Background: an optimization exercise with open tools, aiming at a short achievable clock period and few clock cycles. Do not read the settings as production practice. RTL that was checked went through simulation tests only; none was proved equivalent to the original. The series may have gaps, and a smaller design here may also do less where the tests do not look. Function not checked in runs 3 and 4: the RTL went through the layout flow alone.

File: flow/constraint.sdc
create_clock -name core_clock -period 7.0 [get_ports {clk}]
set_input_delay 1.4000 -clock core_clock [delete_from_list [all_inputs] [get_ports {clk}]]
set_output_delay 1.4000 -clock core_clock [all_outputs]
set_load 0.01 [all_outputs]
File: flow/config.mk
export PLATFORM = sky130hd
export DESIGN_NAME = cpu
export DESIGN_NICKNAME = cpu
export VERILOG_FILES = /design/flow/design.v
export SDC_FILE = /design/flow/constraint.sdc
export NUM_CORES = 4
export LEC_CHECK = 0
export CAP_MARGIN = 20
export CORE_MARGIN = 2
export CORE_UTILIZATION = 40
export SLEW_MARGIN = 20
File: flow/design.v
`timescale 1ns / 1ps
module two_to_one_multiplexer
#(parameter width = 16)
(
    input logic [width - 1:0] one,
    input logic [width - 1:0] two,
    input logic sel,
    output logic [width - 1:0] q
    );
    assign q = sel ? two : one;
endmodule
`timescale 1ns / 1ps
module three_to_one_multiplexer(
        input logic [1:0] sel,
        input logic [15:0] one,
        input logic [15:0] two,
        input logic [15:0] three,
        output logic [15:0] q
    );
    always_comb 
    begin
        case(sel)
            2'b00 : q = one;
            2'b01 : q = two;
            2'b10 : q = three;
            default : q = 0;
          endcase            
    end
endmodule
`timescale 1ns / 1ps
module four_to_one(
        input logic [15:0] one,
        input logic [15:0] two,
        input logic [15:0] three,
        input logic [15:0] four,
        input logic [1:0] sel,
        output logic [15:0] q
    );
    always_comb
    begin
    q = 0;
    if(sel == 2'b00) q = one;
    else if(sel == 2'b01) q = two;
    else if(sel == 2'b10) q = three;
    else if(sel == 2'b11) q = four;
    end
endmodule
`timescale 1ns / 1ps
module tristate_mux(
      input logic gate_pc,
      input logic gate_mar,
      input logic gate_mdr,
      input logic gate_alu,
      input logic [15:0] pc,
      input logic [15:0] mar,
      input logic [15:0] mdr,
      input logic [15:0] alu,
      output logic [15:0] q
    );
    always_comb
    begin   
    if(gate_pc == 1) q = pc;
    else if(gate_mdr == 1) q = mdr;
    else if(gate_mar == 1) q = mar;
    else if(gate_alu == 1) q = alu;
    else 
        q = 16'hx;
    end
endmodule
`timescale 1ns / 1ps
module ALU(
      input logic [1:0] aluk,
      input logic [15:0] one,
      input logic [15:0] two,
      output logic [15:0] q
    );
    always_comb
    begin
    q = 0;
    if(aluk==2'b00) q = one + two;
    else if(aluk==2'b01) q = one & two;
    else if(aluk==2'b10) q = ~one;
    else if(aluk==2'b11) q = one;
    end
endmodule
`timescale 1ns / 1ps
module ben(
        input logic [15:0] bus,
        input logic [15:0] ir,
        input logic        ld_cc,
        input logic        clk,
        input logic        reset,
        output logic       branch
    );
    logic n,z,p;
    logic N,Z,P;
    always_ff @(posedge clk)
     begin
        if(reset)
        begin
            n <= 1'b0;
            z <= 1'b0;
            p <= 1'b0;        
        end
        if(ld_cc) 
        begin
            n <= N;       
            z <= Z;      
            p <= P; 
        end
    end
    always_comb
    begin
         N = 1'b0;
         Z = 1'b0;
         P = 1'b0;
         if(bus[15] == 1'b1) 
         begin
            N = 1'b1;
            Z = 1'b0;
            P = 1'b0;
         end   
         else if (bus == 16'h0000) 
         begin
            N = 1'b0;
            Z = 1'b1;
            P = 1'b0;     
         end
         else if ((bus[15] == 1'b0) & (bus != 16'b0)) 
         begin
            N = 1'b0;
            Z = 1'b0;
            P = 1'b1; 
         end
    end
   assign branch = ((ir[11] & n) | (ir[10] & z) | (ir[9] & p)); 
endmodule
module load_reg #(
    parameter DATA_WIDTH = 1  
) (
	input  logic	    		  clk, 
	input  logic	    		  reset, 
	input  logic	    		  load,
	input  logic [DATA_WIDTH-1:0] data_i,  
	output logic [DATA_WIDTH-1:0] data_q
);
	logic [DATA_WIDTH-1:0] data_d;
	always_comb
	begin
		if (load) begin
			data_d = data_i;
		end else begin
			data_d = data_q;
		end
	end
	always_ff @(posedge clk)
	begin
			if(reset) begin  
				data_q <= '0;
			end else begin
				data_q <= data_d;
			end
	end
endmodule
`timescale 1ns / 1ps
module register(
      input logic [15:0] din,
      input logic [2:0] dr,
      input logic ld_reg,
      input logic [2:0] sr1,
      input logic [2:0] sr2,
      input logic       clk,
      input logic       reset,      
      output logic [15:0] sr1_out,
      output logic [15:0] sr2_out
    );
    logic [15:0] r00, r11, r22, r33, r44, r55, r66, r77;    
    logic ld_r0, ld_r1, ld_r2, ld_r3, ld_r4, ld_r5, ld_r6, ld_r7;
    always_comb 
    begin
    ld_r0 = 0;
    ld_r1 = 0;
    ld_r2 = 0;
    ld_r3 = 0;
    ld_r4 = 0;
    ld_r5 = 0;
    ld_r6 = 0;
    ld_r7 = 0;
    if(ld_reg)
        begin
        if(dr == 3'b000) ld_r0 = 1;
        else if(dr == 3'b001) ld_r1 = 1;
        else if(dr == 3'b010) ld_r2 = 1;
        else if(dr == 3'b011) ld_r3 = 1;
        else if(dr == 3'b100) ld_r4 = 1;
        else if(dr == 3'b101) ld_r5 = 1;
        else if(dr == 3'b110) ld_r6 = 1;
        else if(dr == 3'b111) ld_r7 = 1;
        end
    end
    always_comb 
    begin
        unique case(sr1)
            3'b000: sr1_out = r00;
            3'b001: sr1_out = r11;
            3'b010: sr1_out = r22;
            3'b011: sr1_out = r33;
            3'b100: sr1_out = r44;
            3'b101: sr1_out = r55;
            3'b110: sr1_out = r66;
            3'b111: sr1_out = r77;
        endcase
    end
    always_comb 
    begin
        unique case(sr2)
            3'b000: sr2_out = r00;
            3'b001: sr2_out = r11;
            3'b010: sr2_out = r22;
            3'b011: sr2_out = r33;
            3'b100: sr2_out = r44;
            3'b101: sr2_out = r55;
            3'b110: sr2_out = r66;
            3'b111: sr2_out = r77;
        endcase
    end
    load_reg #(.DATA_WIDTH(16)) r0 (
    .clk(clk),
    .reset(reset),
    .load(ld_r0),
    .data_i(din),
    .data_q(r00)
    );  
    load_reg #(.DATA_WIDTH(16)) r1 (
    .clk(clk),
    .reset(reset),
    .load(ld_r1),
    .data_i(din),
    .data_q(r11)
    );
    load_reg #(.DATA_WIDTH(16)) r2 (
    .clk(clk),
    .reset(reset),
    .load(ld_r2),
    .data_i(din),
    .data_q(r22)
    );
    load_reg #(.DATA_WIDTH(16)) r3 (
    .clk(clk),
    .reset(reset),
    .load(ld_r3),
    .data_i(din),
    .data_q(r33)
    );
load_reg #(.DATA_WIDTH(16)) r4 (
    .clk(clk),
    .reset(reset),
    .load(ld_r4),
    .data_i(din),
    .data_q(r44)
    );
load_reg #(.DATA_WIDTH(16)) r5 (
    .clk(clk),
    .reset(reset),
    .load(ld_r5),
    .data_i(din),
    .data_q(r55)
    );
load_reg #(.DATA_WIDTH(16)) r6 (
    .clk(clk),
    .reset(reset),
    .load(ld_r6),
    .data_i(din),
    .data_q(r66)
    );
load_reg #(.DATA_WIDTH(16)) r7 (
    .clk(clk),
    .reset(reset),
    .load(ld_r7),
    .data_i(din),
    .data_q(r77)
    );
endmodule
module control (
	input logic			clk, 
	input logic			reset,
	input logic  [15:0]	ir,
	input logic			ben,
	input logic 		continue_i,
	input logic 		run_i,
	output logic		ld_mar,
	output logic		ld_mdr,
	output logic		ld_ir,
	output logic		ld_pc,
	output logic        ld_led,
	output logic		gate_pc,
	output logic		gate_mdr,
	output logic        gate_alu,
	output logic        gate_marmux,
	output logic        ld_reg,
	output logic        mio_en,
	output logic [1:0]  aluk,
	output logic        sr2_mux,
    output logic        sr1_mux,
    output logic        ld_cc,
	output logic        dr_mux,
	output logic [1:0]	pc_mux,
	output logic        addr1_mux,
	output logic [1:0]  addr2_mux,
	output logic		mem_mem_ena,  
	output logic		mem_wr_ena   
);
	enum logic [4:0] {
		halted, 
		pause_ir1,
		pause_ir2, 
		s_18, 
		s_33_1,
		s_33_2,
		s_33_3,
		s_35,
		s_32,
		s_1,
		s_5,
		s_9,
		s_6,
		s_27,
		s_7,
		s_23,
		s_16_1,
		s_16_2,
		s_16_3,
		s_0,
		s_22,
		s_12,
		s_4,
		s_21,
		s_25_1,
		s_25_2,
		s_25_3
	} state, state_nxt;    
	always_ff @ (posedge clk)
	begin
		if (reset) 
			state <= halted;
		else 
			state <= state_nxt;
	end
	always_comb
	begin 
		ld_mar = 1'b0;
		ld_mdr = 1'b0;
		ld_ir = 1'b0;
		ld_pc = 1'b0;
		ld_led = 1'b0;
		ld_reg = 0;
		aluk =  0;
		addr1_mux = 0;
		addr2_mux = 0;
		mio_en = 1'b0;
		gate_pc = 1'b0;
		gate_mdr = 1'b0;
		gate_marmux = 1'b0;
		gate_alu = 1'b0;
		sr2_mux = 1'b0;
		sr1_mux = 1'b0;
		dr_mux = 0;
		pc_mux = 2'b10;
		mem_mem_ena = 1'b0;
		mem_wr_ena = 1'b0;
		ld_cc = 1'b0;
		case (state)
			halted: ; 
			s_18 : 
				begin 
					gate_pc = 1'b1;
					ld_mar = 1'b1;
					pc_mux = 2'b10;
					ld_pc = 1'b1;
				end
			s_33_1, s_33_2, s_33_3 :  
				begin
					mem_mem_ena = 1'b1;
					ld_mdr = 1'b1;
				end
			s_35 : 
				begin 
					gate_mdr = 1'b1;
					ld_ir = 1'b1;
				end
			pause_ir1: ld_led = 1'b1; 
			pause_ir2: ld_led = 1'b1;
			s_32 :;
			s_1:
			   begin
			       ld_reg = 1'b1;
			       gate_alu=1'b1;
			       aluk = 2'b00;
			       dr_mux = 1'b0;
			       ld_cc = 1'b1;
			       sr1_mux = 1;
			       sr2_mux = ir[5];
			   end
			s_5:
			   begin
			       ld_reg = 1'b1;
			       gate_alu=1'b1;
			       aluk = 2'b01;
			       dr_mux = 1'b0;
			       ld_cc = 1'b1;
			       sr1_mux = 1;
			       sr2_mux = ir[5];
			   end
			s_9:
			   begin
			       ld_reg = 1'b1;
			       gate_alu=1'b1;
			       aluk = 2'b10;
			       dr_mux = 1'b0;
			       ld_cc = 1'b1;
			       sr1_mux = 1;
			       sr2_mux = ir[5];
			   end
			s_0: ;
			s_12:
			   begin
			       aluk = 2'b11;
			       gate_alu = 1'b1;
			       pc_mux = 2'b00;
			       ld_pc = 1'b1;
			       sr1_mux = 1;
			   end
			 s_4:
			    begin
			        ld_reg = 1'b1;
			        gate_pc = 1'b1;
			        dr_mux = 1'b1;
			    end
			 s_21:
			    begin
			        ld_pc = 1'b1;
			        pc_mux = 2'b01;
			        addr1_mux = 1'b1;
			        addr2_mux = 2'b00;
			    end
			 s_6, s_7:
			     begin
			         sr1_mux = 1'b1;
			         addr1_mux = 1'b0;
			         addr2_mux = 2'b10;
			         gate_marmux = 1'b1;
			         ld_mar = 1'b1;
			     end
			 s_25_1, s_25_2, s_25_3:
			     begin
			         mem_mem_ena = 1'b1;
			         ld_mdr = 1'b1;			     
			     end
			 s_27:
			     begin
			         gate_mdr = 1'b1;
			         dr_mux = 1'b0;
			         ld_reg = 1'b1;
			         ld_cc = 1'b1;
			     end
			 s_23:
			     begin
			         sr1_mux = 1'b0;
			         aluk = 2'b11;
			         gate_alu = 1'b1;
			         ld_mdr=1'b1;
			     end
			 s_16_1, s_16_2, s_16_3:
			     begin
			         mem_wr_ena = 1'b1;
			         mem_mem_ena = 1;
			     end
			  s_22:
			  begin
			     addr1_mux = 1;
			     addr2_mux = 2'b01;
			     pc_mux = 2'b01;
			     ld_pc = 1;
			  end
			default : ;
		endcase
	end 
	always_comb
	begin
		state_nxt = state;
		unique case (state)
			halted : 
				if (run_i) 
					state_nxt = s_18;
			s_18 : 
				state_nxt = s_33_1;  
			s_33_1 :                  
				state_nxt = s_33_2;    
			s_33_2 :
				state_nxt = s_33_3;
			s_33_3 : 
				state_nxt = s_35;
			s_35 : 
				state_nxt = s_32;
			pause_ir1 : 
				if (continue_i) 
					state_nxt = pause_ir2;
			pause_ir2 : 
				if (~continue_i)
					state_nxt = s_18;
			s_32:
			   if(ir[15:12] == 4'b0001)
			         state_nxt = s_1;
			   else if(ir[15:12] == 4'b0101)
			         state_nxt = s_5;
			   else if(ir[15:12] == 4'b1001)
			         state_nxt = s_9;
			   else if(ir[15:12] == 4'b0000)
			         state_nxt = s_0;
			   else if(ir[15:12] == 4'b1100)
			         state_nxt = s_12;
			   else if(ir[15:12] == 4'b0100)
			         state_nxt = s_4;
			   else if(ir[15:12] == 4'b0110)
			         state_nxt = s_6;
			   else if(ir[15:12] == 4'b0111)
			         state_nxt = s_7;
			   else if(ir[15:12] == 4'b1101)
			         state_nxt = pause_ir1;
		  s_1:
		      state_nxt = s_18;
		  s_5:
		      state_nxt = s_18;
		  s_9:
		      state_nxt = s_18;
		  s_6:
		      state_nxt = s_25_1;
		  s_25_1:
		      state_nxt = s_25_2;
		  s_25_2:
		      state_nxt = s_25_3;
		  s_25_3:
		      state_nxt = s_27;
		  s_27:
		      state_nxt = s_18;
		  s_7:
		      state_nxt = s_23;
		  s_23:
		      state_nxt = s_16_1;
		  s_16_1:
		      state_nxt = s_16_2;
		  s_16_2:
		      state_nxt = s_16_3;
		  s_16_3:
		      state_nxt = s_18;
		  s_0:
		      if(ben)
		          state_nxt = s_22;
		      else
		          state_nxt = s_18;
		  s_22:
		      state_nxt = s_18;
		  s_12:
		      state_nxt = s_18;
		  s_4:
		      state_nxt = s_21;
		  s_21:
		      state_nxt = s_18;
			default :;
		endcase
	end
endmodule
module cpu (
    input   logic        clk,
    input   logic        reset,
    input   logic        run_i,
    input   logic        continue_i,
    output  logic [15:0] hex_display_debug,
    output  logic [15:0] led_o,
    output  logic        paused_o,
    input   logic [15:0] mem_rdata,
    output  logic [15:0] mem_wdata,
    output  logic [15:0] mem_addr,
    output  logic        mem_mem_ena,
    output  logic        mem_wr_ena
);
logic ld_mar; 
logic ld_mdr; 
logic ld_ir; 
logic ld_pc; 
logic ld_led;
logic gate_pc;
logic gate_mdr;
logic gate_marmux;
logic gate_alu;
logic [1:0] pc_mux;
logic [15:0] mar; 
logic [15:0] mdr;
logic [15:0] ir;
logic [15:0] pc;
logic [15:0] alu;
logic ben;
logic [15:0] bus;
logic [15:0] pcin;
logic [1:0] addr2_mux;
logic addr1_mux;
logic [15:0] addr_input1;
logic [15:0] addr_input2;
logic [15:0] sr1_out;
logic [15:0] sr2_out;
logic ld_reg;
logic [15:0] mdr_in;
assign mem_addr = mar;
assign mem_wdata = mdr;
control cpu_control (
    .*
);
assign led_o = ir;
assign paused_o = ld_led;
assign hex_display_debug = ir;
load_reg #(.DATA_WIDTH(16)) ir_reg (
    .clk    (clk),
    .reset  (reset),
    .load   (ld_ir),
    .data_i (bus),
    .data_q (ir)
);
load_reg #(.DATA_WIDTH(16)) pc_reg (
    .clk(clk),
    .reset(reset),
    .load(ld_pc),
    .data_i(pcin),
    .data_q(pc)
);
load_reg #(.DATA_WIDTH(16)) mdr_reg (
    .clk(clk),
    .reset(reset),
    .load(ld_mdr),
    .data_i(mdr_in),
    .data_q(mdr)
);
load_reg #(.DATA_WIDTH(16)) mar_reg (
    .clk(clk),
    .reset(reset),
    .load(ld_mar),
    .data_i(bus),
    .data_q(mar)
);
tristate_mux mux(
    .gate_pc(gate_pc),
    .gate_mar(gate_marmux),
    .gate_mdr(gate_mdr),
    .gate_alu(gate_alu),
    .pc(pc),
    .mar(addr_input1+addr_input2),
    .mdr(mdr),
    .alu(alu),
    .q(bus)
);
three_to_one_multiplexer PC_MUX(
    .sel(pc_mux),
    .one(bus),
    .two(addr_input1+addr_input2),
    .three(pc+ 16'h0001),
    .q(pcin)
);
four_to_one addr2mux(
    .one({{5{ir[10]}}, ir[10:0]}),
    .two({{7{ir[8]}} ,ir[8:0]}),
    .three({{10{ir[5]}},ir[5:0]}),
    .four(16'h0000),
    .sel(addr2_mux),
    .q(addr_input1)
);
two_to_one_multiplexer addr1mux(
    .one(sr1_out),
    .two(pc),
    .sel(addr1_mux),
    .q(addr_input2)
);
logic [2:0] dr;
logic dr_mux;
two_to_one_multiplexer #(3) DR_mux(
    .one(ir[11:9]),
    .two(3'b111),
    .sel(dr_mux),
    .q(dr)
);
logic [2:0] sr1;
logic sr1_mux;
two_to_one_multiplexer #(3) SR1_mux(
    .one(ir[11:9]),
    .two(ir[8:6]),
    .sel(sr1_mux),
    .q(sr1)
);
logic [15:0] alu_inputB;
logic sr2_mux;
two_to_one_multiplexer SR2_mux(
    .one(sr2_out),
    .two({{11{ir[4]}},ir[4:0]}),
    .sel(sr2_mux),
    .q(alu_inputB)
);
logic [1:0] aluk;
ALU ALU(
    .one(sr1_out),
    .two(alu_inputB),
    .aluk(aluk),
    .q(alu)
);
logic ld_cc;
ben BRANCH(
    .bus(bus),
    .ir(ir),
    .ld_cc(ld_cc),
    .clk(clk),
    .reset(reset),
    .branch(ben)
);
logic mio_en;
two_to_one_multiplexer mdr_mux(
    .one(bus),
    .two(mem_rdata),
    .sel(mem_mem_ena),
    .q(mdr_in)
);
logic [2:0] sr2;
assign sr2 = ir[2:0];
register REGISTER(
    .din(bus),
    .dr(dr),
    .ld_reg(ld_reg),
    .sr1(sr1),
    .sr2(sr2),
    .clk(clk),
    .reset(reset),
    .sr1_out(sr1_out),
    .sr2_out(sr2_out)
);
endmodule
File: flow/run.sh
#!/bin/bash
# synth_recipe.tcl (not shown) runs the flow's synth.tcl, then flattens the netlist and writes it again
# the make line also repeats each setting of config.mk as NAME=value (left out here)
make -C /OpenROAD-flow-scripts/flow DESIGN_CONFIG=/design/flow/config.mk WORK_HOME=/design/flow/orfs CLKGATE_MAP_FILE= SYNTH_SCRIPT=/design/flow/synth_recipe.tcl finish
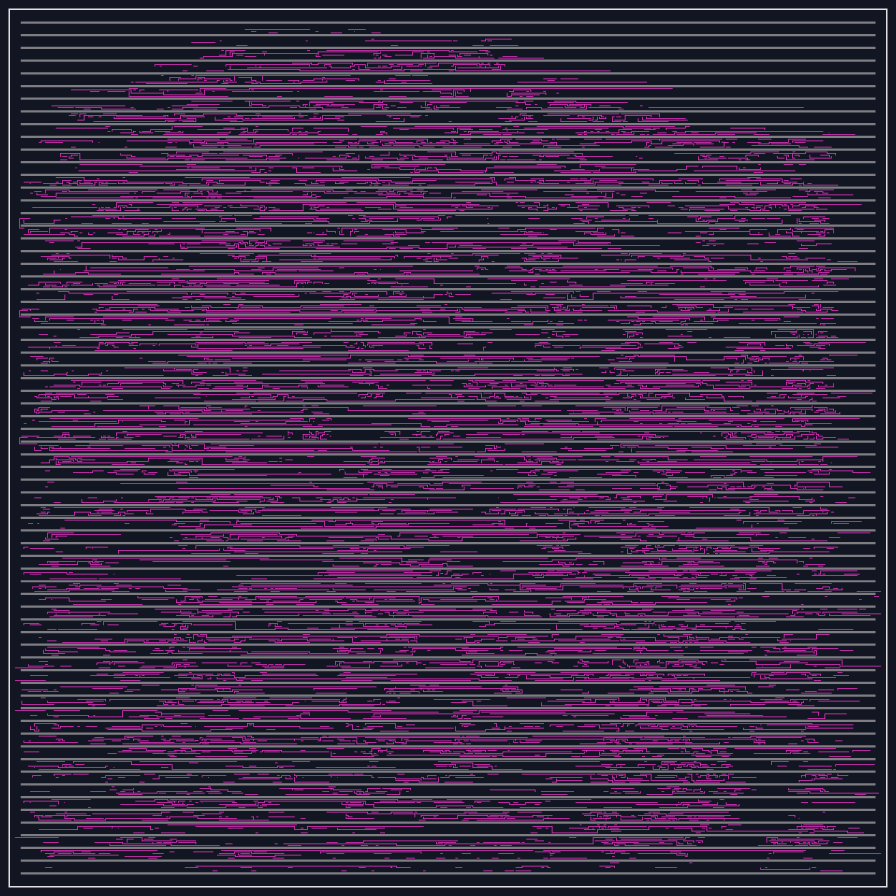
*Metal 1, run 1*
Supply wires on this layer in gray.
longest straight run = 90.6 um
wire length on this layer = 25.9 mm
main direction = horizontal
nets with wire on the layer = 1798
share of all routed wire = 41%
count of vias placed by the detailed router: 14600
Routed WL: 62500 um

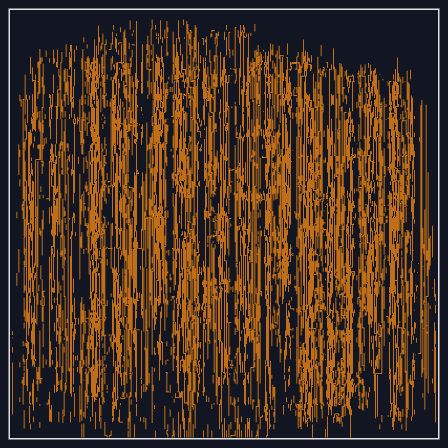
*M2 wires, run 1*
main direction = vertical
nets with wire on the layer = 1496
wire length on this layer = 28.3 mm
share of all routed wire = 45%
longest straight run = 109 um
met2 usage in global routing: 56.4%

==> run summary, run 1 <==
final design instance area without fill about 15000 sq um; area-dominant cell class after layout multi-input combinational cells; area overhead of the layout relative to synthesis 14.2%; Syn. warnings 8; count of clock tree sinks 200; number of detailed-routing iterations run before antenna repair 6; Critical Setup Path Class register to register; Max Slew Vio Count 0; share of post-route cells with drive strength above 1 just under 9%; post-place instance area ~15000 sq um; maximum clock insertion buffer count 2; total core area approximately 33000 sq um; effective utilization at floorplan between 40% and 50%; worst slew pin tran between 1 and 1.5 ns; multi-input gates around 1400; most frequent standard cell in the layout excluding fill and tap cells nand2_1; leading post-synthesis cells by cell area dfxtp_1 29%, nand2_1 7.6%, a21oi_1 6.8%, nor2_1 6.6%, a211oi_1 4.8%; chip width ~190 um; synthesized-area fraction occupied by ao, oa, aoi and oai cells between 20% and 30%; PostCTS Resize Cnt 0; synthesized area divided by synthesized cell count approximately 7.3 sq um; antenna cell count 1; routed wl met3 ~5200 um; CLK BUF 20; number of fill cells in the layout between 3000 and 4000; GR peak layer met2; count of port buffers added during placement between 80 and 90; Detail Placement HPWL between 40000 and 50000 um; DRC viols 0; fraction of the cycle the final worst path needs 95.6%; area taken by flip-flops and latches roughly 4000 sq um; routed wire length on met2 approximately 28000 um; number of synthesized register bits 200; cell with the biggest individual delay on the critical path nor3_1; global routing met1 resource utilization a little under half; initial antenna violation count 0; chip height 188 um; count of non-CTS buffers in the layout ~160; Critical Path AT between 6 and 7 ns; status no timing/DRC/antenna violations; number of cells produced by synthesis roughly 1800; fraction of standard cell area that is sequential a little over a quarter; delay of the slowest cell on the worst path 0.60 ns; I/O pin total just under 90; maximum clock frequency approximately 150 MHz; gr usage total a little over a third; Final non-clock buffer share under 10%; detailed router's first-iteration violation count between 2000 and 2500; smallest hold slack 0.460 ns; Period minus WS final between 6 and 7 ns; worst skew pair latency 0.47 ns; TritonCTS buffer count 17; Worst Setup Start Kind register; via density per instance between 6 and 7; DRT met1 WL ~26000 um; Required @ worst endpoint between 7 and 8 ns; Hold Path Class register to register; Async S/R FF share, synth 0%; Cell variety after synth slightly above 90; H-tree depth 4; number of buffers inserted for hold repair after clock tree synthesis 0; clock tree from TritonCTS built; fraction of area in clock buffers and inverters between 3 and 4%; Slew Limit Headroom 26.6%; Final Hold Fails 0; Seq cells 200; post-synthesis cell area 13500 sq um; commonest cells after routing, fill and taps aside 273 x nand2_1, 238 x nor2_1, 194 x dfxtp_1; multi-input gate share of the layout cell area 56.6%; simple-gate share of the synthesized area between 20% and 30%; Cell Chain, Critical Path buf_4, nor2_2, nor2_8, nor3_1, nor2_1, buf_4, a2111oi_0, o22ai_1, and2_1, nand2_1, nand2_1, ha_1, a2111oi_0, o21ai_0, a41oi_1, o21ai_0, a21o_1, a21oi_1, xnor3_1, a22oi_1, o21ai_1, nor4b_2; total negative slack 0 ns; Max Cap Viol 0; post-route ant nets 0; wire length of the first global-routing pass between 90000 and 100000 um; CP Max Fanout 21; detail-routed net length per standard cell about 27 um; Logic inverters 36; area of the die ~35000 sq um; clk_skew 0.0114 ns; weighted congestion reported at the end of routability-driven placement approximately 1.1; count of flip-flops with a built-in enable after synthesis 3; Adder-Cell Fraction of Synth Area 3.26%; number of nets produced by synthesis approximately 1900; Congestion Overflow GR 0; Final #Nets around 1900; Reg clk slew, reported paths roughly 0.08 ns; multi-input combinational cell area about 8700 sq um; unrepaired setup endpoints after global routing false; number of global-route vias before repair 13500; floorplan row count 67; sequential element share of the synthesized area about 30%; combinational family with the most area after synthesis compound AO/OA/AOI/OAI gates
Testbench counts for the RTL of run 1, summed over its fixed seeds: cycles 360,808.
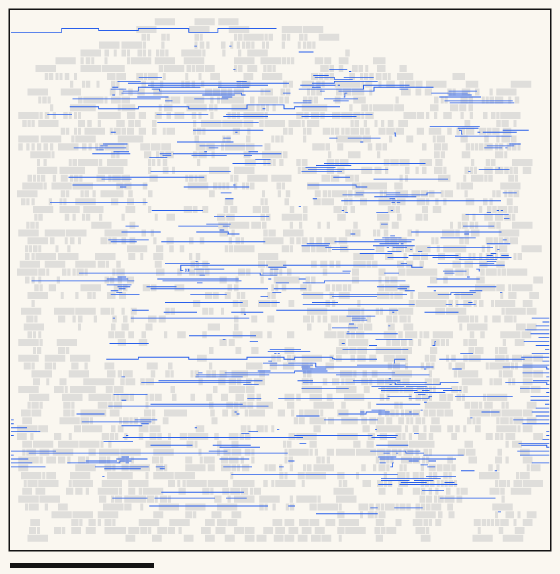
*Metal 3, run 1*
Bar = 50 um. Cells faint in the background.
wire length on this layer = 5210 um
main direction = horizontal
longest straight run = 89.7 um
met3 layer usage reported by global route: 5.84%

## run 1: per-stage QoR
step / util [%] / setup slack, ns / cells
after floorplan: - / 1.52 / 1845
after global placement: 44.3 / 0.321 / 2281
after detailed placement: 44.3 / 0.349 / 2281
after CTS: 46.1 / 0.291 / 2313
after global routing: 46.2 / 0.0257 / 2313
final: 46.2 / 0.306 / 2314
## run 1: worst paths after layout
kind                                            start                     to  slack (ns)  depth (start not counted)
worst max-delay path             cpu_control.state[2]               BRANCH.z        0.31                         22
worst max register to register   cpu_control.state[2]               BRANCH.z        0.31                         22
worst min-delay path            REGISTER.r4.data_q[5]  REGISTER.r4.data_q[5]        0.46                          2
worst min register to register  REGISTER.r4.data_q[5]  REGISTER.r4.data_q[5]        0.46                          2
## run 1: critical path: cells and delay by family, from the launching register on
family                     cells  cell delay (ns)
AOI/OAI and AO/OA             10             3.05
and+or+nand+nor                8             1.92
buffers and inverters          2             0.49
DFF                            1             0.36
xor gates and xnor gates       1             0.36
adders and majority gates      1             0.21
--- run 2 (changed files replaced; the others as in run 1) ---
==> flow/design.v <==
`timescale 1ns / 1ps
module two_to_one_multiplexer
#(parameter width = 16)
(
    input logic [width - 1:0] one,
    input logic [width - 1:0] two,
    input logic sel,
    output logic [width - 1:0] q
    );
    assign q = sel ? two : one;
endmodule
`timescale 1ns / 1ps
module three_to_one_multiplexer(
        input logic [1:0] sel,
        input logic [15:0] one,
        input logic [15:0] two,
        input logic [15:0] three,
        output logic [15:0] q
    );
    always_comb 
    begin
        case(sel)
            2'b00 : q = one;
            2'b01 : q = two;
            2'b10 : q = three;
            default : q = 0;
          endcase            
    end
endmodule
`timescale 1ns / 1ps
module four_to_one(
        input logic [15:0] one,
        input logic [15:0] two,
        input logic [15:0] three,
        input logic [15:0] four,
        input logic [1:0] sel,
        output logic [15:0] q
    );
    always_comb
    begin
    q = 0;
    if(sel == 2'b00) q = one;
    else if(sel == 2'b01) q = two;
    else if(sel == 2'b10) q = three;
    else if(sel == 2'b11) q = four;
    end
endmodule
`timescale 1ns / 1ps
module tristate_mux(
      input logic gate_pc,
      input logic gate_mar,
      input logic gate_mdr,
      input logic gate_alu,
      input logic [15:0] pc,
      input logic [15:0] mar,
      input logic [15:0] mdr,
      input logic [15:0] alu,
      output logic [15:0] q
    );
    always_comb
    begin   
    if(gate_pc == 1) q = pc;
    else if(gate_mdr == 1) q = mdr;
    else if(gate_mar == 1) q = mar;
    else if(gate_alu == 1) q = alu;
    else 
        q = 16'hx;
    end
endmodule
`timescale 1ns / 1ps
module ALU(
      input logic [1:0] aluk,
      input logic [15:0] one,
      input logic [15:0] two,
      output logic [15:0] q
    );
    always_comb
    begin
    q = 0;
    if(aluk==2'b00) q = one + two;
    else if(aluk==2'b01) q = one & two;
    else if(aluk==2'b10) q = ~one;
    else if(aluk==2'b11) q = one;
    end
endmodule
`timescale 1ns / 1ps
module ben(
        input logic [15:0] bus,
        input logic [15:0] ir,
        input logic        ld_cc,
        input logic        clk,
        input logic        reset,
        output logic       branch
    );
    logic n,z,p;
    logic N,Z,P;
    always_ff @(posedge clk)
     begin
        if(reset)
        begin
            n <= 1'b0;
            z <= 1'b0;
            p <= 1'b0;        
        end
        if(ld_cc) 
        begin
            n <= N;       
            z <= Z;      
            p <= P; 
        end
    end
    always_comb
    begin
         N = 1'b0;
         Z = 1'b0;
         P = 1'b0;
         if(bus[15] == 1'b1) 
         begin
            N = 1'b1;
            Z = 1'b0;
            P = 1'b0;
         end   
         else if (bus == 16'h0000) 
         begin
            N = 1'b0;
            Z = 1'b1;
            P = 1'b0;     
         end
         else if ((bus[15] == 1'b0) & (bus != 16'b0)) 
         begin
            N = 1'b0;
            Z = 1'b0;
            P = 1'b1; 
         end
    end
   assign branch = ((ir[11] & n) | (ir[10] & z) | (ir[9] & p)); 
endmodule
module load_reg #(
    parameter DATA_WIDTH = 1  
) (
	input  logic	    		  clk, 
	input  logic	    		  reset, 
	input  logic	    		  load,
	input  logic [DATA_WIDTH-1:0] data_i,  
	output logic [DATA_WIDTH-1:0] data_q
);
	logic [DATA_WIDTH-1:0] data_d;
	always_comb
	begin
		if (load) begin
			data_d = data_i;
		end else begin
			data_d = data_q;
		end
	end
	always_ff @(posedge clk)
	begin
			if(reset) begin  
				data_q <= '0;
			end else begin
				data_q <= data_d;
			end
	end
endmodule
`timescale 1ns / 1ps
module register(
      input logic [15:0] din,
      input logic [2:0] dr,
      input logic ld_reg,
      input logic [2:0] sr1,
      input logic [2:0] sr2,
      input logic       clk,
      input logic       reset,      
      output logic [15:0] sr1_out,
      output logic [15:0] sr2_out
    );
    logic [15:0] r00, r11, r22, r33, r44, r55, r66, r77;    
    logic ld_r0, ld_r1, ld_r2, ld_r3, ld_r4, ld_r5, ld_r6, ld_r7;
    always_comb 
    begin
    ld_r0 = 0;
    ld_r1 = 0;
    ld_r2 = 0;
    ld_r3 = 0;
    ld_r4 = 0;
    ld_r5 = 0;
    ld_r6 = 0;
    ld_r7 = 0;
    if(ld_reg)
        begin
        if(dr == 3'b000) ld_r0 = 1;
        else if(dr == 3'b001) ld_r1 = 1;
        else if(dr == 3'b010) ld_r2 = 1;
        else if(dr == 3'b011) ld_r3 = 1;
        else if(dr == 3'b100) ld_r4 = 1;
        else if(dr == 3'b101) ld_r5 = 1;
        else if(dr == 3'b110) ld_r6 = 1;
        else if(dr == 3'b111) ld_r7 = 1;
        end
    end
    always_comb 
    begin
        unique case(sr1)
            3'b000: sr1_out = r00;
            3'b001: sr1_out = r11;
            3'b010: sr1_out = r22;
            3'b011: sr1_out = r33;
            3'b100: sr1_out = r44;
            3'b101: sr1_out = r55;
            3'b110: sr1_out = r66;
            3'b111: sr1_out = r77;
        endcase
    end
    always_comb 
    begin
        unique case(sr2)
            3'b000: sr2_out = r00;
            3'b001: sr2_out = r11;
            3'b010: sr2_out = r22;
            3'b011: sr2_out = r33;
            3'b100: sr2_out = r44;
            3'b101: sr2_out = r55;
            3'b110: sr2_out = r66;
            3'b111: sr2_out = r77;
        endcase
    end
    load_reg #(.DATA_WIDTH(16)) r0 (
    .clk(clk),
    .reset(reset),
    .load(ld_r0),
    .data_i(din),
    .data_q(r00)
    );  
    load_reg #(.DATA_WIDTH(16)) r1 (
    .clk(clk),
    .reset(reset),
    .load(ld_r1),
    .data_i(din),
    .data_q(r11)
    );
    load_reg #(.DATA_WIDTH(16)) r2 (
    .clk(clk),
    .reset(reset),
    .load(ld_r2),
    .data_i(din),
    .data_q(r22)
    );
    load_reg #(.DATA_WIDTH(16)) r3 (
    .clk(clk),
    .reset(reset),
    .load(ld_r3),
    .data_i(din),
    .data_q(r33)
    );
load_reg #(.DATA_WIDTH(16)) r4 (
    .clk(clk),
    .reset(reset),
    .load(ld_r4),
    .data_i(din),
    .data_q(r44)
    );
load_reg #(.DATA_WIDTH(16)) r5 (
    .clk(clk),
    .reset(reset),
    .load(ld_r5),
    .data_i(din),
    .data_q(r55)
    );
load_reg #(.DATA_WIDTH(16)) r6 (
    .clk(clk),
    .reset(reset),
    .load(ld_r6),
    .data_i(din),
    .data_q(r66)
    );
load_reg #(.DATA_WIDTH(16)) r7 (
    .clk(clk),
    .reset(reset),
    .load(ld_r7),
    .data_i(din),
    .data_q(r77)
    );
endmodule
module control (
	input logic			clk, 
	input logic			reset,
	input logic  [15:0]	ir,
	input logic			ben,
	input logic 		continue_i,
	input logic 		run_i,
	output logic		ld_mar,
	output logic		ld_mdr,
	output logic		ld_ir,
	output logic		ld_pc,
	output logic        ld_led,
	output logic		gate_pc,
	output logic		gate_mdr,
	output logic        gate_alu,
	output logic        gate_marmux,
	output logic        ld_reg,
	output logic        mio_en,
	output logic [1:0]  aluk,
	output logic        sr2_mux,
    output logic        sr1_mux,
    output logic        ld_cc,
	output logic        dr_mux,
	output logic [1:0]	pc_mux,
	output logic        addr1_mux,
	output logic [1:0]  addr2_mux,
	output logic		mem_mem_ena,  
	output logic		mem_wr_ena   
);
	enum logic [4:0] {
		halted, 
		pause_ir1,
		pause_ir2, 
		s_18, 
		s_33_1,
		s_33_2,
		s_33_3,
		s_35,
		s_32,
		s_1,
		s_5,
		s_9,
		s_6,
		s_27,
		s_7,
		s_23,
		s_16_1,
		s_16_2,
		s_16_3,
		s_0,
		s_22,
		s_12,
		s_4,
		s_21,
		s_25_1,
		s_25_2,
		s_25_3
	} state, state_nxt;    
	always_ff @ (posedge clk)
	begin
		if (reset) 
			state <= halted;
		else 
			state <= state_nxt;
	end
	always_comb
	begin 
		ld_mar = 1'b0;
		ld_mdr = 1'b0;
		ld_ir = 1'b0;
		ld_pc = 1'b0;
		ld_led = 1'b0;
		ld_reg = 0;
		aluk =  0;
		addr1_mux = 0;
		addr2_mux = 0;
		mio_en = 1'b0;
		gate_pc = 1'b0;
		gate_mdr = 1'b0;
		gate_marmux = 1'b0;
		gate_alu = 1'b0;
		sr2_mux = 1'b0;
		sr1_mux = 1'b0;
		dr_mux = 0;
		pc_mux = 2'b10;
		mem_mem_ena = 1'b0;
		mem_wr_ena = 1'b0;
		ld_cc = 1'b0;
		case (state)
			halted: ; 
			s_18 : 
				begin 
					gate_pc = 1'b1;
					ld_mar = 1'b1;
					pc_mux = 2'b10;
					ld_pc = 1'b1;
				end
			s_33_1, s_33_2, s_33_3 :  
				begin
					mem_mem_ena = 1'b1;
					ld_mdr = 1'b1;
				end
			s_35 : 
				begin 
					gate_mdr = 1'b1;
					ld_ir = 1'b1;
				end
			pause_ir1: ld_led = 1'b1; 
			pause_ir2: ld_led = 1'b1;
			s_32 :;
			s_1:
			   begin
			       ld_reg = 1'b1;
			       gate_alu=1'b1;
			       aluk = 2'b00;
			       dr_mux = 1'b0;
			       ld_cc = 1'b1;
			       sr1_mux = 1;
			       sr2_mux = ir[5];
			   end
			s_5:
			   begin
			       ld_reg = 1'b1;
			       gate_alu=1'b1;
			       aluk = 2'b01;
			       dr_mux = 1'b0;
			       ld_cc = 1'b1;
			       sr1_mux = 1;
			       sr2_mux = ir[5];
			   end
			s_9:
			   begin
			       ld_reg = 1'b1;
			       gate_alu=1'b1;
			       aluk = 2'b10;
			       dr_mux = 1'b0;
			       ld_cc = 1'b1;
			       sr1_mux = 1;
			       sr2_mux = ir[5];
			   end
			s_0: ;
			s_12:
			   begin
			       aluk = 2'b11;
			       gate_alu = 1'b1;
			       pc_mux = 2'b00;
			       ld_pc = 1'b1;
			       sr1_mux = 1;
			   end
			 s_4:
			    begin
			        ld_reg = 1'b1;
			        gate_pc = 1'b1;
			        dr_mux = 1'b1;
			    end
			 s_21:
			    begin
			        ld_pc = 1'b1;
			        pc_mux = 2'b01;
			        addr1_mux = 1'b1;
			        addr2_mux = 2'b00;
			    end
			 s_6, s_7:
			     begin
			         sr1_mux = 1'b1;
			         addr1_mux = 1'b0;
			         addr2_mux = 2'b10;
			         gate_marmux = 1'b1;
			         ld_mar = 1'b1;
			     end
			 s_25_1, s_25_2, s_25_3:
			     begin
			         mem_mem_ena = 1'b1;
			         ld_mdr = 1'b1;			     
			     end
			 s_27:
			     begin
			         gate_mdr = 1'b1;
			         dr_mux = 1'b0;
			         ld_reg = 1'b1;
			         ld_cc = 1'b1;
			     end
			 s_23:
			     begin
			         sr1_mux = 1'b0;
			         aluk = 2'b11;
			         gate_alu = 1'b1;
			         ld_mdr=1'b1;
			     end
			 s_16_1, s_16_2, s_16_3:
			     begin
			         mem_wr_ena = 1'b1;
			         mem_mem_ena = 1;
			     end
			  s_22:
			  begin
			     addr1_mux = 1;
			     addr2_mux = 2'b01;
			     pc_mux = 2'b01;
			     ld_pc = 1;
			  end
			default : ;
		endcase
	end 
	always_comb
	begin
		state_nxt = state;
		unique case (state)
			halted : 
				if (run_i) 
					state_nxt = s_18;
			s_18 : 
				state_nxt = s_33_1;  
			s_33_1 :                  
				state_nxt = s_33_2;    
			s_33_2 :
				state_nxt = s_33_3;
			s_33_3 : 
				state_nxt = s_35;
			s_35 : 
				state_nxt = s_32;
			pause_ir1 : 
				if (continue_i) 
					state_nxt = pause_ir2;
			pause_ir2 : 
				if (~continue_i)
					state_nxt = s_18;
			s_32:
			   if(ir[15:12] == 4'b0001)
			         state_nxt = s_1;
			   else if(ir[15:12] == 4'b0101)
			         state_nxt = s_5;
			   else if(ir[15:12] == 4'b1001)
			         state_nxt = s_9;
			   else if(ir[15:12] == 4'b0000)
			         state_nxt = s_0;
			   else if(ir[15:12] == 4'b1100)
			         state_nxt = s_12;
			   else if(ir[15:12] == 4'b0100)
			         state_nxt = s_4;
			   else if(ir[15:12] == 4'b0110)
			         state_nxt = s_6;
			   else if(ir[15:12] == 4'b0111)
			         state_nxt = s_7;
			   else if(ir[15:12] == 4'b1101)
			         state_nxt = pause_ir1;
		  s_1:
		      state_nxt = s_18;
		  s_5:
		      state_nxt = s_18;
		  s_9:
		      state_nxt = s_18;
		  s_6:
		      state_nxt = s_25_1;
		  s_25_1:
		      state_nxt = s_25_2;
		  s_25_2:
		      state_nxt = s_25_3;
		  s_25_3:
		      state_nxt = s_27;
		  s_27:
		      state_nxt = s_18;
		  s_7:
		      state_nxt = s_23;
		  s_23:
		      state_nxt = s_16_1;
		  s_16_1:
		      state_nxt = s_16_2;
		  s_16_2:
		      state_nxt = s_16_3;
		  s_16_3:
		      state_nxt = s_18;
		  s_0:
		      if(ben)
		          state_nxt = s_22;
		      else
		          state_nxt = s_18;
		  s_22:
		      state_nxt = s_18;
		  s_12:
		      state_nxt = s_18;
		  s_4:
		      state_nxt = s_21;
		  s_21:
		      state_nxt = s_18;
			default :;
		endcase
	end
endmodule
module cpu (
    input   logic        clk,
    input   logic        reset,
    input   logic        run_i,
    input   logic        continue_i,
    output  logic [15:0] hex_display_debug,
    output  logic [15:0] led_o,
    output  logic        paused_o,
    input   logic [15:0] mem_rdata,
    output  logic [15:0] mem_wdata,
    output  logic [15:0] mem_addr,
    output  logic        mem_mem_ena,
    output  logic        mem_wr_ena
);
    localparam int E_IR    = 0;    
    localparam int E_PC1   = 16;   
    localparam int E_TGT   = 32;   
    localparam int E_SR1   = 48;   
    localparam int E_SR2   = 56;   
    localparam int E_DR    = 64;   
    localparam int E_SR1I  = 72;   
    localparam int E_SR2I  = 75;   
    localparam int E_DRI   = 78;   
    localparam int E_ADD   = 81;
    localparam int E_AND   = 82;
    localparam int E_NOT   = 83;
    localparam int E_BR    = 84;
    localparam int E_JMP   = 85;
    localparam int E_JSR   = 86;
    localparam int E_LDR   = 87;
    localparam int E_STR   = 88;
    localparam int E_PSE   = 89;
    localparam int E_USE1  = 90;
    localparam int E_USE2  = 91;
    localparam int E_WR    = 92;
    localparam int E_SETCC = 93;
    localparam int E_IMM   = 94;
    localparam int EW      = 95;
    function automatic logic [EW-1:0] mk_entry(input logic [15:0] w, input logic [15:0] pc1);
        logic [EW-1:0] e;
        logic [3:0]  op;
        logic        fadd, fand, fnot, fbr, fjmp, fjsr, fldr, fstr, fpse;
        logic [2:0]  s1, s2, d;
        logic [15:0] off;
        op   = w[15:12];
        fadd = (op == 4'b0001);
        fand = (op == 4'b0101);
        fnot = (op == 4'b1001);
        fbr  = (op == 4'b0000);
        fjmp = (op == 4'b1100);
        fjsr = (op == 4'b0100);
        fldr = (op == 4'b0110);
        fstr = (op == 4'b0111);
        fpse = (op == 4'b1101);
        s1   = w[8:6];
        s2   = fstr ? w[11:9] : w[2:0];
        d    = fjsr ? 3'd7 : w[11:9];
        off  = fjsr ? {{5{w[10]}}, w[10:0]} : {{7{w[8]}}, w[8:0]};
        e = '0;
        e[E_IR  +: 16] = w;
        e[E_PC1 +: 16] = pc1;
        e[E_TGT +: 16] = pc1 + off;
        e[E_SR1 +: 8]  = 8'b1 << s1;
        e[E_SR2 +: 8]  = 8'b1 << s2;
        e[E_DR  +: 8]  = 8'b1 << d;
        e[E_SR1I +: 3] = s1;
        e[E_SR2I +: 3] = s2;
        e[E_DRI  +: 3] = d;
        e[E_ADD]   = fadd;
        e[E_AND]   = fand;
        e[E_NOT]   = fnot;
        e[E_BR]    = fbr;
        e[E_JMP]   = fjmp;
        e[E_JSR]   = fjsr;
        e[E_LDR]   = fldr;
        e[E_STR]   = fstr;
        e[E_PSE]   = fpse;
        e[E_USE1]  = fadd | fand | fnot | fjmp | fldr | fstr;
        e[E_USE2]  = ((fadd | fand) & ~w[5]) | fstr;
        e[E_WR]    = fadd | fand | fnot | fldr | fjsr;
        e[E_SETCC] = fadd | fand | fnot | fldr;
        e[E_IMM]   = w[5];
        mk_entry = e;
    endfunction
    localparam logic [1:0] S_HALT = 2'd0, S_RUN = 2'd1, S_P1 = 2'd2, S_P2 = 2'd3;
    logic [1:0]  run_st;
    logic [127:0] rf;           
    logic        cc_n, cc_z, cc_p;
    logic [15:0] pse_ir;
    logic [15:0] fetch_pc;      
    logic [15:0] xpc;           
    logic          xv;
    logic [EW-1:0] xe;
    logic [1:0]    qcnt;
    logic [EW-1:0] q0, q1, q2;
    logic        s1_v, s1_ld, s1_wreg, s1_wcc;
    logic [2:0]  s1_dr;
    logic [15:0] s1_pc1;
    logic        s2_v, s2_ld, s2_wreg, s2_wcc;
    logic [2:0]  s2_dr;
    logic [15:0] s2_pc1;
    logic        m_v, m_ld, m_st, m_wreg, m_wcc;
    logic [2:0]  m_dr;
    logic [15:0] mar, mdr;
    logic        smc_r;
    logic [15:0] x_ir, x_pc1, x_tgt;
    logic [7:0]  x_sr1, x_sr2, x_droh;
    logic [2:0]  x_sr1i, x_sr2i, x_dri;
    logic        x_add, x_and, x_not, x_br, x_jmp, x_jsr, x_ldr, x_str, x_pse;
    logic        x_use1, x_use2, x_wr, x_setcc, x_imm;
    assign x_ir    = xe[E_IR  +: 16];
    assign x_pc1   = xe[E_PC1 +: 16];
    assign x_tgt   = xe[E_TGT +: 16];
    assign x_sr1   = xe[E_SR1 +: 8];
    assign x_sr2   = xe[E_SR2 +: 8];
    assign x_droh  = xe[E_DR  +: 8];
    assign x_sr1i  = xe[E_SR1I +: 3];
    assign x_sr2i  = xe[E_SR2I +: 3];
    assign x_dri   = xe[E_DRI  +: 3];
    assign x_add   = xe[E_ADD];
    assign x_and   = xe[E_AND];
    assign x_not   = xe[E_NOT];
    assign x_br    = xe[E_BR];
    assign x_jmp   = xe[E_JMP];
    assign x_jsr   = xe[E_JSR];
    assign x_ldr   = xe[E_LDR];
    assign x_str   = xe[E_STR];
    assign x_pse   = xe[E_PSE];
    assign x_use1  = xe[E_USE1];
    assign x_use2  = xe[E_USE2];
    assign x_wr    = xe[E_WR];
    assign x_setcc = xe[E_SETCC];
    assign x_imm   = xe[E_IMM];
    logic [15:0] opa, opb_reg, opb, sum, alu_res, wres, agen;
    always_comb begin
        opa = '0;
        opb_reg = '0;
        for (int i = 0; i < 8; i++) begin
            opa     = opa     | ({16{x_sr1[i]}} & rf[i*16 +: 16]);
            opb_reg = opb_reg | ({16{x_sr2[i]}} & rf[i*16 +: 16]);
        end
    end
    assign opb  = x_imm ? {{11{x_ir[4]}}, x_ir[4:0]} : opb_reg;
    assign sum  = opa + opb;
    assign alu_res = x_add ? sum : (x_and ? (opa & opb) : ~opa);
    assign wres = x_jsr ? x_pc1 : alu_res;
    assign agen = opa + {{10{x_ir[5]}}, x_ir[5:0]};
    logic cond;
    assign cond = (x_ir[11] & cc_n) | (x_ir[10] & cc_z) | (x_ir[9] & cc_p);
    logic pm, p1, p2, raw, cch, hazard;
    assign pm = m_v & m_ld;
    assign p1 = s1_v & s1_ld;
    assign p2 = s2_v & s2_ld;
    assign raw = (pm & m_wreg  & ((x_use1 & (m_dr  == x_sr1i)) | (x_use2 & (m_dr  == x_sr2i))))
               | (p1 & s1_wreg & ((x_use1 & (s1_dr == x_sr1i)) | (x_use2 & (s1_dr == x_sr2i))))
               | (p2 & s2_wreg & ((x_use1 & (s2_dr == x_sr1i)) | (x_use2 & (s2_dr == x_sr2i))));
    assign cch = x_br & ((pm & m_wcc) | (p1 & s1_wcc) | (p2 & s2_wcc));
    assign hazard = raw | cch;
    logic x_fire, x_redir, redir;
    logic [15:0] raddr;
    assign x_fire  = xv & (run_st == S_RUN) & ~(m_v & m_st) & ~smc_r & ~hazard;
    assign x_redir = x_fire & ((x_br & cond) | x_jmp | x_jsr);
    assign redir   = smc_r | x_redir;
    assign raddr   = smc_r ? xpc : (x_jmp ? opa : x_tgt);
    logic kill_cc;
    assign kill_cc = x_fire & x_setcc;
    function automatic logic kill_reg(input logic [2:0] d);
        kill_reg = x_fire & x_wr & (x_dri == d);
    endfunction
    logic [2:0]  occ;
    logic        room, can_issue;
    logic [15:0] issue_addr, issue_pc1;
    assign occ = {2'b0, xv} + {1'b0, qcnt} + {2'b0, s1_v & ~s1_ld} + {2'b0, s2_v & ~s2_ld};
    assign room = (occ <= 3'd3);
    assign can_issue = ~m_v & ((run_st != S_HALT) | run_i) & (redir | room);
    assign issue_addr = redir ? raddr : fetch_pc;
    assign issue_pc1  = issue_addr + 16'd1;
    assign mem_addr    = m_v ? mar : issue_addr;
    assign mem_mem_ena = 1'b1;
    assign mem_wr_ena  = m_v & m_st;
    assign mem_wdata   = mdr;
    logic          arr_fetch;
    logic [EW-1:0] arr_e;
    assign arr_fetch = s2_v & ~s2_ld & ~redir;
    assign arr_e = mk_entry(mem_rdata, s2_pc1);
    logic ld_we, ld_cc;
    assign ld_we = p2 & s2_wreg & ~kill_reg(s2_dr);
    assign ld_cc = p2 & s2_wcc & ~kill_cc;
    logic [15:0] mar1;
    logic        hit;
    assign mar1 = mar + 16'd1;
    assign hit = m_v & m_st & (
                   (xv & (x_pc1 == mar1))
                 | ((qcnt > 2'd0) & (q0[E_PC1 +: 16] == mar1))
                 | ((qcnt > 2'd1) & (q1[E_PC1 +: 16] == mar1))
                 | ((qcnt > 2'd2) & (q2[E_PC1 +: 16] == mar1))
                 | (s1_v & ~s1_ld & (s1_pc1 == mar1))
                 | (s2_v & ~s2_ld & (s2_pc1 == mar1)));
    assign paused_o = (run_st == S_P1) | (run_st == S_P2);
    assign led_o = pse_ir;
    assign hex_display_debug = pse_ir;
    always_ff @(posedge clk) begin
        if (reset) begin
            run_st   <= S_HALT;
            rf       <= '0;
            cc_n     <= 1'b0;
            cc_z     <= 1'b0;
            cc_p     <= 1'b0;
            pse_ir   <= '0;
            fetch_pc <= '0;
            xpc      <= '0;
            xv       <= 1'b0;
            qcnt     <= '0;
            s1_v     <= 1'b0;
            s2_v     <= 1'b0;
            m_v      <= 1'b0;
            m_ld     <= 1'b0;
            m_st     <= 1'b0;
            smc_r    <= 1'b0;
        end else begin
            case (run_st)
                S_HALT: if (run_i) run_st <= S_RUN;
                S_RUN:  if (x_fire & x_pse) run_st <= S_P1;
                S_P1:   if (continue_i) run_st <= S_P2;
                S_P2:   if (~continue_i) run_st <= S_RUN;
            endcase
            if (x_fire & x_pse) pse_ir <= x_ir;
            for (int i = 0; i < 8; i++) begin
                if (ld_we & (s2_dr == i[2:0])) rf[i*16 +: 16] <= mem_rdata;
                if (x_fire & x_wr & ~x_ldr & x_droh[i]) rf[i*16 +: 16] <= wres;
            end
            if (ld_cc) begin
                cc_n <= mem_rdata[15];
                cc_z <= (mem_rdata == 16'h0);
                cc_p <= ~mem_rdata[15] & (mem_rdata != 16'h0);
            end
            if (x_fire & x_setcc & ~x_ldr) begin
                cc_n <= alu_res[15];
                cc_z <= (alu_res == 16'h0);
                cc_p <= ~alu_res[15] & (alu_res != 16'h0);
            end
            if (x_fire) xpc <= x_redir ? raddr : x_pc1;
            m_v    <= x_fire & (x_ldr | x_str);
            m_ld   <= x_fire & x_ldr;
            m_st   <= x_fire & x_str;
            mar    <= agen;
            mdr    <= opb_reg;
            m_dr   <= x_dri;
            m_wreg <= 1'b1;
            m_wcc  <= 1'b1;
            smc_r <= hit;
            if (can_issue)  fetch_pc <= issue_pc1;
            else if (redir) fetch_pc <= raddr;
            if (m_v) begin
                s1_v    <= m_ld;
                s1_ld   <= 1'b1;
                s1_dr   <= m_dr;
                s1_wreg <= m_wreg & ~kill_reg(m_dr);
                s1_wcc  <= m_wcc & ~kill_cc;
            end else begin
                s1_v    <= can_issue;
                s1_ld   <= 1'b0;
                s1_pc1  <= issue_pc1;
            end
            s2_v    <= s1_v & ~(redir & ~s1_ld);
            s2_ld   <= s1_ld;
            s2_dr   <= s1_dr;
            s2_pc1  <= s1_pc1;
            s2_wreg <= s1_wreg & ~kill_reg(s1_dr);
            s2_wcc  <= s1_wcc & ~kill_cc;
            if (redir) begin
                xv   <= 1'b0;
                qcnt <= '0;
            end else if (~xv | x_fire) begin
                if (qcnt != 2'd0) begin
                    xe <= q0;
                    xv <= 1'b1;
                    q0 <= q1;
                    q1 <= q2;
                    if (arr_fetch) begin
                        case (qcnt)
                            2'd1: q0 <= arr_e;
                            2'd2: q1 <= arr_e;
                            default: q2 <= arr_e;
                        endcase
                    end else begin
                        qcnt <= qcnt - 2'd1;
                    end
                end else begin
                    xv <= arr_fetch;
                    if (arr_fetch) xe <= arr_e;
                end
            end else if (arr_fetch) begin
                case (qcnt)
                    2'd0: q0 <= arr_e;
                    2'd1: q1 <= arr_e;
                    default: q2 <= arr_e;
                endcase
                qcnt <= qcnt + 2'd1;
            end
        end
    end
endmodule
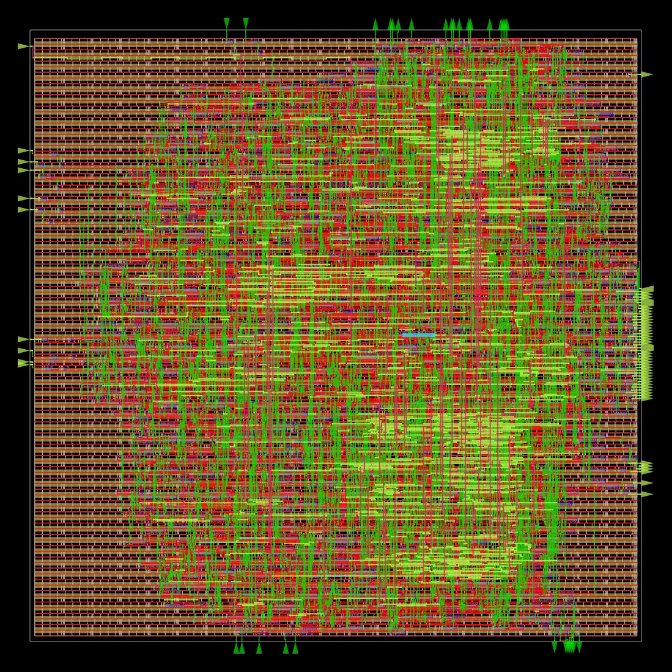
*Wires after detailed routing, run 2*
detail-routed net length per standard cell: 24.7 um
count of vias placed by the detailed router: 27100
gr usage total: 25.5%
routed wl met3: 11300 um

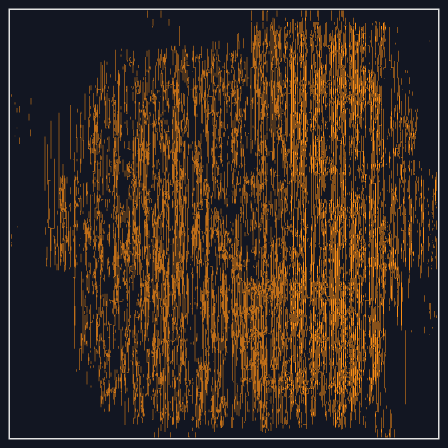
*M2 wires, run 2*
share of all routed wire = 42%
main direction = vertical
longest straight run = 121 um
met2 usage in global routing: 36.6%
Routed WL: 112000 um

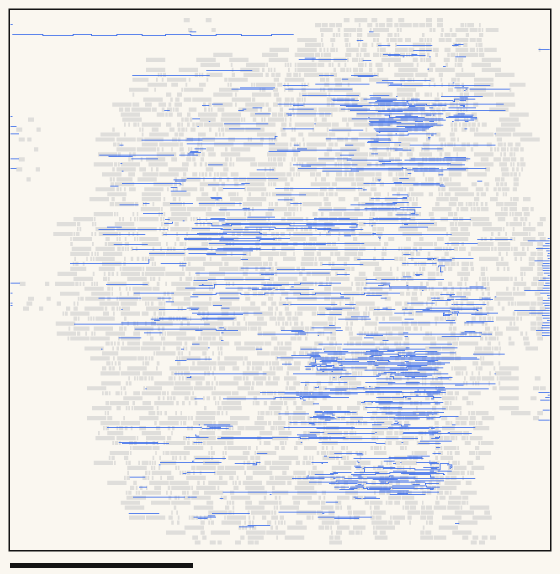
*Metal 3, run 2*
Bar = 100 um. Cells faint in the background.
nets with wire on the layer = 423
longest straight run = 176 um
wire length on this layer = 11300 um
main direction = horizontal
share of all routed wire = 10%
met3 layer usage reported by global route: 5.41%

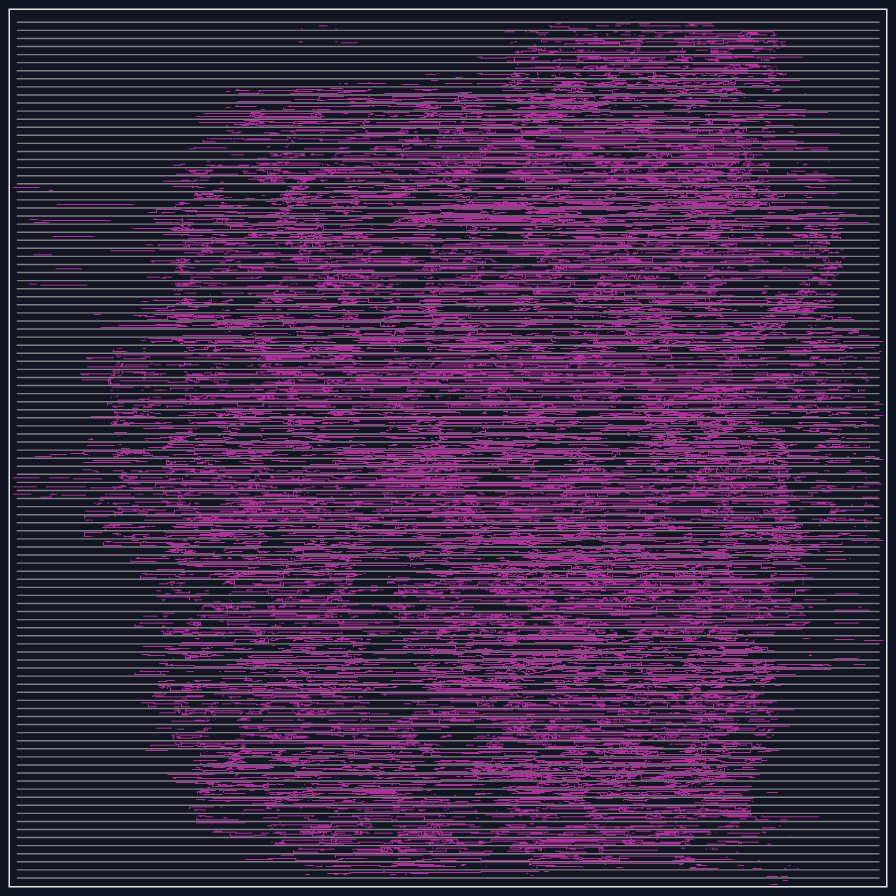
*Metal 1, run 2*
Supply wires on this layer in gray.
main direction = horizontal
longest straight run = 170 um
wire length on this layer = 50.0 mm
share of all routed wire = 44%
nets with wire on the layer = 3268
global routing met1 resource utilization: 37.5%

==> run summary, run 2 <==
chip width 295 um (+57%); total negative slack 0 ns (unchanged); count of flip-flops with a built-in enable after synthesis 451 (+448); initial antenna violation count 3 (+3); area taken by flip-flops and latches 17300 sq um (+330%); number of synthesized register bits 641 (+220%); Adder-Cell Fraction of Synth Area 2.47% (-0.79 points); CP Max Fanout 16 (-24%); PostCTS Resize Cnt 0 (unchanged); post-synthesis cell area 33900 sq um (+150%); Hold Path Class register to register; clock tree from TritonCTS built; worst slew pin tran 1.10 ns (+0.00251 ns); utilization of the core after routing 45.9% (-0.30 points); count of clock tree sinks 641 (+220%); Max Cap Viol 0 (unchanged); status no timing/DRC/antenna violations; sequential element share of the synthesized area 51.1% (+21 points); smallest hold slack 0.468 ns (+0.00804 ns); Final Hold Fails 0 (unchanged); post-place instance area 36000 sq um (+140%); Syn. warnings 1 (-7); number of fill cells in the layout 7895 (+130%); Cell variety after synth 79 (-14%); unrepaired setup endpoints after global routing false; maximum clock insertion buffer count 3 (+1); synthesized area divided by synthesized cell count 10.1 sq um (+38%); Worst Setup Start Kind register; Critical Path AT 4.37 ns (-2.53 ns); Async S/R FF share, synth 0% (unchanged); share of post-route cells with drive strength above 1 10.9% (+2.0 points); most frequent standard cell in the layout excluding fill and tap cells edfxtp_1; simple-gate share of the synthesized area 14.4% (-8.9 points); clk_skew 0.0206 ns (+0.00920 ns); flop2flop setup slack 1.92 ns (+1.61 ns); number of detailed-routing iterations run before antenna repair 6 (unchanged); fraction of the cycle the final worst path needs 82.5% (-13 points); delay of the slowest cell on the worst path 1.02 ns (+0.42 ns); detailed router's first-iteration violation count 3515 (+64%); maximum clock frequency 173 MHz (+16%); number of nets produced by synthesis 3457 (+82%); combinational family with the most area after synthesis compound AO/OA/AOI/OAI gates; wire length of the first global-routing pass 166000 um (+81%); cell with the biggest individual delay on the critical path edfxtp_1
Testbench counts for the RTL of run 2, summed over its fixed seeds: cycles 72,004.
run 2: area by class of cell:
cell class | count | share of cell area [%]
clock inverter | 30 | 0.898
inverter | 89 | 0.872
antenna | 1 | 0.00651
timing repair buffer | 179 | 4.17
sequential | 641 | 45.1
clock buffer | 103 | 5.40
tap | 1134 | 3.69
multi-input combinational | 2383 | 39.8
run 2: per-layer routing:
| metal | share of wire, % | GRT usage [%] |
|---|---|---|
| met1 | 44 | 37.5 |
| met2 | 42 | 36.6 |
| met3 | 10 | 5.41 |
| met4 | 3.5 | 9.47 |
| met5 | 0.012 | 0 |
run 2: cell families after synthesis:
group | Yosys count
and+or+nand+nor | 1100
other | 1
adders and majority gates | 64
AOI/OAI and AO/OA | 783
buffers and inverters | 349
DFF | 641
muxes | 255
xor gates and xnor gates | 180
run 2: final timing paths:
check,start,endpoint,depth (start not counted)
hold reg to reg,pse_ir[15],pse_ir[15],2
setup reg to reg,xe[58],rf[14],15
setup / recovery,xe[49],mem_addr[3],7
hold / removal,pse_ir[15],pse_ir[15],2
## Run 3: files that changed since run 2, shown whole
==> flow/design.v <==
`timescale 1ns / 1ps
module two_to_one_multiplexer
#(parameter width = 16)
(
    input logic [width - 1:0] one,
    input logic [width - 1:0] two,
    input logic sel,
    output logic [width - 1:0] q
    );
    assign q = sel ? two : one;
endmodule
`timescale 1ns / 1ps
module three_to_one_multiplexer(
        input logic [1:0] sel,
        input logic [15:0] one,
        input logic [15:0] two,
        input logic [15:0] three,
        output logic [15:0] q
    );
    always_comb 
    begin
        case(sel)
            2'b00 : q = one;
            2'b01 : q = two;
            2'b10 : q = three;
            default : q = 0;
          endcase            
    end
endmodule
`timescale 1ns / 1ps
module four_to_one(
        input logic [15:0] one,
        input logic [15:0] two,
        input logic [15:0] three,
        input logic [15:0] four,
        input logic [1:0] sel,
        output logic [15:0] q
    );
    always_comb
    begin
    q = 0;
    if(sel == 2'b00) q = one;
    else if(sel == 2'b01) q = two;
    else if(sel == 2'b10) q = three;
    else if(sel == 2'b11) q = four;
    end
endmodule
`timescale 1ns / 1ps
module tristate_mux(
      input logic gate_pc,
      input logic gate_mar,
      input logic gate_mdr,
      input logic gate_alu,
      input logic [15:0] pc,
      input logic [15:0] mar,
      input logic [15:0] mdr,
      input logic [15:0] alu,
      output logic [15:0] q
    );
    always_comb
    begin   
    if(gate_pc == 1) q = pc;
    else if(gate_mdr == 1) q = mdr;
    else if(gate_mar == 1) q = mar;
    else if(gate_alu == 1) q = alu;
    else 
        q = 16'hx;
    end
endmodule
`timescale 1ns / 1ps
module ALU(
      input logic [1:0] aluk,
      input logic [15:0] one,
      input logic [15:0] two,
      output logic [15:0] q
    );
    always_comb
    begin
    q = 0;
    if(aluk==2'b00) q = one + two;
    else if(aluk==2'b01) q = one & two;
    else if(aluk==2'b10) q = ~one;
    else if(aluk==2'b11) q = one;
    end
endmodule
`timescale 1ns / 1ps
module ben(
        input logic [15:0] bus,
        input logic [15:0] ir,
        input logic        ld_cc,
        input logic        clk,
        input logic        reset,
        output logic       branch
    );
    logic n,z,p;
    logic N,Z,P;
    always_ff @(posedge clk)
     begin
        if(reset)
        begin
            n <= 1'b0;
            z <= 1'b0;
            p <= 1'b0;        
        end
        if(ld_cc) 
        begin
            n <= N;       
            z <= Z;      
            p <= P; 
        end
    end
    always_comb
    begin
         N = 1'b0;
         Z = 1'b0;
         P = 1'b0;
         if(bus[15] == 1'b1) 
         begin
            N = 1'b1;
            Z = 1'b0;
            P = 1'b0;
         end   
         else if (bus == 16'h0000) 
         begin
            N = 1'b0;
            Z = 1'b1;
            P = 1'b0;     
         end
         else if ((bus[15] == 1'b0) & (bus != 16'b0)) 
         begin
            N = 1'b0;
            Z = 1'b0;
            P = 1'b1; 
         end
    end
   assign branch = ((ir[11] & n) | (ir[10] & z) | (ir[9] & p)); 
endmodule
module load_reg #(
    parameter DATA_WIDTH = 1  
) (
	input  logic	    		  clk, 
	input  logic	    		  reset, 
	input  logic	    		  load,
	input  logic [DATA_WIDTH-1:0] data_i,  
	output logic [DATA_WIDTH-1:0] data_q
);
	logic [DATA_WIDTH-1:0] data_d;
	always_comb
	begin
		if (load) begin
			data_d = data_i;
		end else begin
			data_d = data_q;
		end
	end
	always_ff @(posedge clk)
	begin
			if(reset) begin  
				data_q <= '0;
			end else begin
				data_q <= data_d;
			end
	end
endmodule
`timescale 1ns / 1ps
module register(
      input logic [15:0] din,
      input logic [2:0] dr,
      input logic ld_reg,
      input logic [2:0] sr1,
      input logic [2:0] sr2,
      input logic       clk,
      input logic       reset,      
      output logic [15:0] sr1_out,
      output logic [15:0] sr2_out
    );
    logic [15:0] r00, r11, r22, r33, r44, r55, r66, r77;    
    logic ld_r0, ld_r1, ld_r2, ld_r3, ld_r4, ld_r5, ld_r6, ld_r7;
    always_comb 
    begin
    ld_r0 = 0;
    ld_r1 = 0;
    ld_r2 = 0;
    ld_r3 = 0;
    ld_r4 = 0;
    ld_r5 = 0;
    ld_r6 = 0;
    ld_r7 = 0;
    if(ld_reg)
        begin
        if(dr == 3'b000) ld_r0 = 1;
        else if(dr == 3'b001) ld_r1 = 1;
        else if(dr == 3'b010) ld_r2 = 1;
        else if(dr == 3'b011) ld_r3 = 1;
        else if(dr == 3'b100) ld_r4 = 1;
        else if(dr == 3'b101) ld_r5 = 1;
        else if(dr == 3'b110) ld_r6 = 1;
        else if(dr == 3'b111) ld_r7 = 1;
        end
    end
    always_comb 
    begin
        unique case(sr1)
            3'b000: sr1_out = r00;
            3'b001: sr1_out = r11;
            3'b010: sr1_out = r22;
            3'b011: sr1_out = r33;
            3'b100: sr1_out = r44;
            3'b101: sr1_out = r55;
            3'b110: sr1_out = r66;
            3'b111: sr1_out = r77;
        endcase
    end
    always_comb 
    begin
        unique case(sr2)
            3'b000: sr2_out = r00;
            3'b001: sr2_out = r11;
            3'b010: sr2_out = r22;
            3'b011: sr2_out = r33;
            3'b100: sr2_out = r44;
            3'b101: sr2_out = r55;
            3'b110: sr2_out = r66;
            3'b111: sr2_out = r77;
        endcase
    end
    load_reg #(.DATA_WIDTH(16)) r0 (
    .clk(clk),
    .reset(reset),
    .load(ld_r0),
    .data_i(din),
    .data_q(r00)
    );  
    load_reg #(.DATA_WIDTH(16)) r1 (
    .clk(clk),
    .reset(reset),
    .load(ld_r1),
    .data_i(din),
    .data_q(r11)
    );
    load_reg #(.DATA_WIDTH(16)) r2 (
    .clk(clk),
    .reset(reset),
    .load(ld_r2),
    .data_i(din),
    .data_q(r22)
    );
    load_reg #(.DATA_WIDTH(16)) r3 (
    .clk(clk),
    .reset(reset),
    .load(ld_r3),
    .data_i(din),
    .data_q(r33)
    );
load_reg #(.DATA_WIDTH(16)) r4 (
    .clk(clk),
    .reset(reset),
    .load(ld_r4),
    .data_i(din),
    .data_q(r44)
    );
load_reg #(.DATA_WIDTH(16)) r5 (
    .clk(clk),
    .reset(reset),
    .load(ld_r5),
    .data_i(din),
    .data_q(r55)
    );
load_reg #(.DATA_WIDTH(16)) r6 (
    .clk(clk),
    .reset(reset),
    .load(ld_r6),
    .data_i(din),
    .data_q(r66)
    );
load_reg #(.DATA_WIDTH(16)) r7 (
    .clk(clk),
    .reset(reset),
    .load(ld_r7),
    .data_i(din),
    .data_q(r77)
    );
endmodule
module control (
	input logic			clk, 
	input logic			reset,
	input logic  [15:0]	ir,
	input logic			ben,
	input logic 		continue_i,
	input logic 		run_i,
	output logic		ld_mar,
	output logic		ld_mdr,
	output logic		ld_ir,
	output logic		ld_pc,
	output logic        ld_led,
	output logic		gate_pc,
	output logic		gate_mdr,
	output logic        gate_alu,
	output logic        gate_marmux,
	output logic        ld_reg,
	output logic        mio_en,
	output logic [1:0]  aluk,
	output logic        sr2_mux,
    output logic        sr1_mux,
    output logic        ld_cc,
	output logic        dr_mux,
	output logic [1:0]	pc_mux,
	output logic        addr1_mux,
	output logic [1:0]  addr2_mux,
	output logic		mem_mem_ena,  
	output logic		mem_wr_ena   
);
	enum logic [4:0] {
		halted, 
		pause_ir1,
		pause_ir2, 
		s_18, 
		s_33_1,
		s_33_2,
		s_33_3,
		s_35,
		s_32,
		s_1,
		s_5,
		s_9,
		s_6,
		s_27,
		s_7,
		s_23,
		s_16_1,
		s_16_2,
		s_16_3,
		s_0,
		s_22,
		s_12,
		s_4,
		s_21,
		s_25_1,
		s_25_2,
		s_25_3
	} state, state_nxt;    
	always_ff @ (posedge clk)
	begin
		if (reset) 
			state <= halted;
		else 
			state <= state_nxt;
	end
	always_comb
	begin 
		ld_mar = 1'b0;
		ld_mdr = 1'b0;
		ld_ir = 1'b0;
		ld_pc = 1'b0;
		ld_led = 1'b0;
		ld_reg = 0;
		aluk =  0;
		addr1_mux = 0;
		addr2_mux = 0;
		mio_en = 1'b0;
		gate_pc = 1'b0;
		gate_mdr = 1'b0;
		gate_marmux = 1'b0;
		gate_alu = 1'b0;
		sr2_mux = 1'b0;
		sr1_mux = 1'b0;
		dr_mux = 0;
		pc_mux = 2'b10;
		mem_mem_ena = 1'b0;
		mem_wr_ena = 1'b0;
		ld_cc = 1'b0;
		case (state)
			halted: ; 
			s_18 : 
				begin 
					gate_pc = 1'b1;
					ld_mar = 1'b1;
					pc_mux = 2'b10;
					ld_pc = 1'b1;
				end
			s_33_1, s_33_2, s_33_3 :  
				begin
					mem_mem_ena = 1'b1;
					ld_mdr = 1'b1;
				end
			s_35 : 
				begin 
					gate_mdr = 1'b1;
					ld_ir = 1'b1;
				end
			pause_ir1: ld_led = 1'b1; 
			pause_ir2: ld_led = 1'b1;
			s_32 :;
			s_1:
			   begin
			       ld_reg = 1'b1;
			       gate_alu=1'b1;
			       aluk = 2'b00;
			       dr_mux = 1'b0;
			       ld_cc = 1'b1;
			       sr1_mux = 1;
			       sr2_mux = ir[5];
			   end
			s_5:
			   begin
			       ld_reg = 1'b1;
			       gate_alu=1'b1;
			       aluk = 2'b01;
			       dr_mux = 1'b0;
			       ld_cc = 1'b1;
			       sr1_mux = 1;
			       sr2_mux = ir[5];
			   end
			s_9:
			   begin
			       ld_reg = 1'b1;
			       gate_alu=1'b1;
			       aluk = 2'b10;
			       dr_mux = 1'b0;
			       ld_cc = 1'b1;
			       sr1_mux = 1;
			       sr2_mux = ir[5];
			   end
			s_0: ;
			s_12:
			   begin
			       aluk = 2'b11;
			       gate_alu = 1'b1;
			       pc_mux = 2'b00;
			       ld_pc = 1'b1;
			       sr1_mux = 1;
			   end
			 s_4:
			    begin
			        ld_reg = 1'b1;
			        gate_pc = 1'b1;
			        dr_mux = 1'b1;
			    end
			 s_21:
			    begin
			        ld_pc = 1'b1;
			        pc_mux = 2'b01;
			        addr1_mux = 1'b1;
			        addr2_mux = 2'b00;
			    end
			 s_6, s_7:
			     begin
			         sr1_mux = 1'b1;
			         addr1_mux = 1'b0;
			         addr2_mux = 2'b10;
			         gate_marmux = 1'b1;
			         ld_mar = 1'b1;
			     end
			 s_25_1, s_25_2, s_25_3:
			     begin
			         mem_mem_ena = 1'b1;
			         ld_mdr = 1'b1;			     
			     end
			 s_27:
			     begin
			         gate_mdr = 1'b1;
			         dr_mux = 1'b0;
			         ld_reg = 1'b1;
			         ld_cc = 1'b1;
			     end
			 s_23:
			     begin
			         sr1_mux = 1'b0;
			         aluk = 2'b11;
			         gate_alu = 1'b1;
			         ld_mdr=1'b1;
			     end
			 s_16_1, s_16_2, s_16_3:
			     begin
			         mem_wr_ena = 1'b1;
			         mem_mem_ena = 1;
			     end
			  s_22:
			  begin
			     addr1_mux = 1;
			     addr2_mux = 2'b01;
			     pc_mux = 2'b01;
			     ld_pc = 1;
			  end
			default : ;
		endcase
	end 
	always_comb
	begin
		state_nxt = state;
		unique case (state)
			halted : 
				if (run_i) 
					state_nxt = s_18;
			s_18 : 
				state_nxt = s_33_1;  
			s_33_1 :                  
				state_nxt = s_33_2;    
			s_33_2 :
				state_nxt = s_33_3;
			s_33_3 : 
				state_nxt = s_35;
			s_35 : 
				state_nxt = s_32;
			pause_ir1 : 
				if (continue_i) 
					state_nxt = pause_ir2;
			pause_ir2 : 
				if (~continue_i)
					state_nxt = s_18;
			s_32:
			   if(ir[15:12] == 4'b0001)
			         state_nxt = s_1;
			   else if(ir[15:12] == 4'b0101)
			         state_nxt = s_5;
			   else if(ir[15:12] == 4'b1001)
			         state_nxt = s_9;
			   else if(ir[15:12] == 4'b0000)
			         state_nxt = s_0;
			   else if(ir[15:12] == 4'b1100)
			         state_nxt = s_12;
			   else if(ir[15:12] == 4'b0100)
			         state_nxt = s_4;
			   else if(ir[15:12] == 4'b0110)
			         state_nxt = s_6;
			   else if(ir[15:12] == 4'b0111)
			         state_nxt = s_7;
			   else if(ir[15:12] == 4'b1101)
			         state_nxt = pause_ir1;
		  s_1:
		      state_nxt = s_18;
		  s_5:
		      state_nxt = s_18;
		  s_9:
		      state_nxt = s_18;
		  s_6:
		      state_nxt = s_25_1;
		  s_25_1:
		      state_nxt = s_25_2;
		  s_25_2:
		      state_nxt = s_25_3;
		  s_25_3:
		      state_nxt = s_27;
		  s_27:
		      state_nxt = s_18;
		  s_7:
		      state_nxt = s_23;
		  s_23:
		      state_nxt = s_16_1;
		  s_16_1:
		      state_nxt = s_16_2;
		  s_16_2:
		      state_nxt = s_16_3;
		  s_16_3:
		      state_nxt = s_18;
		  s_0:
		      if(ben)
		          state_nxt = s_22;
		      else
		          state_nxt = s_18;
		  s_22:
		      state_nxt = s_18;
		  s_12:
		      state_nxt = s_18;
		  s_4:
		      state_nxt = s_21;
		  s_21:
		      state_nxt = s_18;
			default :;
		endcase
	end
endmodule
module cpu (
    input   logic        clk,
    input   logic        reset,
    input   logic        run_i,
    input   logic        continue_i,
    output  logic [15:0] hex_display_debug,
    output  logic [15:0] led_o,
    output  logic        paused_o,
    input   logic [15:0] mem_rdata,
    output  logic [15:0] mem_wdata,
    output  logic [15:0] mem_addr,
    output  logic        mem_mem_ena,
    output  logic        mem_wr_ena
);
    localparam int R_IR   = 0;    
    localparam int R_PC1  = 16;   
    localparam int R_TGT  = 32;   
    localparam int R_PRED = 48;   
    localparam int RW     = 49;
    localparam int E_IR    = 0;    
    localparam int E_PC1   = 16;   
    localparam int E_TGT   = 32;   
    localparam int E_SR1   = 48;   
    localparam int E_SR2   = 56;   
    localparam int E_DR    = 64;   
    localparam int E_SR1I  = 72;   
    localparam int E_SR2I  = 75;   
    localparam int E_DRI   = 78;   
    localparam int E_ADD   = 81;
    localparam int E_AND   = 82;
    localparam int E_NOT   = 83;
    localparam int E_BR    = 84;
    localparam int E_JMP   = 85;
    localparam int E_JSR   = 86;
    localparam int E_LDR   = 87;
    localparam int E_STR   = 88;
    localparam int E_PSE   = 89;
    localparam int E_USE1  = 90;
    localparam int E_USE2  = 91;
    localparam int E_WR    = 92;
    localparam int E_ALU   = 93;
    localparam int E_IMM   = 94;
    localparam int E_PRED  = 95;
    localparam int EW      = 96;
    function automatic logic [15:0] tgt_of(input logic [15:0] w, input logic [15:0] pc1);
        logic [15:0] off;
        off = (w[15:12] == 4'b0100) ? {{5{w[10]}}, w[10:0]} : {{7{w[8]}}, w[8:0]};
        tgt_of = pc1 + off;
    endfunction
    function automatic logic [EW-1:0] decode(input logic [RW-1:0] r);
        logic [EW-1:0] e;
        logic [15:0] w;
        logic [3:0]  op;
        logic        fadd, fand, fnot, fbr, fjmp, fjsr, fldr, fstr, fpse, imm;
        logic [2:0]  s1, s2, d;
        w    = r[R_IR +: 16];
        op   = w[15:12];
        fadd = (op == 4'b0001);
        fand = (op == 4'b0101);
        fnot = (op == 4'b1001);
        fbr  = (op == 4'b0000);
        fjmp = (op == 4'b1100);
        fjsr = (op == 4'b0100);
        fldr = (op == 4'b0110);
        fstr = (op == 4'b0111);
        fpse = (op == 4'b1101);
        imm  = (fadd | fand) & w[5];
        s1   = w[8:6];
        s2   = fstr ? w[11:9] : w[2:0];
        d    = fjsr ? 3'd7 : w[11:9];
        e = '0;
        e[E_IR  +: 16] = w;
        e[E_PC1 +: 16] = r[R_PC1 +: 16];
        e[E_TGT +: 16] = r[R_TGT +: 16];
        e[E_SR1 +: 8]  = 8'b1 << s1;
        e[E_SR2 +: 8]  = imm ? 8'b0 : (8'b1 << s2);
        e[E_DR  +: 8]  = 8'b1 << d;
        e[E_SR1I +: 3] = s1;
        e[E_SR2I +: 3] = s2;
        e[E_DRI  +: 3] = d;
        e[E_ADD]   = fadd;
        e[E_AND]   = fand;
        e[E_NOT]   = fnot;
        e[E_BR]    = fbr;
        e[E_JMP]   = fjmp;
        e[E_JSR]   = fjsr;
        e[E_LDR]   = fldr;
        e[E_STR]   = fstr;
        e[E_PSE]   = fpse;
        e[E_USE1]  = fadd | fand | fnot | fjmp | fldr | fstr;
        e[E_USE2]  = ((fadd | fand) & ~w[5]) | fstr;
        e[E_WR]    = fadd | fand | fnot | fldr | fjsr;
        e[E_ALU]   = fadd | fand | fnot;
        e[E_IMM]   = imm;
        e[E_PRED]  = r[R_PRED];
        decode = e;
    endfunction
    localparam logic [1:0] S_HALT = 2'd0, S_RUN = 2'd1, S_P1 = 2'd2, S_P2 = 2'd3;
    logic [1:0]  run_st;
    logic [127:0] rf;           
    logic        cc_n, cc_z, cc_p;
    logic [15:0] pse_ir;
    logic [15:0] fpc;           
    logic [15:0] xpc;           
    logic [15:0] pa, pd;
    logic        pw;            
    logic        p_v;           
    logic [15:0] p_pc1;
    logic        p_pred;
    logic        p_ld, p_wreg, p_wcc, p_hn;
    logic [2:0]  p_dr;
    logic        s1_v, s1_ld, s1_wreg, s1_wcc, s1_pred;
    logic [2:0]  s1_dr;
    logic [15:0] s1_pc1;
    logic        s2_v, s2_ld, s2_wreg, s2_wcc, s2_pred;
    logic [2:0]  s2_dr;
    logic [15:0] s2_pc1;
    logic          xv;
    logic [EW-1:0] xe;
    logic [2:0]    qcnt;
    logic [RW-1:0] q0, q1, q2, q3;
    logic        smc_r;
    logic [15:0] x_ir, x_pc1, x_tgt;
    logic [7:0]  x_sr1, x_sr2, x_droh;
    logic [2:0]  x_sr1i, x_sr2i, x_dri;
    logic        x_add, x_and, x_not, x_br, x_jmp, x_jsr, x_ldr, x_str, x_pse;
    logic        x_use1, x_use2, x_wr, x_alu, x_imm, x_pred;
    assign x_ir    = xe[E_IR  +: 16];
    assign x_pc1   = xe[E_PC1 +: 16];
    assign x_tgt   = xe[E_TGT +: 16];
    assign x_sr1   = xe[E_SR1 +: 8];
    assign x_sr2   = xe[E_SR2 +: 8];
    assign x_droh  = xe[E_DR  +: 8];
    assign x_sr1i  = xe[E_SR1I +: 3];
    assign x_sr2i  = xe[E_SR2I +: 3];
    assign x_dri   = xe[E_DRI  +: 3];
    assign x_add   = xe[E_ADD];
    assign x_and   = xe[E_AND];
    assign x_not   = xe[E_NOT];
    assign x_br    = xe[E_BR];
    assign x_jmp   = xe[E_JMP];
    assign x_jsr   = xe[E_JSR];
    assign x_ldr   = xe[E_LDR];
    assign x_str   = xe[E_STR];
    assign x_pse   = xe[E_PSE];
    assign x_use1  = xe[E_USE1];
    assign x_use2  = xe[E_USE2];
    assign x_wr    = xe[E_WR];
    assign x_alu   = xe[E_ALU];
    assign x_imm   = xe[E_IMM];
    assign x_pred  = xe[E_PRED];
    logic [15:0] opa, opb, sum, alu_res, agen;
    always_comb begin
        opa = '0;
        opb = {16{x_imm}} & {{11{x_ir[4]}}, x_ir[4:0]};
        for (int i = 0; i < 8; i++) begin
            opa = opa | ({16{x_sr1[i]}} & rf[i*16 +: 16]);
            opb = opb | ({16{x_sr2[i]}} & rf[i*16 +: 16]);
        end
    end
    assign sum     = opa + opb;
    assign alu_res = x_add ? sum : (x_and ? (opa & opb) : ~opa);
    assign agen    = opa + {{10{x_ir[5]}}, x_ir[5:0]};
    logic alu_z, alu_n;
    assign alu_z = x_add ? (((opa ^ opb) ^ {opa[14:0] | opb[14:0], 1'b0}) == 16'h0)
                         : ((x_and ? (opa & opb) : ~opa) == 16'h0);
    assign alu_n = alu_res[15];
    logic cond;
    assign cond = (x_ir[11] & cc_n) | (x_ir[10] & cc_z) | (x_ir[9] & cc_p);
    logic raw, cch, hazard;
    assign raw = (p_ld & p_wreg  & ((x_use1 & (p_dr  == x_sr1i)) | (x_use2 & (p_dr  == x_sr2i))))
               | (s1_v & s1_ld & s1_wreg & ((x_use1 & (s1_dr == x_sr1i)) | (x_use2 & (s1_dr == x_sr2i))))
               | (s2_v & s2_ld & s2_wreg & ((x_use1 & (s2_dr == x_sr1i)) | (x_use2 & (s2_dr == x_sr2i))));
    assign cch = x_br & ((p_ld & p_wcc) | (s1_v & s1_ld & s1_wcc) | (s2_v & s2_ld & s2_wcc));
    assign hazard = raw | cch;
    logic x_fire, x_taken, x_redir, redir, x_mem;
    logic [15:0] raddr;
    assign x_fire  = xv & (run_st == S_RUN) & ~(pw & p_hn) & ~smc_r & ~hazard;
    assign x_taken = (x_br & cond) | x_jsr;
    assign x_redir = x_fire & (x_jmp | (x_taken != x_pred) | (x_pred & ~(x_br | x_jsr)));
    assign redir   = smc_r | x_redir;
    assign raddr   = smc_r ? xpc : (x_jmp ? opa : (x_taken ? x_tgt : x_pc1));
    assign x_mem   = x_fire & (x_ldr | x_str);
    logic kill_cc;
    assign kill_cc = x_fire & (x_alu | x_ldr);
    function automatic logic kill_reg(input logic [2:0] d);
        kill_reg = x_fire & x_wr & (x_dri == d);
    endfunction
    logic [15:0] btb_v;
    logic [11:0] btb_tag [0:15];
    logic [15:0] btb_tgt [0:15];
    logic        bhit;
    logic [15:0] btgt;
    logic [15:0] x_pc;
    assign bhit = btb_v[fpc[3:0]] & (btb_tag[fpc[3:0]] == fpc[15:4]);
    assign btgt = btb_tgt[fpc[3:0]];
    assign x_pc = x_pc1 - 16'd1;
    logic        p_fetch;       
    logic [2:0]  occ;
    logic        room, can_fetch;
    logic [15:0] faddr, faddr1, fpc1;
    assign p_fetch   = (run_st == S_HALT) ? run_i : p_v;
    assign occ       = {2'b0, xv} + qcnt + {2'b0, p_fetch} + {2'b0, s1_v & ~s1_ld} + {2'b0, s2_v & ~s2_ld};
    assign room      = (occ <= 3'd4);
    assign can_fetch = ~x_mem & ((run_st != S_HALT) | run_i) & (redir | room);
    assign faddr     = redir ? raddr : fpc;
    assign faddr1    = faddr + 16'd1;
    assign fpc1      = fpc + 16'd1;
    assign mem_addr    = pa;
    assign mem_mem_ena = 1'b1;
    assign mem_wr_ena  = pw;
    assign mem_wdata   = pd;
    logic          arr_fetch;
    logic [RW-1:0] arr_r;
    assign arr_fetch = s2_v & ~s2_ld & ~redir;
    assign arr_r = {s2_pred, tgt_of(mem_rdata, s2_pc1), s2_pc1, mem_rdata};
    logic ld_we, ld_cc;
    assign ld_we = s2_v & s2_ld & s2_wreg & ~kill_reg(s2_dr);
    assign ld_cc = s2_v & s2_ld & s2_wcc & ~kill_cc;
    logic [15:0] pa1;
    logic        hit;
    assign pa1 = pa + 16'd1;
    assign hit = pw & (
                   (xv & (x_pc1 == pa1))
                 | ((qcnt > 3'd0) & (q0[R_PC1 +: 16] == pa1))
                 | ((qcnt > 3'd1) & (q1[R_PC1 +: 16] == pa1))
                 | ((qcnt > 3'd2) & (q2[R_PC1 +: 16] == pa1))
                 | ((qcnt > 3'd3) & (q3[R_PC1 +: 16] == pa1))
                 | (s1_v & ~s1_ld & (s1_pc1 == pa1))
                 | (s2_v & ~s2_ld & (s2_pc1 == pa1)));
    assign paused_o = run_st[1];
    assign led_o = pse_ir;
    assign hex_display_debug = pse_ir;
    always_ff @(posedge clk) begin
        if (reset) begin
            run_st <= S_HALT;
            rf     <= '0;
            cc_n   <= 1'b0;
            cc_z   <= 1'b0;
            cc_p   <= 1'b0;
            pse_ir <= '0;
            fpc    <= 16'd1;
            xpc    <= '0;
            pa     <= '0;
            pw     <= 1'b0;
            p_v    <= 1'b0;
            p_pc1  <= 16'd1;
            p_pred <= 1'b0;
            p_ld   <= 1'b0;
            s1_v   <= 1'b0;
            s2_v   <= 1'b0;
            xv     <= 1'b0;
            qcnt   <= '0;
            smc_r  <= 1'b0;
            btb_v  <= '0;
        end else begin
            case (run_st)
                S_HALT: if (run_i) run_st <= S_RUN;
                S_RUN:  if (x_fire & x_pse) run_st <= S_P1;
                S_P1:   if (continue_i) run_st <= S_P2;
                S_P2:   if (~continue_i) run_st <= S_RUN;
            endcase
            if (x_fire & x_pse) pse_ir <= x_ir;
            for (int i = 0; i < 8; i++) begin
                if (x_fire & x_alu & x_droh[i])      rf[i*16 +: 16] <= alu_res;
                else if (x_fire & x_jsr & (i == 7))  rf[i*16 +: 16] <= x_pc1;
                else if (ld_we & (s2_dr == i[2:0]))  rf[i*16 +: 16] <= mem_rdata;
            end
            if (x_fire & x_alu) begin
                cc_n <= alu_n;
                cc_z <= alu_z;
                cc_p <= ~alu_n & ~alu_z;
            end else if (ld_cc) begin
                cc_n <= mem_rdata[15];
                cc_z <= (mem_rdata == 16'h0);
                cc_p <= ~mem_rdata[15] & (mem_rdata != 16'h0);
            end
            if (x_fire) xpc <= x_redir ? raddr : x_pc1;
            if (x_fire & x_taken & ~x_pred) begin
                btb_v[x_pc[3:0]]   <= 1'b1;
                btb_tag[x_pc[3:0]] <= x_pc[15:4];
                btb_tgt[x_pc[3:0]] <= x_tgt;
            end
            if (pw & (btb_tag[pa[3:0]] == pa[15:4])) btb_v[pa[3:0]] <= 1'b0;
            smc_r <= hit;
            pd     <= opb;
            p_dr   <= x_dri;
            p_wreg <= 1'b1;
            p_wcc  <= 1'b1;
            p_hn   <= (agen == x_pc1);
            if (x_mem) begin
                pa   <= agen;
                pw   <= x_str;
                p_ld <= x_ldr;
                p_v  <= 1'b0;
            end else begin
                pw   <= 1'b0;
                p_ld <= 1'b0;
                p_v  <= can_fetch;
                if (can_fetch) begin
                    pa     <= faddr;
                    p_pc1  <= faddr1;
                    p_pred <= ~redir & bhit;
                    fpc    <= redir ? faddr1 : (bhit ? btgt : fpc1);
                end else if (redir) begin
                    fpc    <= raddr;
                end
            end
            s1_v    <= (p_fetch & ~redir) | p_ld;
            s1_ld   <= p_ld;
            s1_dr   <= p_dr;
            s1_wreg <= p_wreg & ~kill_reg(p_dr);
            s1_wcc  <= p_wcc & ~kill_cc;
            s1_pc1  <= p_pc1;
            s1_pred <= p_pred;
            s2_v    <= s1_v & ~(redir & ~s1_ld);
            s2_ld   <= s1_ld;
            s2_dr   <= s1_dr;
            s2_wreg <= s1_wreg & ~kill_reg(s1_dr);
            s2_wcc  <= s1_wcc & ~kill_cc;
            s2_pc1  <= s1_pc1;
            s2_pred <= s1_pred;
            if (redir) begin
                xv   <= 1'b0;
                qcnt <= '0;
            end else if (~xv | x_fire) begin
                if (qcnt != 3'd0) begin
                    xe <= decode(q0);
                    xv <= 1'b1;
                    q0 <= q1;
                    q1 <= q2;
                    q2 <= q3;
                    if (arr_fetch) begin
                        case (qcnt)
                            3'd1: q0 <= arr_r;
                            3'd2: q1 <= arr_r;
                            3'd3: q2 <= arr_r;
                            default: q3 <= arr_r;
                        endcase
                    end else begin
                        qcnt <= qcnt - 3'd1;
                    end
                end else begin
                    xv <= arr_fetch;
                    if (arr_fetch) xe <= decode(arr_r);
                end
            end else if (arr_fetch) begin
                case (qcnt)
                    3'd0: q0 <= arr_r;
                    3'd1: q1 <= arr_r;
                    3'd2: q2 <= arr_r;
                    default: q3 <= arr_r;
                endcase
                qcnt <= qcnt + 3'd1;
            end
        end
    end
endmodule
==> flow/config.mk <==
export PLATFORM = sky130hd
export DESIGN_NAME = cpu
export DESIGN_NICKNAME = cpu
export VERILOG_FILES = /design/flow/design.v
export SDC_FILE = /design/flow/constraint.sdc
export NUM_CORES = 4
export LEC_CHECK = 0
export ABC_CLOCK_PERIOD_IN_PS = 2800
export CAP_MARGIN = 20
export CORE_MARGIN = 2
export CORE_UTILIZATION = 40
export SETUP_SLACK_MARGIN = 4.0
export SLEW_MARGIN = 20
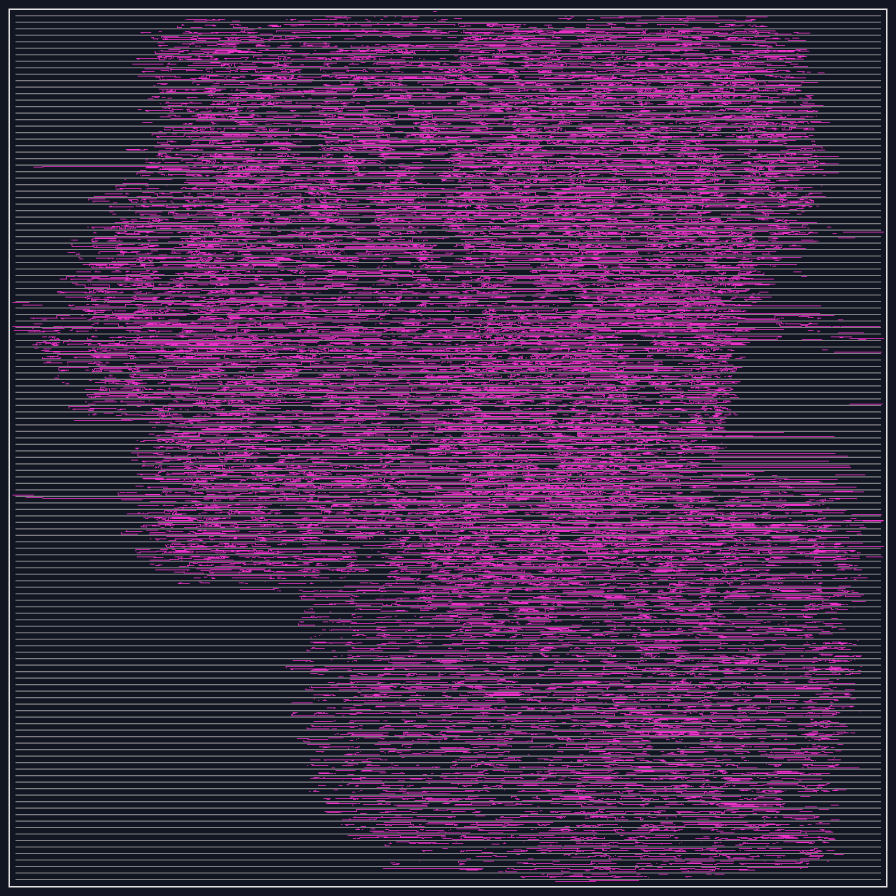
*Metal 1, run 3*
Supply wires on this layer in gray.
global routing met1 resource utilization: 39.7%
Routed WL: 208000 um
count of vias placed by the detailed router: 43400

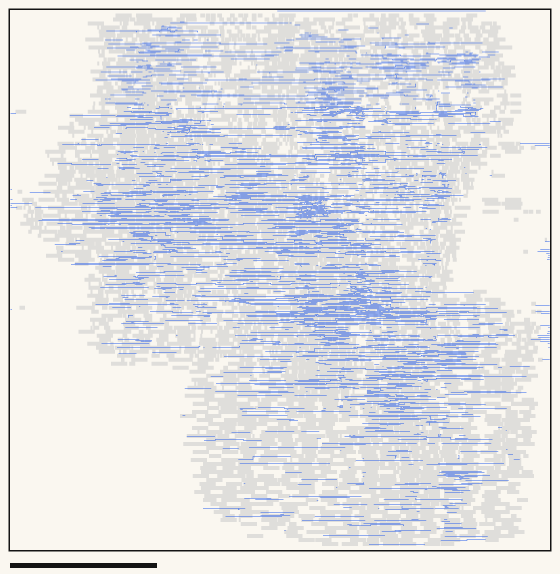
*Metal 3, run 3*
Bar = 100 um. Cells faint in the background.
wire length on this layer = 26.1 mm
nets with wire on the layer = 942
met3 layer usage reported by global route: 6.99%

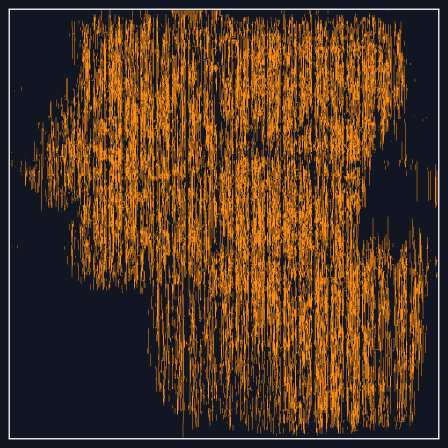
*M2 wires, run 3*
longest straight run = 114 um
main direction = vertical
wire length on this layer = 90.9 mm
nets with wire on the layer = 4508
share of all routed wire = 44%
met2 usage in global routing: 43.0%

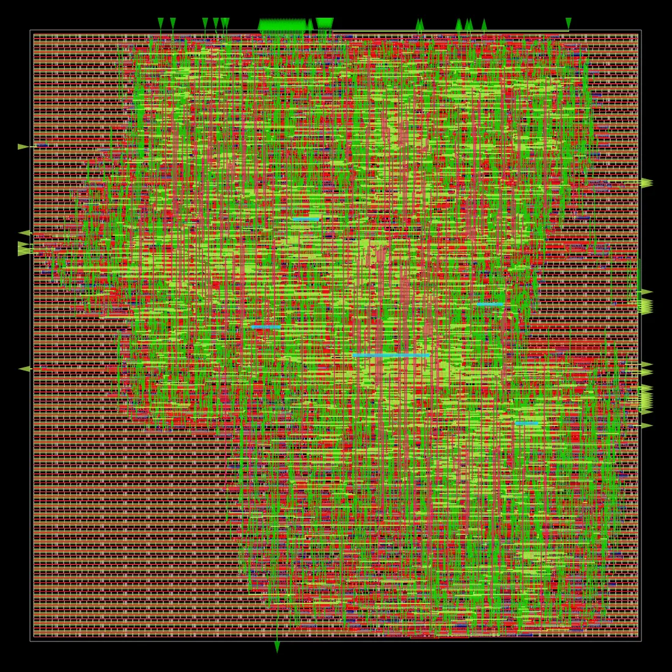
*Wires after detailed routing, run 3*
detail-routed net length per standard cell: 30.3 um
DRT met1 WL: 78100 um
routed wire length on met2: 90900 um
gr usage total: 29.0%

==> run summary, run 3 <==
antenna cell count 3 (+2); Logic inverters 142 (+60%); Adder-Cell Fraction of Synth Area 2.25% (-0.22 points); Hold Path Cell Cnt 0 (-2); count of clock tree sinks 1050 (+64%); GR peak layer met2; number of nets produced by synthesis 4388 (+27%); number of fill cells in the layout 10200 (+29%); library cell with the largest summed area after synthesis edfxtp_1; area taken by flip-flops and latches 29100 sq um (+68%); post-synthesis cell area 52700 sq um (+55%); uppermost signal routing layer after detailed routing met5; synthesized area divided by synthesized cell count 12.3 sq um (+22%); count of flip-flops with a built-in enable after synthesis 802 (+78%); Async S/R FF share, synth 0% (unchanged); Max Cap Viol 0 (unchanged); via density per instance around 6.3; hold worst-path end s1_pc1[6]; count of non-CTS buffers in the layout 909 (+410%); number of synthesized register bits 1050 (+64%); initial antenna violation count 10 (+7); TritonCTS buffer count between 100 and 150; total negative slack 0 ns (unchanged); fraction of the cycle the final worst path needs 55.6% (-27 points); fraction of standard cell area that is sequential 39.8% (-5.3 points); multi-input gates 2792 (+17%); cell depth of the worst flop-to-flop path 12 (-3); Max Slew Vio Count 0; PostCTS Resize Cnt 1024 (+1024); reg-to-reg startpoint xe[62]; Reg clk slew, reported paths 0.06 ns; critical path endpoint rf[124]; number of detailed-routing iterations run before antenna repair 9 (+3); tap cells 1755 (+55%); area-dominant cell class after layout registers; Critical Path AT 4.52 ns (+0.15 ns); maximum clock insertion buffer count 3 (unchanged); unrepaired setup endpoints after global routing true; chip width 367 um (+24%); simple-gate share of the synthesized area 9.56% (-4.8 points); routed wl met3 26100 um (+130%); maximum clock frequency 257 MHz (+48%); flip-flop count of the largest register after layout around 260; synthesized-area fraction occupied by ao, oa, aoi and oai cells 11.5%; clock tree from TritonCTS built; Final #Nets between 5000 and 6000; Final Hold Fails 0 (unchanged); status no timing/DRC/antenna violations; detailed router's first-iteration violation count 6808 (+94%); Cell variety after synth 82 (+3.8%); Worst Setup Start Kind register; clk_skew 0.0455 ns (+0.0249 ns); hold path startpoint p_pc1[6]; Syn. warnings 1 (unchanged); wire length of the first global-routing pass 288000 um (+73%); worst slew pin tran 1.14 ns (+0.0354 ns); CP Max Fanout 8 (-8); share of post-route cells with drive strength above 1 38.1% (+27 points); sequential element share of the synthesized area 55.1% (+4.0 points); main flop type after synthesis edfxtp_1; CP startpoint xe[62]; Seq cells 1050 (+64%); commonest cells after routing, fill and taps aside 802 x edfxtp_1, 368 x buf_4, 305 x nand2_1; reg-to-reg endpoint rf[124]; smallest hold slack 0.434 ns (-0.0338 ns); CLK BUF 156 (+51%); Slew Limit Headroom roughly a quarter; fraction of area in clock buffers and inverters 4.80% (-1.5 points); multi-input gate share of the layout cell area 36.1% (-3.7 points); combinational family with the most area after synthesis multiplexers; most frequent standard cell in the layout excluding fill and tap cells edfxtp_1; Final non-clock buffer share 15.5% (+11 points); flop2flop setup slack 3.11 ns (+1.19 ns)
[run 3: worst max-delay path: stages (launching register included)]
cell and delay, ns:
edfxtp_1 0.47, buf_4 0.20, buf_4 0.16, a221oi_1 0.24
nand4_1 0.34, ha_2 0.40, nor3_1 0.68, a211oi_4 0.16
o31a_1 0.33, nor2_2 0.13, xnor2_2 0.17, a21oi_4 0.16
a221oi_1 0.34
[run 3: metrics by stage]
step | instance area [sq um] | worst slack [ns] | util [%] | cells
floorplan | 53200 | 2.28 | - | 4277
global placement | 55600 | 1.86 | 42.4 | 5902
detailed placement | 55700 | 1.78 | 42.5 | 5904
CTS | 69400 | 3.30 | 52.9 | 6685
global route | 73100 | 3.02 | 55.8 | 6855
finish | 73100 | 3.11 | 55.8 | 6857
==> run 4: changes to the inputs <==
--- a/flow/design.v
+++ b/flow/design.v
@@ -592,38 +592,50 @@
     localparam int E_IR    = 0;    
     localparam int E_PC1   = 16;   
     localparam int E_TGT   = 32;   
-    localparam int E_SR1   = 48;   
-    localparam int E_SR2   = 56;   
-    localparam int E_DR    = 64;   
-    localparam int E_SR1I  = 72;   
-    localparam int E_SR2I  = 75;   
-    localparam int E_DRI   = 78;   
-    localparam int E_ADD   = 81;
-    localparam int E_AND   = 82;
-    localparam int E_NOT   = 83;
-    localparam int E_BR    = 84;
-    localparam int E_JMP   = 85;
-    localparam int E_JSR   = 86;
-    localparam int E_LDR   = 87;
-    localparam int E_STR   = 88;
-    localparam int E_PSE   = 89;
-    localparam int E_USE1  = 90;
-    localparam int E_USE2  = 91;
-    localparam int E_WR    = 92;
-    localparam int E_ALU   = 93;
-    localparam int E_IMM   = 94;
-    localparam int E_PRED  = 95;
-    localparam int EW      = 96;
+    localparam int E_DR    = 48;   
+    localparam int E_SR1I  = 56;   
+    localparam int E_SR2I  = 59;   
+    localparam int E_DRI   = 62;   
+    localparam int E_ADD   = 65;
+    localparam int E_AND   = 66;
+    localparam int E_NOT   = 67;
+    localparam int E_BR    = 68;
+    localparam int E_JMP   = 69;
+    localparam int E_JSR   = 70;
+    localparam int E_LDR   = 71;
+    localparam int E_STR   = 72;
+    localparam int E_PSE   = 73;
+    localparam int E_USE1  = 74;
+    localparam int E_USE2  = 75;
+    localparam int E_WR    = 76;
+    localparam int E_ALU   = 77;
+    localparam int E_IMM   = 78;
+    localparam int E_PRED  = 79;
+    localparam int E_ZOFF  = 80;   
+    localparam int EW      = 81;
+    function automatic logic [15:0] add16(input logic [15:0] a, input logic [15:0] b);
+        logic [15:0] g, p, t;
+        g = a & b;
+        p = a ^ b;
+        t = p;
+        for (int d = 1; d < 16; d = d * 2) begin
+            for (int i = 15; i >= d; i--) begin
+                g[i] = g[i] | (t[i] & g[i-d]);
+                t[i] = t[i] & t[i-d];
+            end
+        end
+        add16 = p ^ {g[14:0], 1'b0};
+    endfunction
     function automatic logic [15:0] tgt_of(input logic [15:0] w, input logic [15:0] pc1);
         logic [15:0] off;
         off = (w[15:12] == 4'b0100) ? {{5{w[10]}}, w[10:0]} : {{7{w[8]}}, w[8:0]};
-        tgt_of = pc1 + off;
+        tgt_of = add16(pc1, off);
     endfunction
     function automatic logic [EW-1:0] decode(input logic [RW-1:0] r);
         logic [EW-1:0] e;
         logic [15:0] w;
         logic [3:0]  op;
-        logic        fadd, fand, fnot, fbr, fjmp, fjsr, fldr, fstr, fpse, imm;
+        logic        fadd, fand, fnot, fbr, fjmp, fjsr, fldr, fstr, fpse;
         logic [2:0]  s1, s2, d;
         w    = r[R_IR +: 16];
         op   = w[15:12];
@@ -636,7 +648,6 @@
         fldr = (op == 4'b0110);
         fstr = (op == 4'b0111);
         fpse = (op == 4'b1101);
-        imm  = (fadd | fand) & w[5];
         s1   = w[8:6];
         s2   = fstr ? w[11:9] : w[2:0];
         d    = fjsr ? 3'd7 : w[11:9];
@@ -644,8 +655,6 @@
         e[E_IR  +: 16] = w;
         e[E_PC1 +: 16] = r[R_PC1 +: 16];
         e[E_TGT +: 16] = r[R_TGT +: 16];
-        e[E_SR1 +: 8]  = 8'b1 << s1;
-        e[E_SR2 +: 8]  = imm ? 8'b0 : (8'b1 << s2);
         e[E_DR  +: 8]  = 8'b1 << d;
         e[E_SR1I +: 3] = s1;
         e[E_SR2I +: 3] = s2;
@@ -663,8 +672,9 @@
         e[E_USE2]  = ((fadd | fand) & ~w[5]) | fstr;
         e[E_WR]    = fadd | fand | fnot | fldr | fjsr;
         e[E_ALU]   = fadd | fand | fnot;
-        e[E_IMM]   = imm;
+        e[E_IMM]   = (fadd | fand) & w[5];
         e[E_PRED]  = r[R_PRED];
+        e[E_ZOFF]  = fjsr ? (w[10:0] == 11'd0) : (w[8:0] == 9'd0);
         decode = e;
     endfunction
     localparam logic [1:0] S_HALT = 2'd0, S_RUN = 2'd1, S_P1 = 2'd2, S_P2 = 2'd3;
@@ -689,19 +699,18 @@
     logic [15:0] s2_pc1;
     logic          xv;
     logic [EW-1:0] xe;
+    logic [15:0]   opa, opb;    
     logic [2:0]    qcnt;
     logic [RW-1:0] q0, q1, q2, q3;
     logic        smc_r;
     logic [15:0] x_ir, x_pc1, x_tgt;
-    logic [7:0]  x_sr1, x_sr2, x_droh;
+    logic [7:0]  x_droh;
     logic [2:0]  x_sr1i, x_sr2i, x_dri;
     logic        x_add, x_and, x_not, x_br, x_jmp, x_jsr, x_ldr, x_str, x_pse;
-    logic        x_use1, x_use2, x_wr, x_alu, x_imm, x_pred;
+    logic        x_use1, x_use2, x_wr, x_alu, x_imm, x_pred, x_zoff;
     assign x_ir    = xe[E_IR  +: 16];
     assign x_pc1   = xe[E_PC1 +: 16];
     assign x_tgt   = xe[E_TGT +: 16];
-    assign x_sr1   = xe[E_SR1 +: 8];
-    assign x_sr2   = xe[E_SR2 +: 8];
     assign x_droh  = xe[E_DR  +: 8];
     assign x_sr1i  = xe[E_SR1I +: 3];
     assign x_sr2i  = xe[E_SR2I +: 3];
@@ -721,18 +730,11 @@
     assign x_alu   = xe[E_ALU];
     assign x_imm   = xe[E_IMM];
     assign x_pred  = xe[E_PRED];
-    logic [15:0] opa, opb, sum, alu_res, agen;
-    always_comb begin
-        opa = '0;
-        opb = {16{x_imm}} & {{11{x_ir[4]}}, x_ir[4:0]};
-        for (int i = 0; i < 8; i++) begin
-            opa = opa | ({16{x_sr1[i]}} & rf[i*16 +: 16]);
-            opb = opb | ({16{x_sr2[i]}} & rf[i*16 +: 16]);
-        end
-    end
-    assign sum     = opa + opb;
+    assign x_zoff  = xe[E_ZOFF];
+    logic [15:0] sum, alu_res, agen;
+    assign sum     = add16(opa, opb);
     assign alu_res = x_add ? sum : (x_and ? (opa & opb) : ~opa);
-    assign agen    = opa + {{10{x_ir[5]}}, x_ir[5:0]};
+    assign agen    = add16(opa, {{10{x_ir[5]}}, x_ir[5:0]});
     logic alu_z, alu_n;
     assign alu_z = x_add ? (((opa ^ opb) ^ {opa[14:0] | opb[14:0], 1'b0}) == 16'h0)
                          : ((x_and ? (opa & opb) : ~opa) == 16'h0);
@@ -746,26 +748,27 @@
     assign cch = x_br & ((p_ld & p_wcc) | (s1_v & s1_ld & s1_wcc) | (s2_v & s2_ld & s2_wcc));
     assign hazard = raw | cch;
     logic x_fire, x_taken, x_redir, redir, x_mem;
-    logic [15:0] raddr;
+    logic [15:0] raddr, raddr1;
     assign x_fire  = xv & (run_st == S_RUN) & ~(pw & p_hn) & ~smc_r & ~hazard;
-    assign x_taken = (x_br & cond) | x_jsr;
+    assign x_taken = ((x_br & cond) | x_jsr) & ~x_zoff;
     assign x_redir = x_fire & (x_jmp | (x_taken != x_pred) | (x_pred & ~(x_br | x_jsr)));
     assign redir   = smc_r | x_redir;
     assign raddr   = smc_r ? xpc : (x_jmp ? opa : (x_taken ? x_tgt : x_pc1));
+    assign raddr1  = smc_r ? (xpc + 16'd1) : (x_jmp ? (opa + 16'd1) : (x_taken ? (x_tgt + 16'd1) : (x_pc1 + 16'd1)));
     assign x_mem   = x_fire & (x_ldr | x_str);
     logic kill_cc;
     assign kill_cc = x_fire & (x_alu | x_ldr);
     function automatic logic kill_reg(input logic [2:0] d);
         kill_reg = x_fire & x_wr & (x_dri == d);
     endfunction
-    logic [15:0] btb_v;
-    logic [11:0] btb_tag [0:15];
-    logic [15:0] btb_tgt [0:15];
+    logic [7:0]  btb_v;
+    logic [12:0] btb_tag [0:7];
+    logic [15:0] btb_tgt [0:7];
     logic        bhit;
     logic [15:0] btgt;
     logic [15:0] x_pc;
-    assign bhit = btb_v[fpc[3:0]] & (btb_tag[fpc[3:0]] == fpc[15:4]);
-    assign btgt = btb_tgt[fpc[3:0]];
+    assign bhit = btb_v[fpc[2:0]] & (btb_tag[fpc[2:0]] == fpc[15:3]);
+    assign btgt = btb_tgt[fpc[2:0]];
     assign x_pc = x_pc1 - 16'd1;
     logic        p_fetch;       
     logic [2:0]  occ;
@@ -776,8 +779,8 @@
     assign room      = (occ <= 3'd4);
     assign can_fetch = ~x_mem & ((run_st != S_HALT) | run_i) & (redir | room);
     assign faddr     = redir ? raddr : fpc;
-    assign faddr1    = faddr + 16'd1;
     assign fpc1      = fpc + 16'd1;
+    assign faddr1    = redir ? raddr1 : fpc1;
     assign mem_addr    = pa;
     assign mem_mem_ena = 1'b1;
     assign mem_wr_ena  = pw;
@@ -789,6 +792,27 @@
     logic ld_we, ld_cc;
     assign ld_we = s2_v & s2_ld & s2_wreg & ~kill_reg(s2_dr);
     assign ld_cc = s2_v & s2_ld & s2_wcc & ~kill_cc;
+    logic          take, hold;
+    logic [EW-1:0] nxe;
+    logic [15:0]   nir;
+    logic [2:0]    nsr1, nsr2;
+    logic          nimm;
+    assign take = ~xv | x_fire;
+    assign hold = ~take;
+    assign nxe  = (qcnt != 3'd0) ? decode(q0) : decode(arr_r);
+    assign nir  = hold ? x_ir : nxe[E_IR +: 16];
+    assign nsr1 = hold ? x_sr1i : nxe[E_SR1I +: 3];
+    assign nsr2 = hold ? x_sr2i : nxe[E_SR2I +: 3];
+    assign nimm = hold ? x_imm  : nxe[E_IMM];
+    logic [15:0] x_wdata;
+    logic        x_we;
+    assign x_we    = x_fire & (x_alu | x_jsr);
+    assign x_wdata = x_jsr ? x_pc1 : alu_res;
+    function automatic logic [15:0] rd_fwd(input logic [2:0] r);
+        if (x_we & (x_dri == r))         rd_fwd = x_wdata;
+        else if (ld_we & (s2_dr == r))   rd_fwd = mem_rdata;
+        else                             rd_fwd = rf[r*16 +: 16];
+    endfunction
     logic [15:0] pa1;
     logic        hit;
     assign pa1 = pa + 16'd1;
@@ -849,11 +873,11 @@
             end
             if (x_fire) xpc <= x_redir ? raddr : x_pc1;
             if (x_fire & x_taken & ~x_pred) begin
-                btb_v[x_pc[3:0]]   <= 1'b1;
-                btb_tag[x_pc[3:0]] <= x_pc[15:4];
-                btb_tgt[x_pc[3:0]] <= x_tgt;
+                btb_v[x_pc[2:0]]   <= 1'b1;
+                btb_tag[x_pc[2:0]] <= x_pc[15:3];
+                btb_tgt[x_pc[2:0]] <= x_tgt;
             end
-            if (pw & (btb_tag[pa[3:0]] == pa[15:4])) btb_v[pa[3:0]] <= 1'b0;
+            if (pw & (btb_tag[pa[2:0]] == pa[15:3])) btb_v[pa[2:0]] <= 1'b0;
             smc_r <= hit;
             pd     <= opb;
             p_dr   <= x_dri;
@@ -873,7 +897,7 @@
                     pa     <= faddr;
                     p_pc1  <= faddr1;
                     p_pred <= ~redir & bhit;
-                    fpc    <= redir ? faddr1 : (bhit ? btgt : fpc1);
+                    fpc    <= redir ? raddr1 : (bhit ? btgt : fpc1);
                 end else if (redir) begin
                     fpc    <= raddr;
                 end
@@ -892,12 +916,14 @@
             s2_wcc  <= s1_wcc & ~kill_cc;
             s2_pc1  <= s1_pc1;
             s2_pred <= s1_pred;
+            opa <= rd_fwd(nsr1);
+            opb <= nimm ? {{11{nir[4]}}, nir[4:0]} : rd_fwd(nsr2);
             if (redir) begin
                 xv   <= 1'b0;
                 qcnt <= '0;
-            end else if (~xv | x_fire) begin
+            end else if (take) begin
                 if (qcnt != 3'd0) begin
-                    xe <= decode(q0);
+                    xe <= nxe;
                     xv <= 1'b1;
                     q0 <= q1;
                     q1 <= q2;
@@ -914,7 +940,7 @@
                     end
                 end else begin
                     xv <= arr_fetch;
-                    if (arr_fetch) xe <= decode(arr_r);
+                    if (arr_fetch) xe <= nxe;
                 end
             end else if (arr_fetch) begin
                 case (qcnt)
==> flow/config.mk (replaced) <==
export PLATFORM = sky130hd
export DESIGN_NAME = cpu
export DESIGN_NICKNAME = cpu
export VERILOG_FILES = /design/flow/design.v
export SDC_FILE = /design/flow/constraint.sdc
export NUM_CORES = 4
export LEC_CHECK = 0
export ABC_CLOCK_PERIOD_IN_PS = 2500
export CAP_MARGIN = 20
export CORE_MARGIN = 2
export CORE_UTILIZATION = 40
export SETUP_SLACK_MARGIN = 4.3
export SLEW_MARGIN = 20
export TNS_END_PERCENT = 20
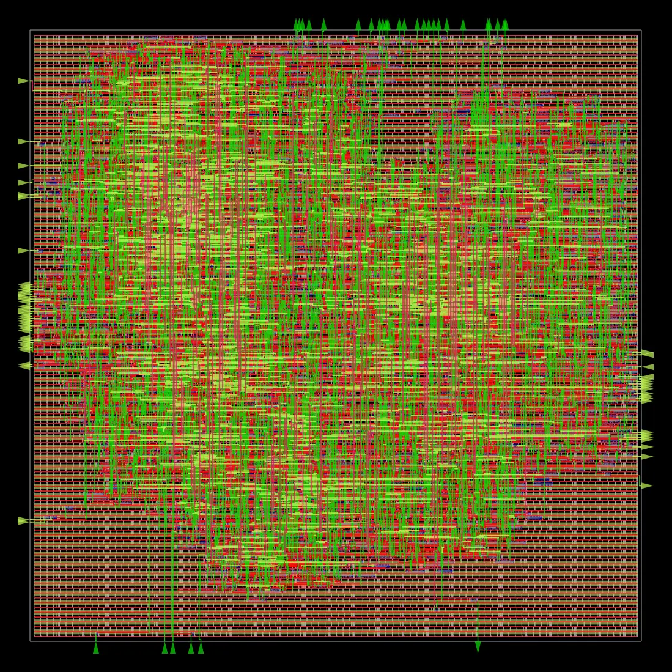
*Wires after detailed routing, run 4*
gr usage total: 28.7%
Routed WL: 180000 um
DRT met1 WL: 69700 um
count of vias placed by the detailed router: 39800

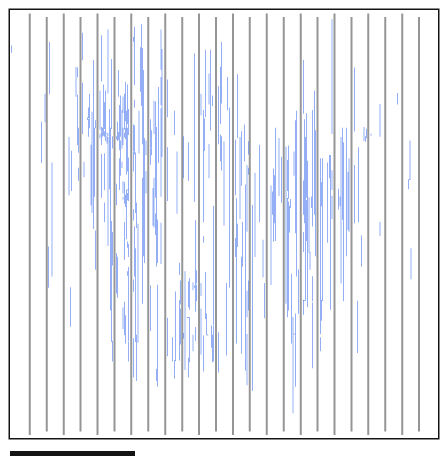
*Met4 routing, run 4*
Bar = 100 um. Supply wires on this layer in gray.
share of all routed wire = 6.3%
longest straight run = 149 um
wire length on this layer = 11300 um
main direction = vertical
nets with wire on the layer = 211

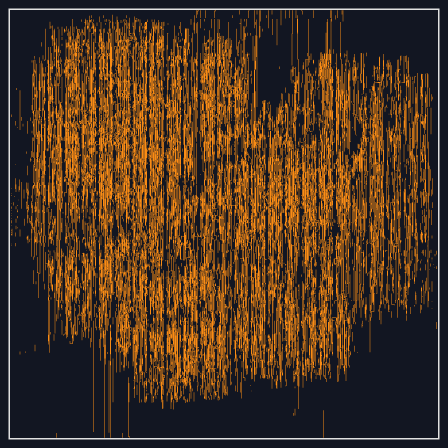
*M2 wires, run 4*
nets with wire on the layer = 4058
share of all routed wire = 43%
main direction = vertical
wire length on this layer = 78.0 mm
met2 usage in global routing: 43.1%

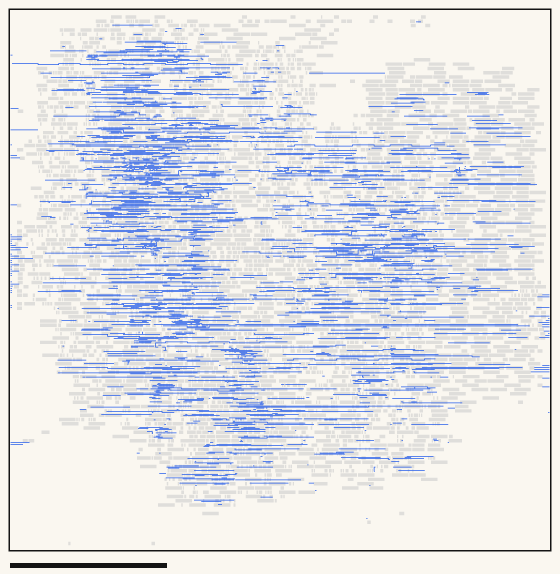
*Metal 3, run 4*
Bar = 100 um. Cells faint in the background.
wire length on this layer = 20.8 mm
nets with wire on the layer = 823
share of all routed wire = 12%
main direction = horizontal
longest straight run = 184 um
met3 layer usage reported by global route: 6.07%

==> run summary, run 4 <==
final design instance area without fill 59400 sq um (-19%); Async S/R FF share, synth 0% (unchanged); CP Max Fanout 16 (+8); reg-to-reg startpoint xe[57]; smallest hold slack 0.428 ns (-0.00686 ns); status no timing/DRC/antenna violations; via density per instance 6.27 (-0.96%); Max Cap Viol 0 (unchanged); wire length of the first global-routing pass 251000 um (-13%); TritonCTS buffer count 93 (-15%); number of detailed-routing iterations run before antenna repair 6 (-3); Critical Path AT 4.14 ns (-0.38 ns); share of post-route cells with drive strength above 1 26.3% (-12 points); chip width 343 um (-6.5%); Setup WS post-layout 3.37 ns (+0.267 ns); number of buffers and inverters on the critical path 4 (+2); post-place instance area 48500 sq um (-13%); multi-input gates 3116 (+12%); library cell appearing most often on the critical path buf_6; clock tree from TritonCTS built; maximum clock insertion buffer count 3 (unchanged); library cell with the largest summed area after synthesis edfxtp_1; antenna cell count 1 (-2); Reg clk slew, reported paths 0.06 ns (about the same); number of synthesized register bits 841 (-20%); total negative slack 0 ns (unchanged); most frequent standard cell in the layout excluding fill and tap cells edfxtp_1; number of fill cells in the layout 9714 (-4.9%); number of nets produced by synthesis 4490 (+2.3%); clk_skew 0.0415 ns (-0.00400 ns); utilization of the core after routing 52.0% (-3.8 points); cell depth of the worst flop-to-flop path 13 (+1); reg-to-reg endpoint opa[9]; main flop type after synthesis edfxtp_1; Final Hold Fails 0 (unchanged); area taken by flip-flops and latches 22900 sq um (-21%); cell family with most CP delay compound AO/OA/AOI/OAI gates; detailed router's first-iteration violation count 5700 (-16%); cell with the biggest individual delay on the critical path edfxtp_1; post-synthesis cell area 46000 sq um (-13%)
[run 4: worst max path at each step]
stage,slack [ns],startpoint,to,cells after the start
detailed placement,1.20,run_i,fpc[5],11
global placement,1.41,run_i,fpc[5],11
CTS,3.52,pa[2],smc_r,9
finish,3.37,xe[57],opa[9],13
floorplan,2.41,xe[61],xe[0],11
global route,3.31,xe[56],rf[53],13
[run 4: layer usage]
layer | vias up | global-route usage [%] | share of wire, %
li1 | 17000 | - | -
met1 | 19400 | 39.3 | 39
met3 | 616 | 6.07 | 12
met4 | 0 | 14.6 | 6.3
met2 | 2705 | 43.1 | 43
met5 | - | 0 | 0
[run 4: cells by family after synthesis]
| logic type | Yosys count | share of synthesized area, % |
|---|---|---|
| AOI/OAI and AO/OA | 893 | 12.8 |
| xor gates and xnor gates | 291 | 6.08 |
| adders and majority gates | 89 | 2.52 |
| buffers and inverters | 436 | 3.96 |
| DFF | 841 | 49.7 |
| muxes | 381 | 10.8 |
| other | 1 | 0.00815 |
| and+or+nand+nor | 1449 | 14.1 |
[run 4: repair_timing]
item,4_1_cts,5_1_grt
cloned,39,21
gates resized for setup,505,360
buffers inserted,199,153
pin swaps,115,138
setup endpoints to repair,1119,1112

==> notes/layouts.md <==
Pictures saved along the way, in no particular order.

Met4 routing.
(a)
Bar = 50 um. Supply wires on this layer in gray.
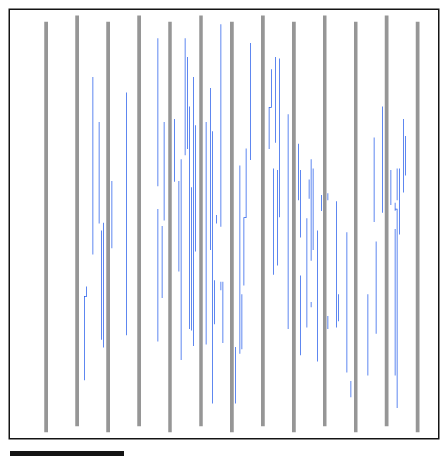
(b)
Bar = 100 um. Supply wires on this layer in gray.
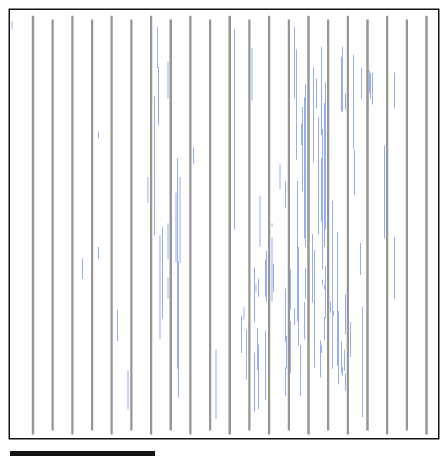
Run 1 is (a).
Run 2 is (b).

## separate check: timing with driven ports
The results above use ideal ports. As a check the final layouts listed here were re-extracted and re-timed, cells and wires unchanged. Step 1 assumes that a clkbuf_16 drives the clock port and a buf_2 every other input. Step 2, shift: input delay + t, output delay - t, t = (earliest + latest rising clock arrival at the registers) / 2. This alone moves slack from input paths to output paths. Three values: no drivers, after step 1, after step 2; two values: the first two.
run	t, ns	setup WS [ns]	worst register clock-pin slew, ns
run 1	0.521	0.306 / 0.306 / 0.306	0.08 / 0.08
run 2	0.691	1.227 / 1.159 / 1.850	0.07 / 0.07
run 3	0.817	3.106 / 3.106 / 2.685	0.07 / 0.07
run 4	0.744	3.373 / 3.373 / 2.710	0.07 / 0.07
After both steps every run listed still meets setup and hold. The setup slack of run 4, which loses most, moves by 0.000 ns with the drivers and by -0.663 ns with both steps.
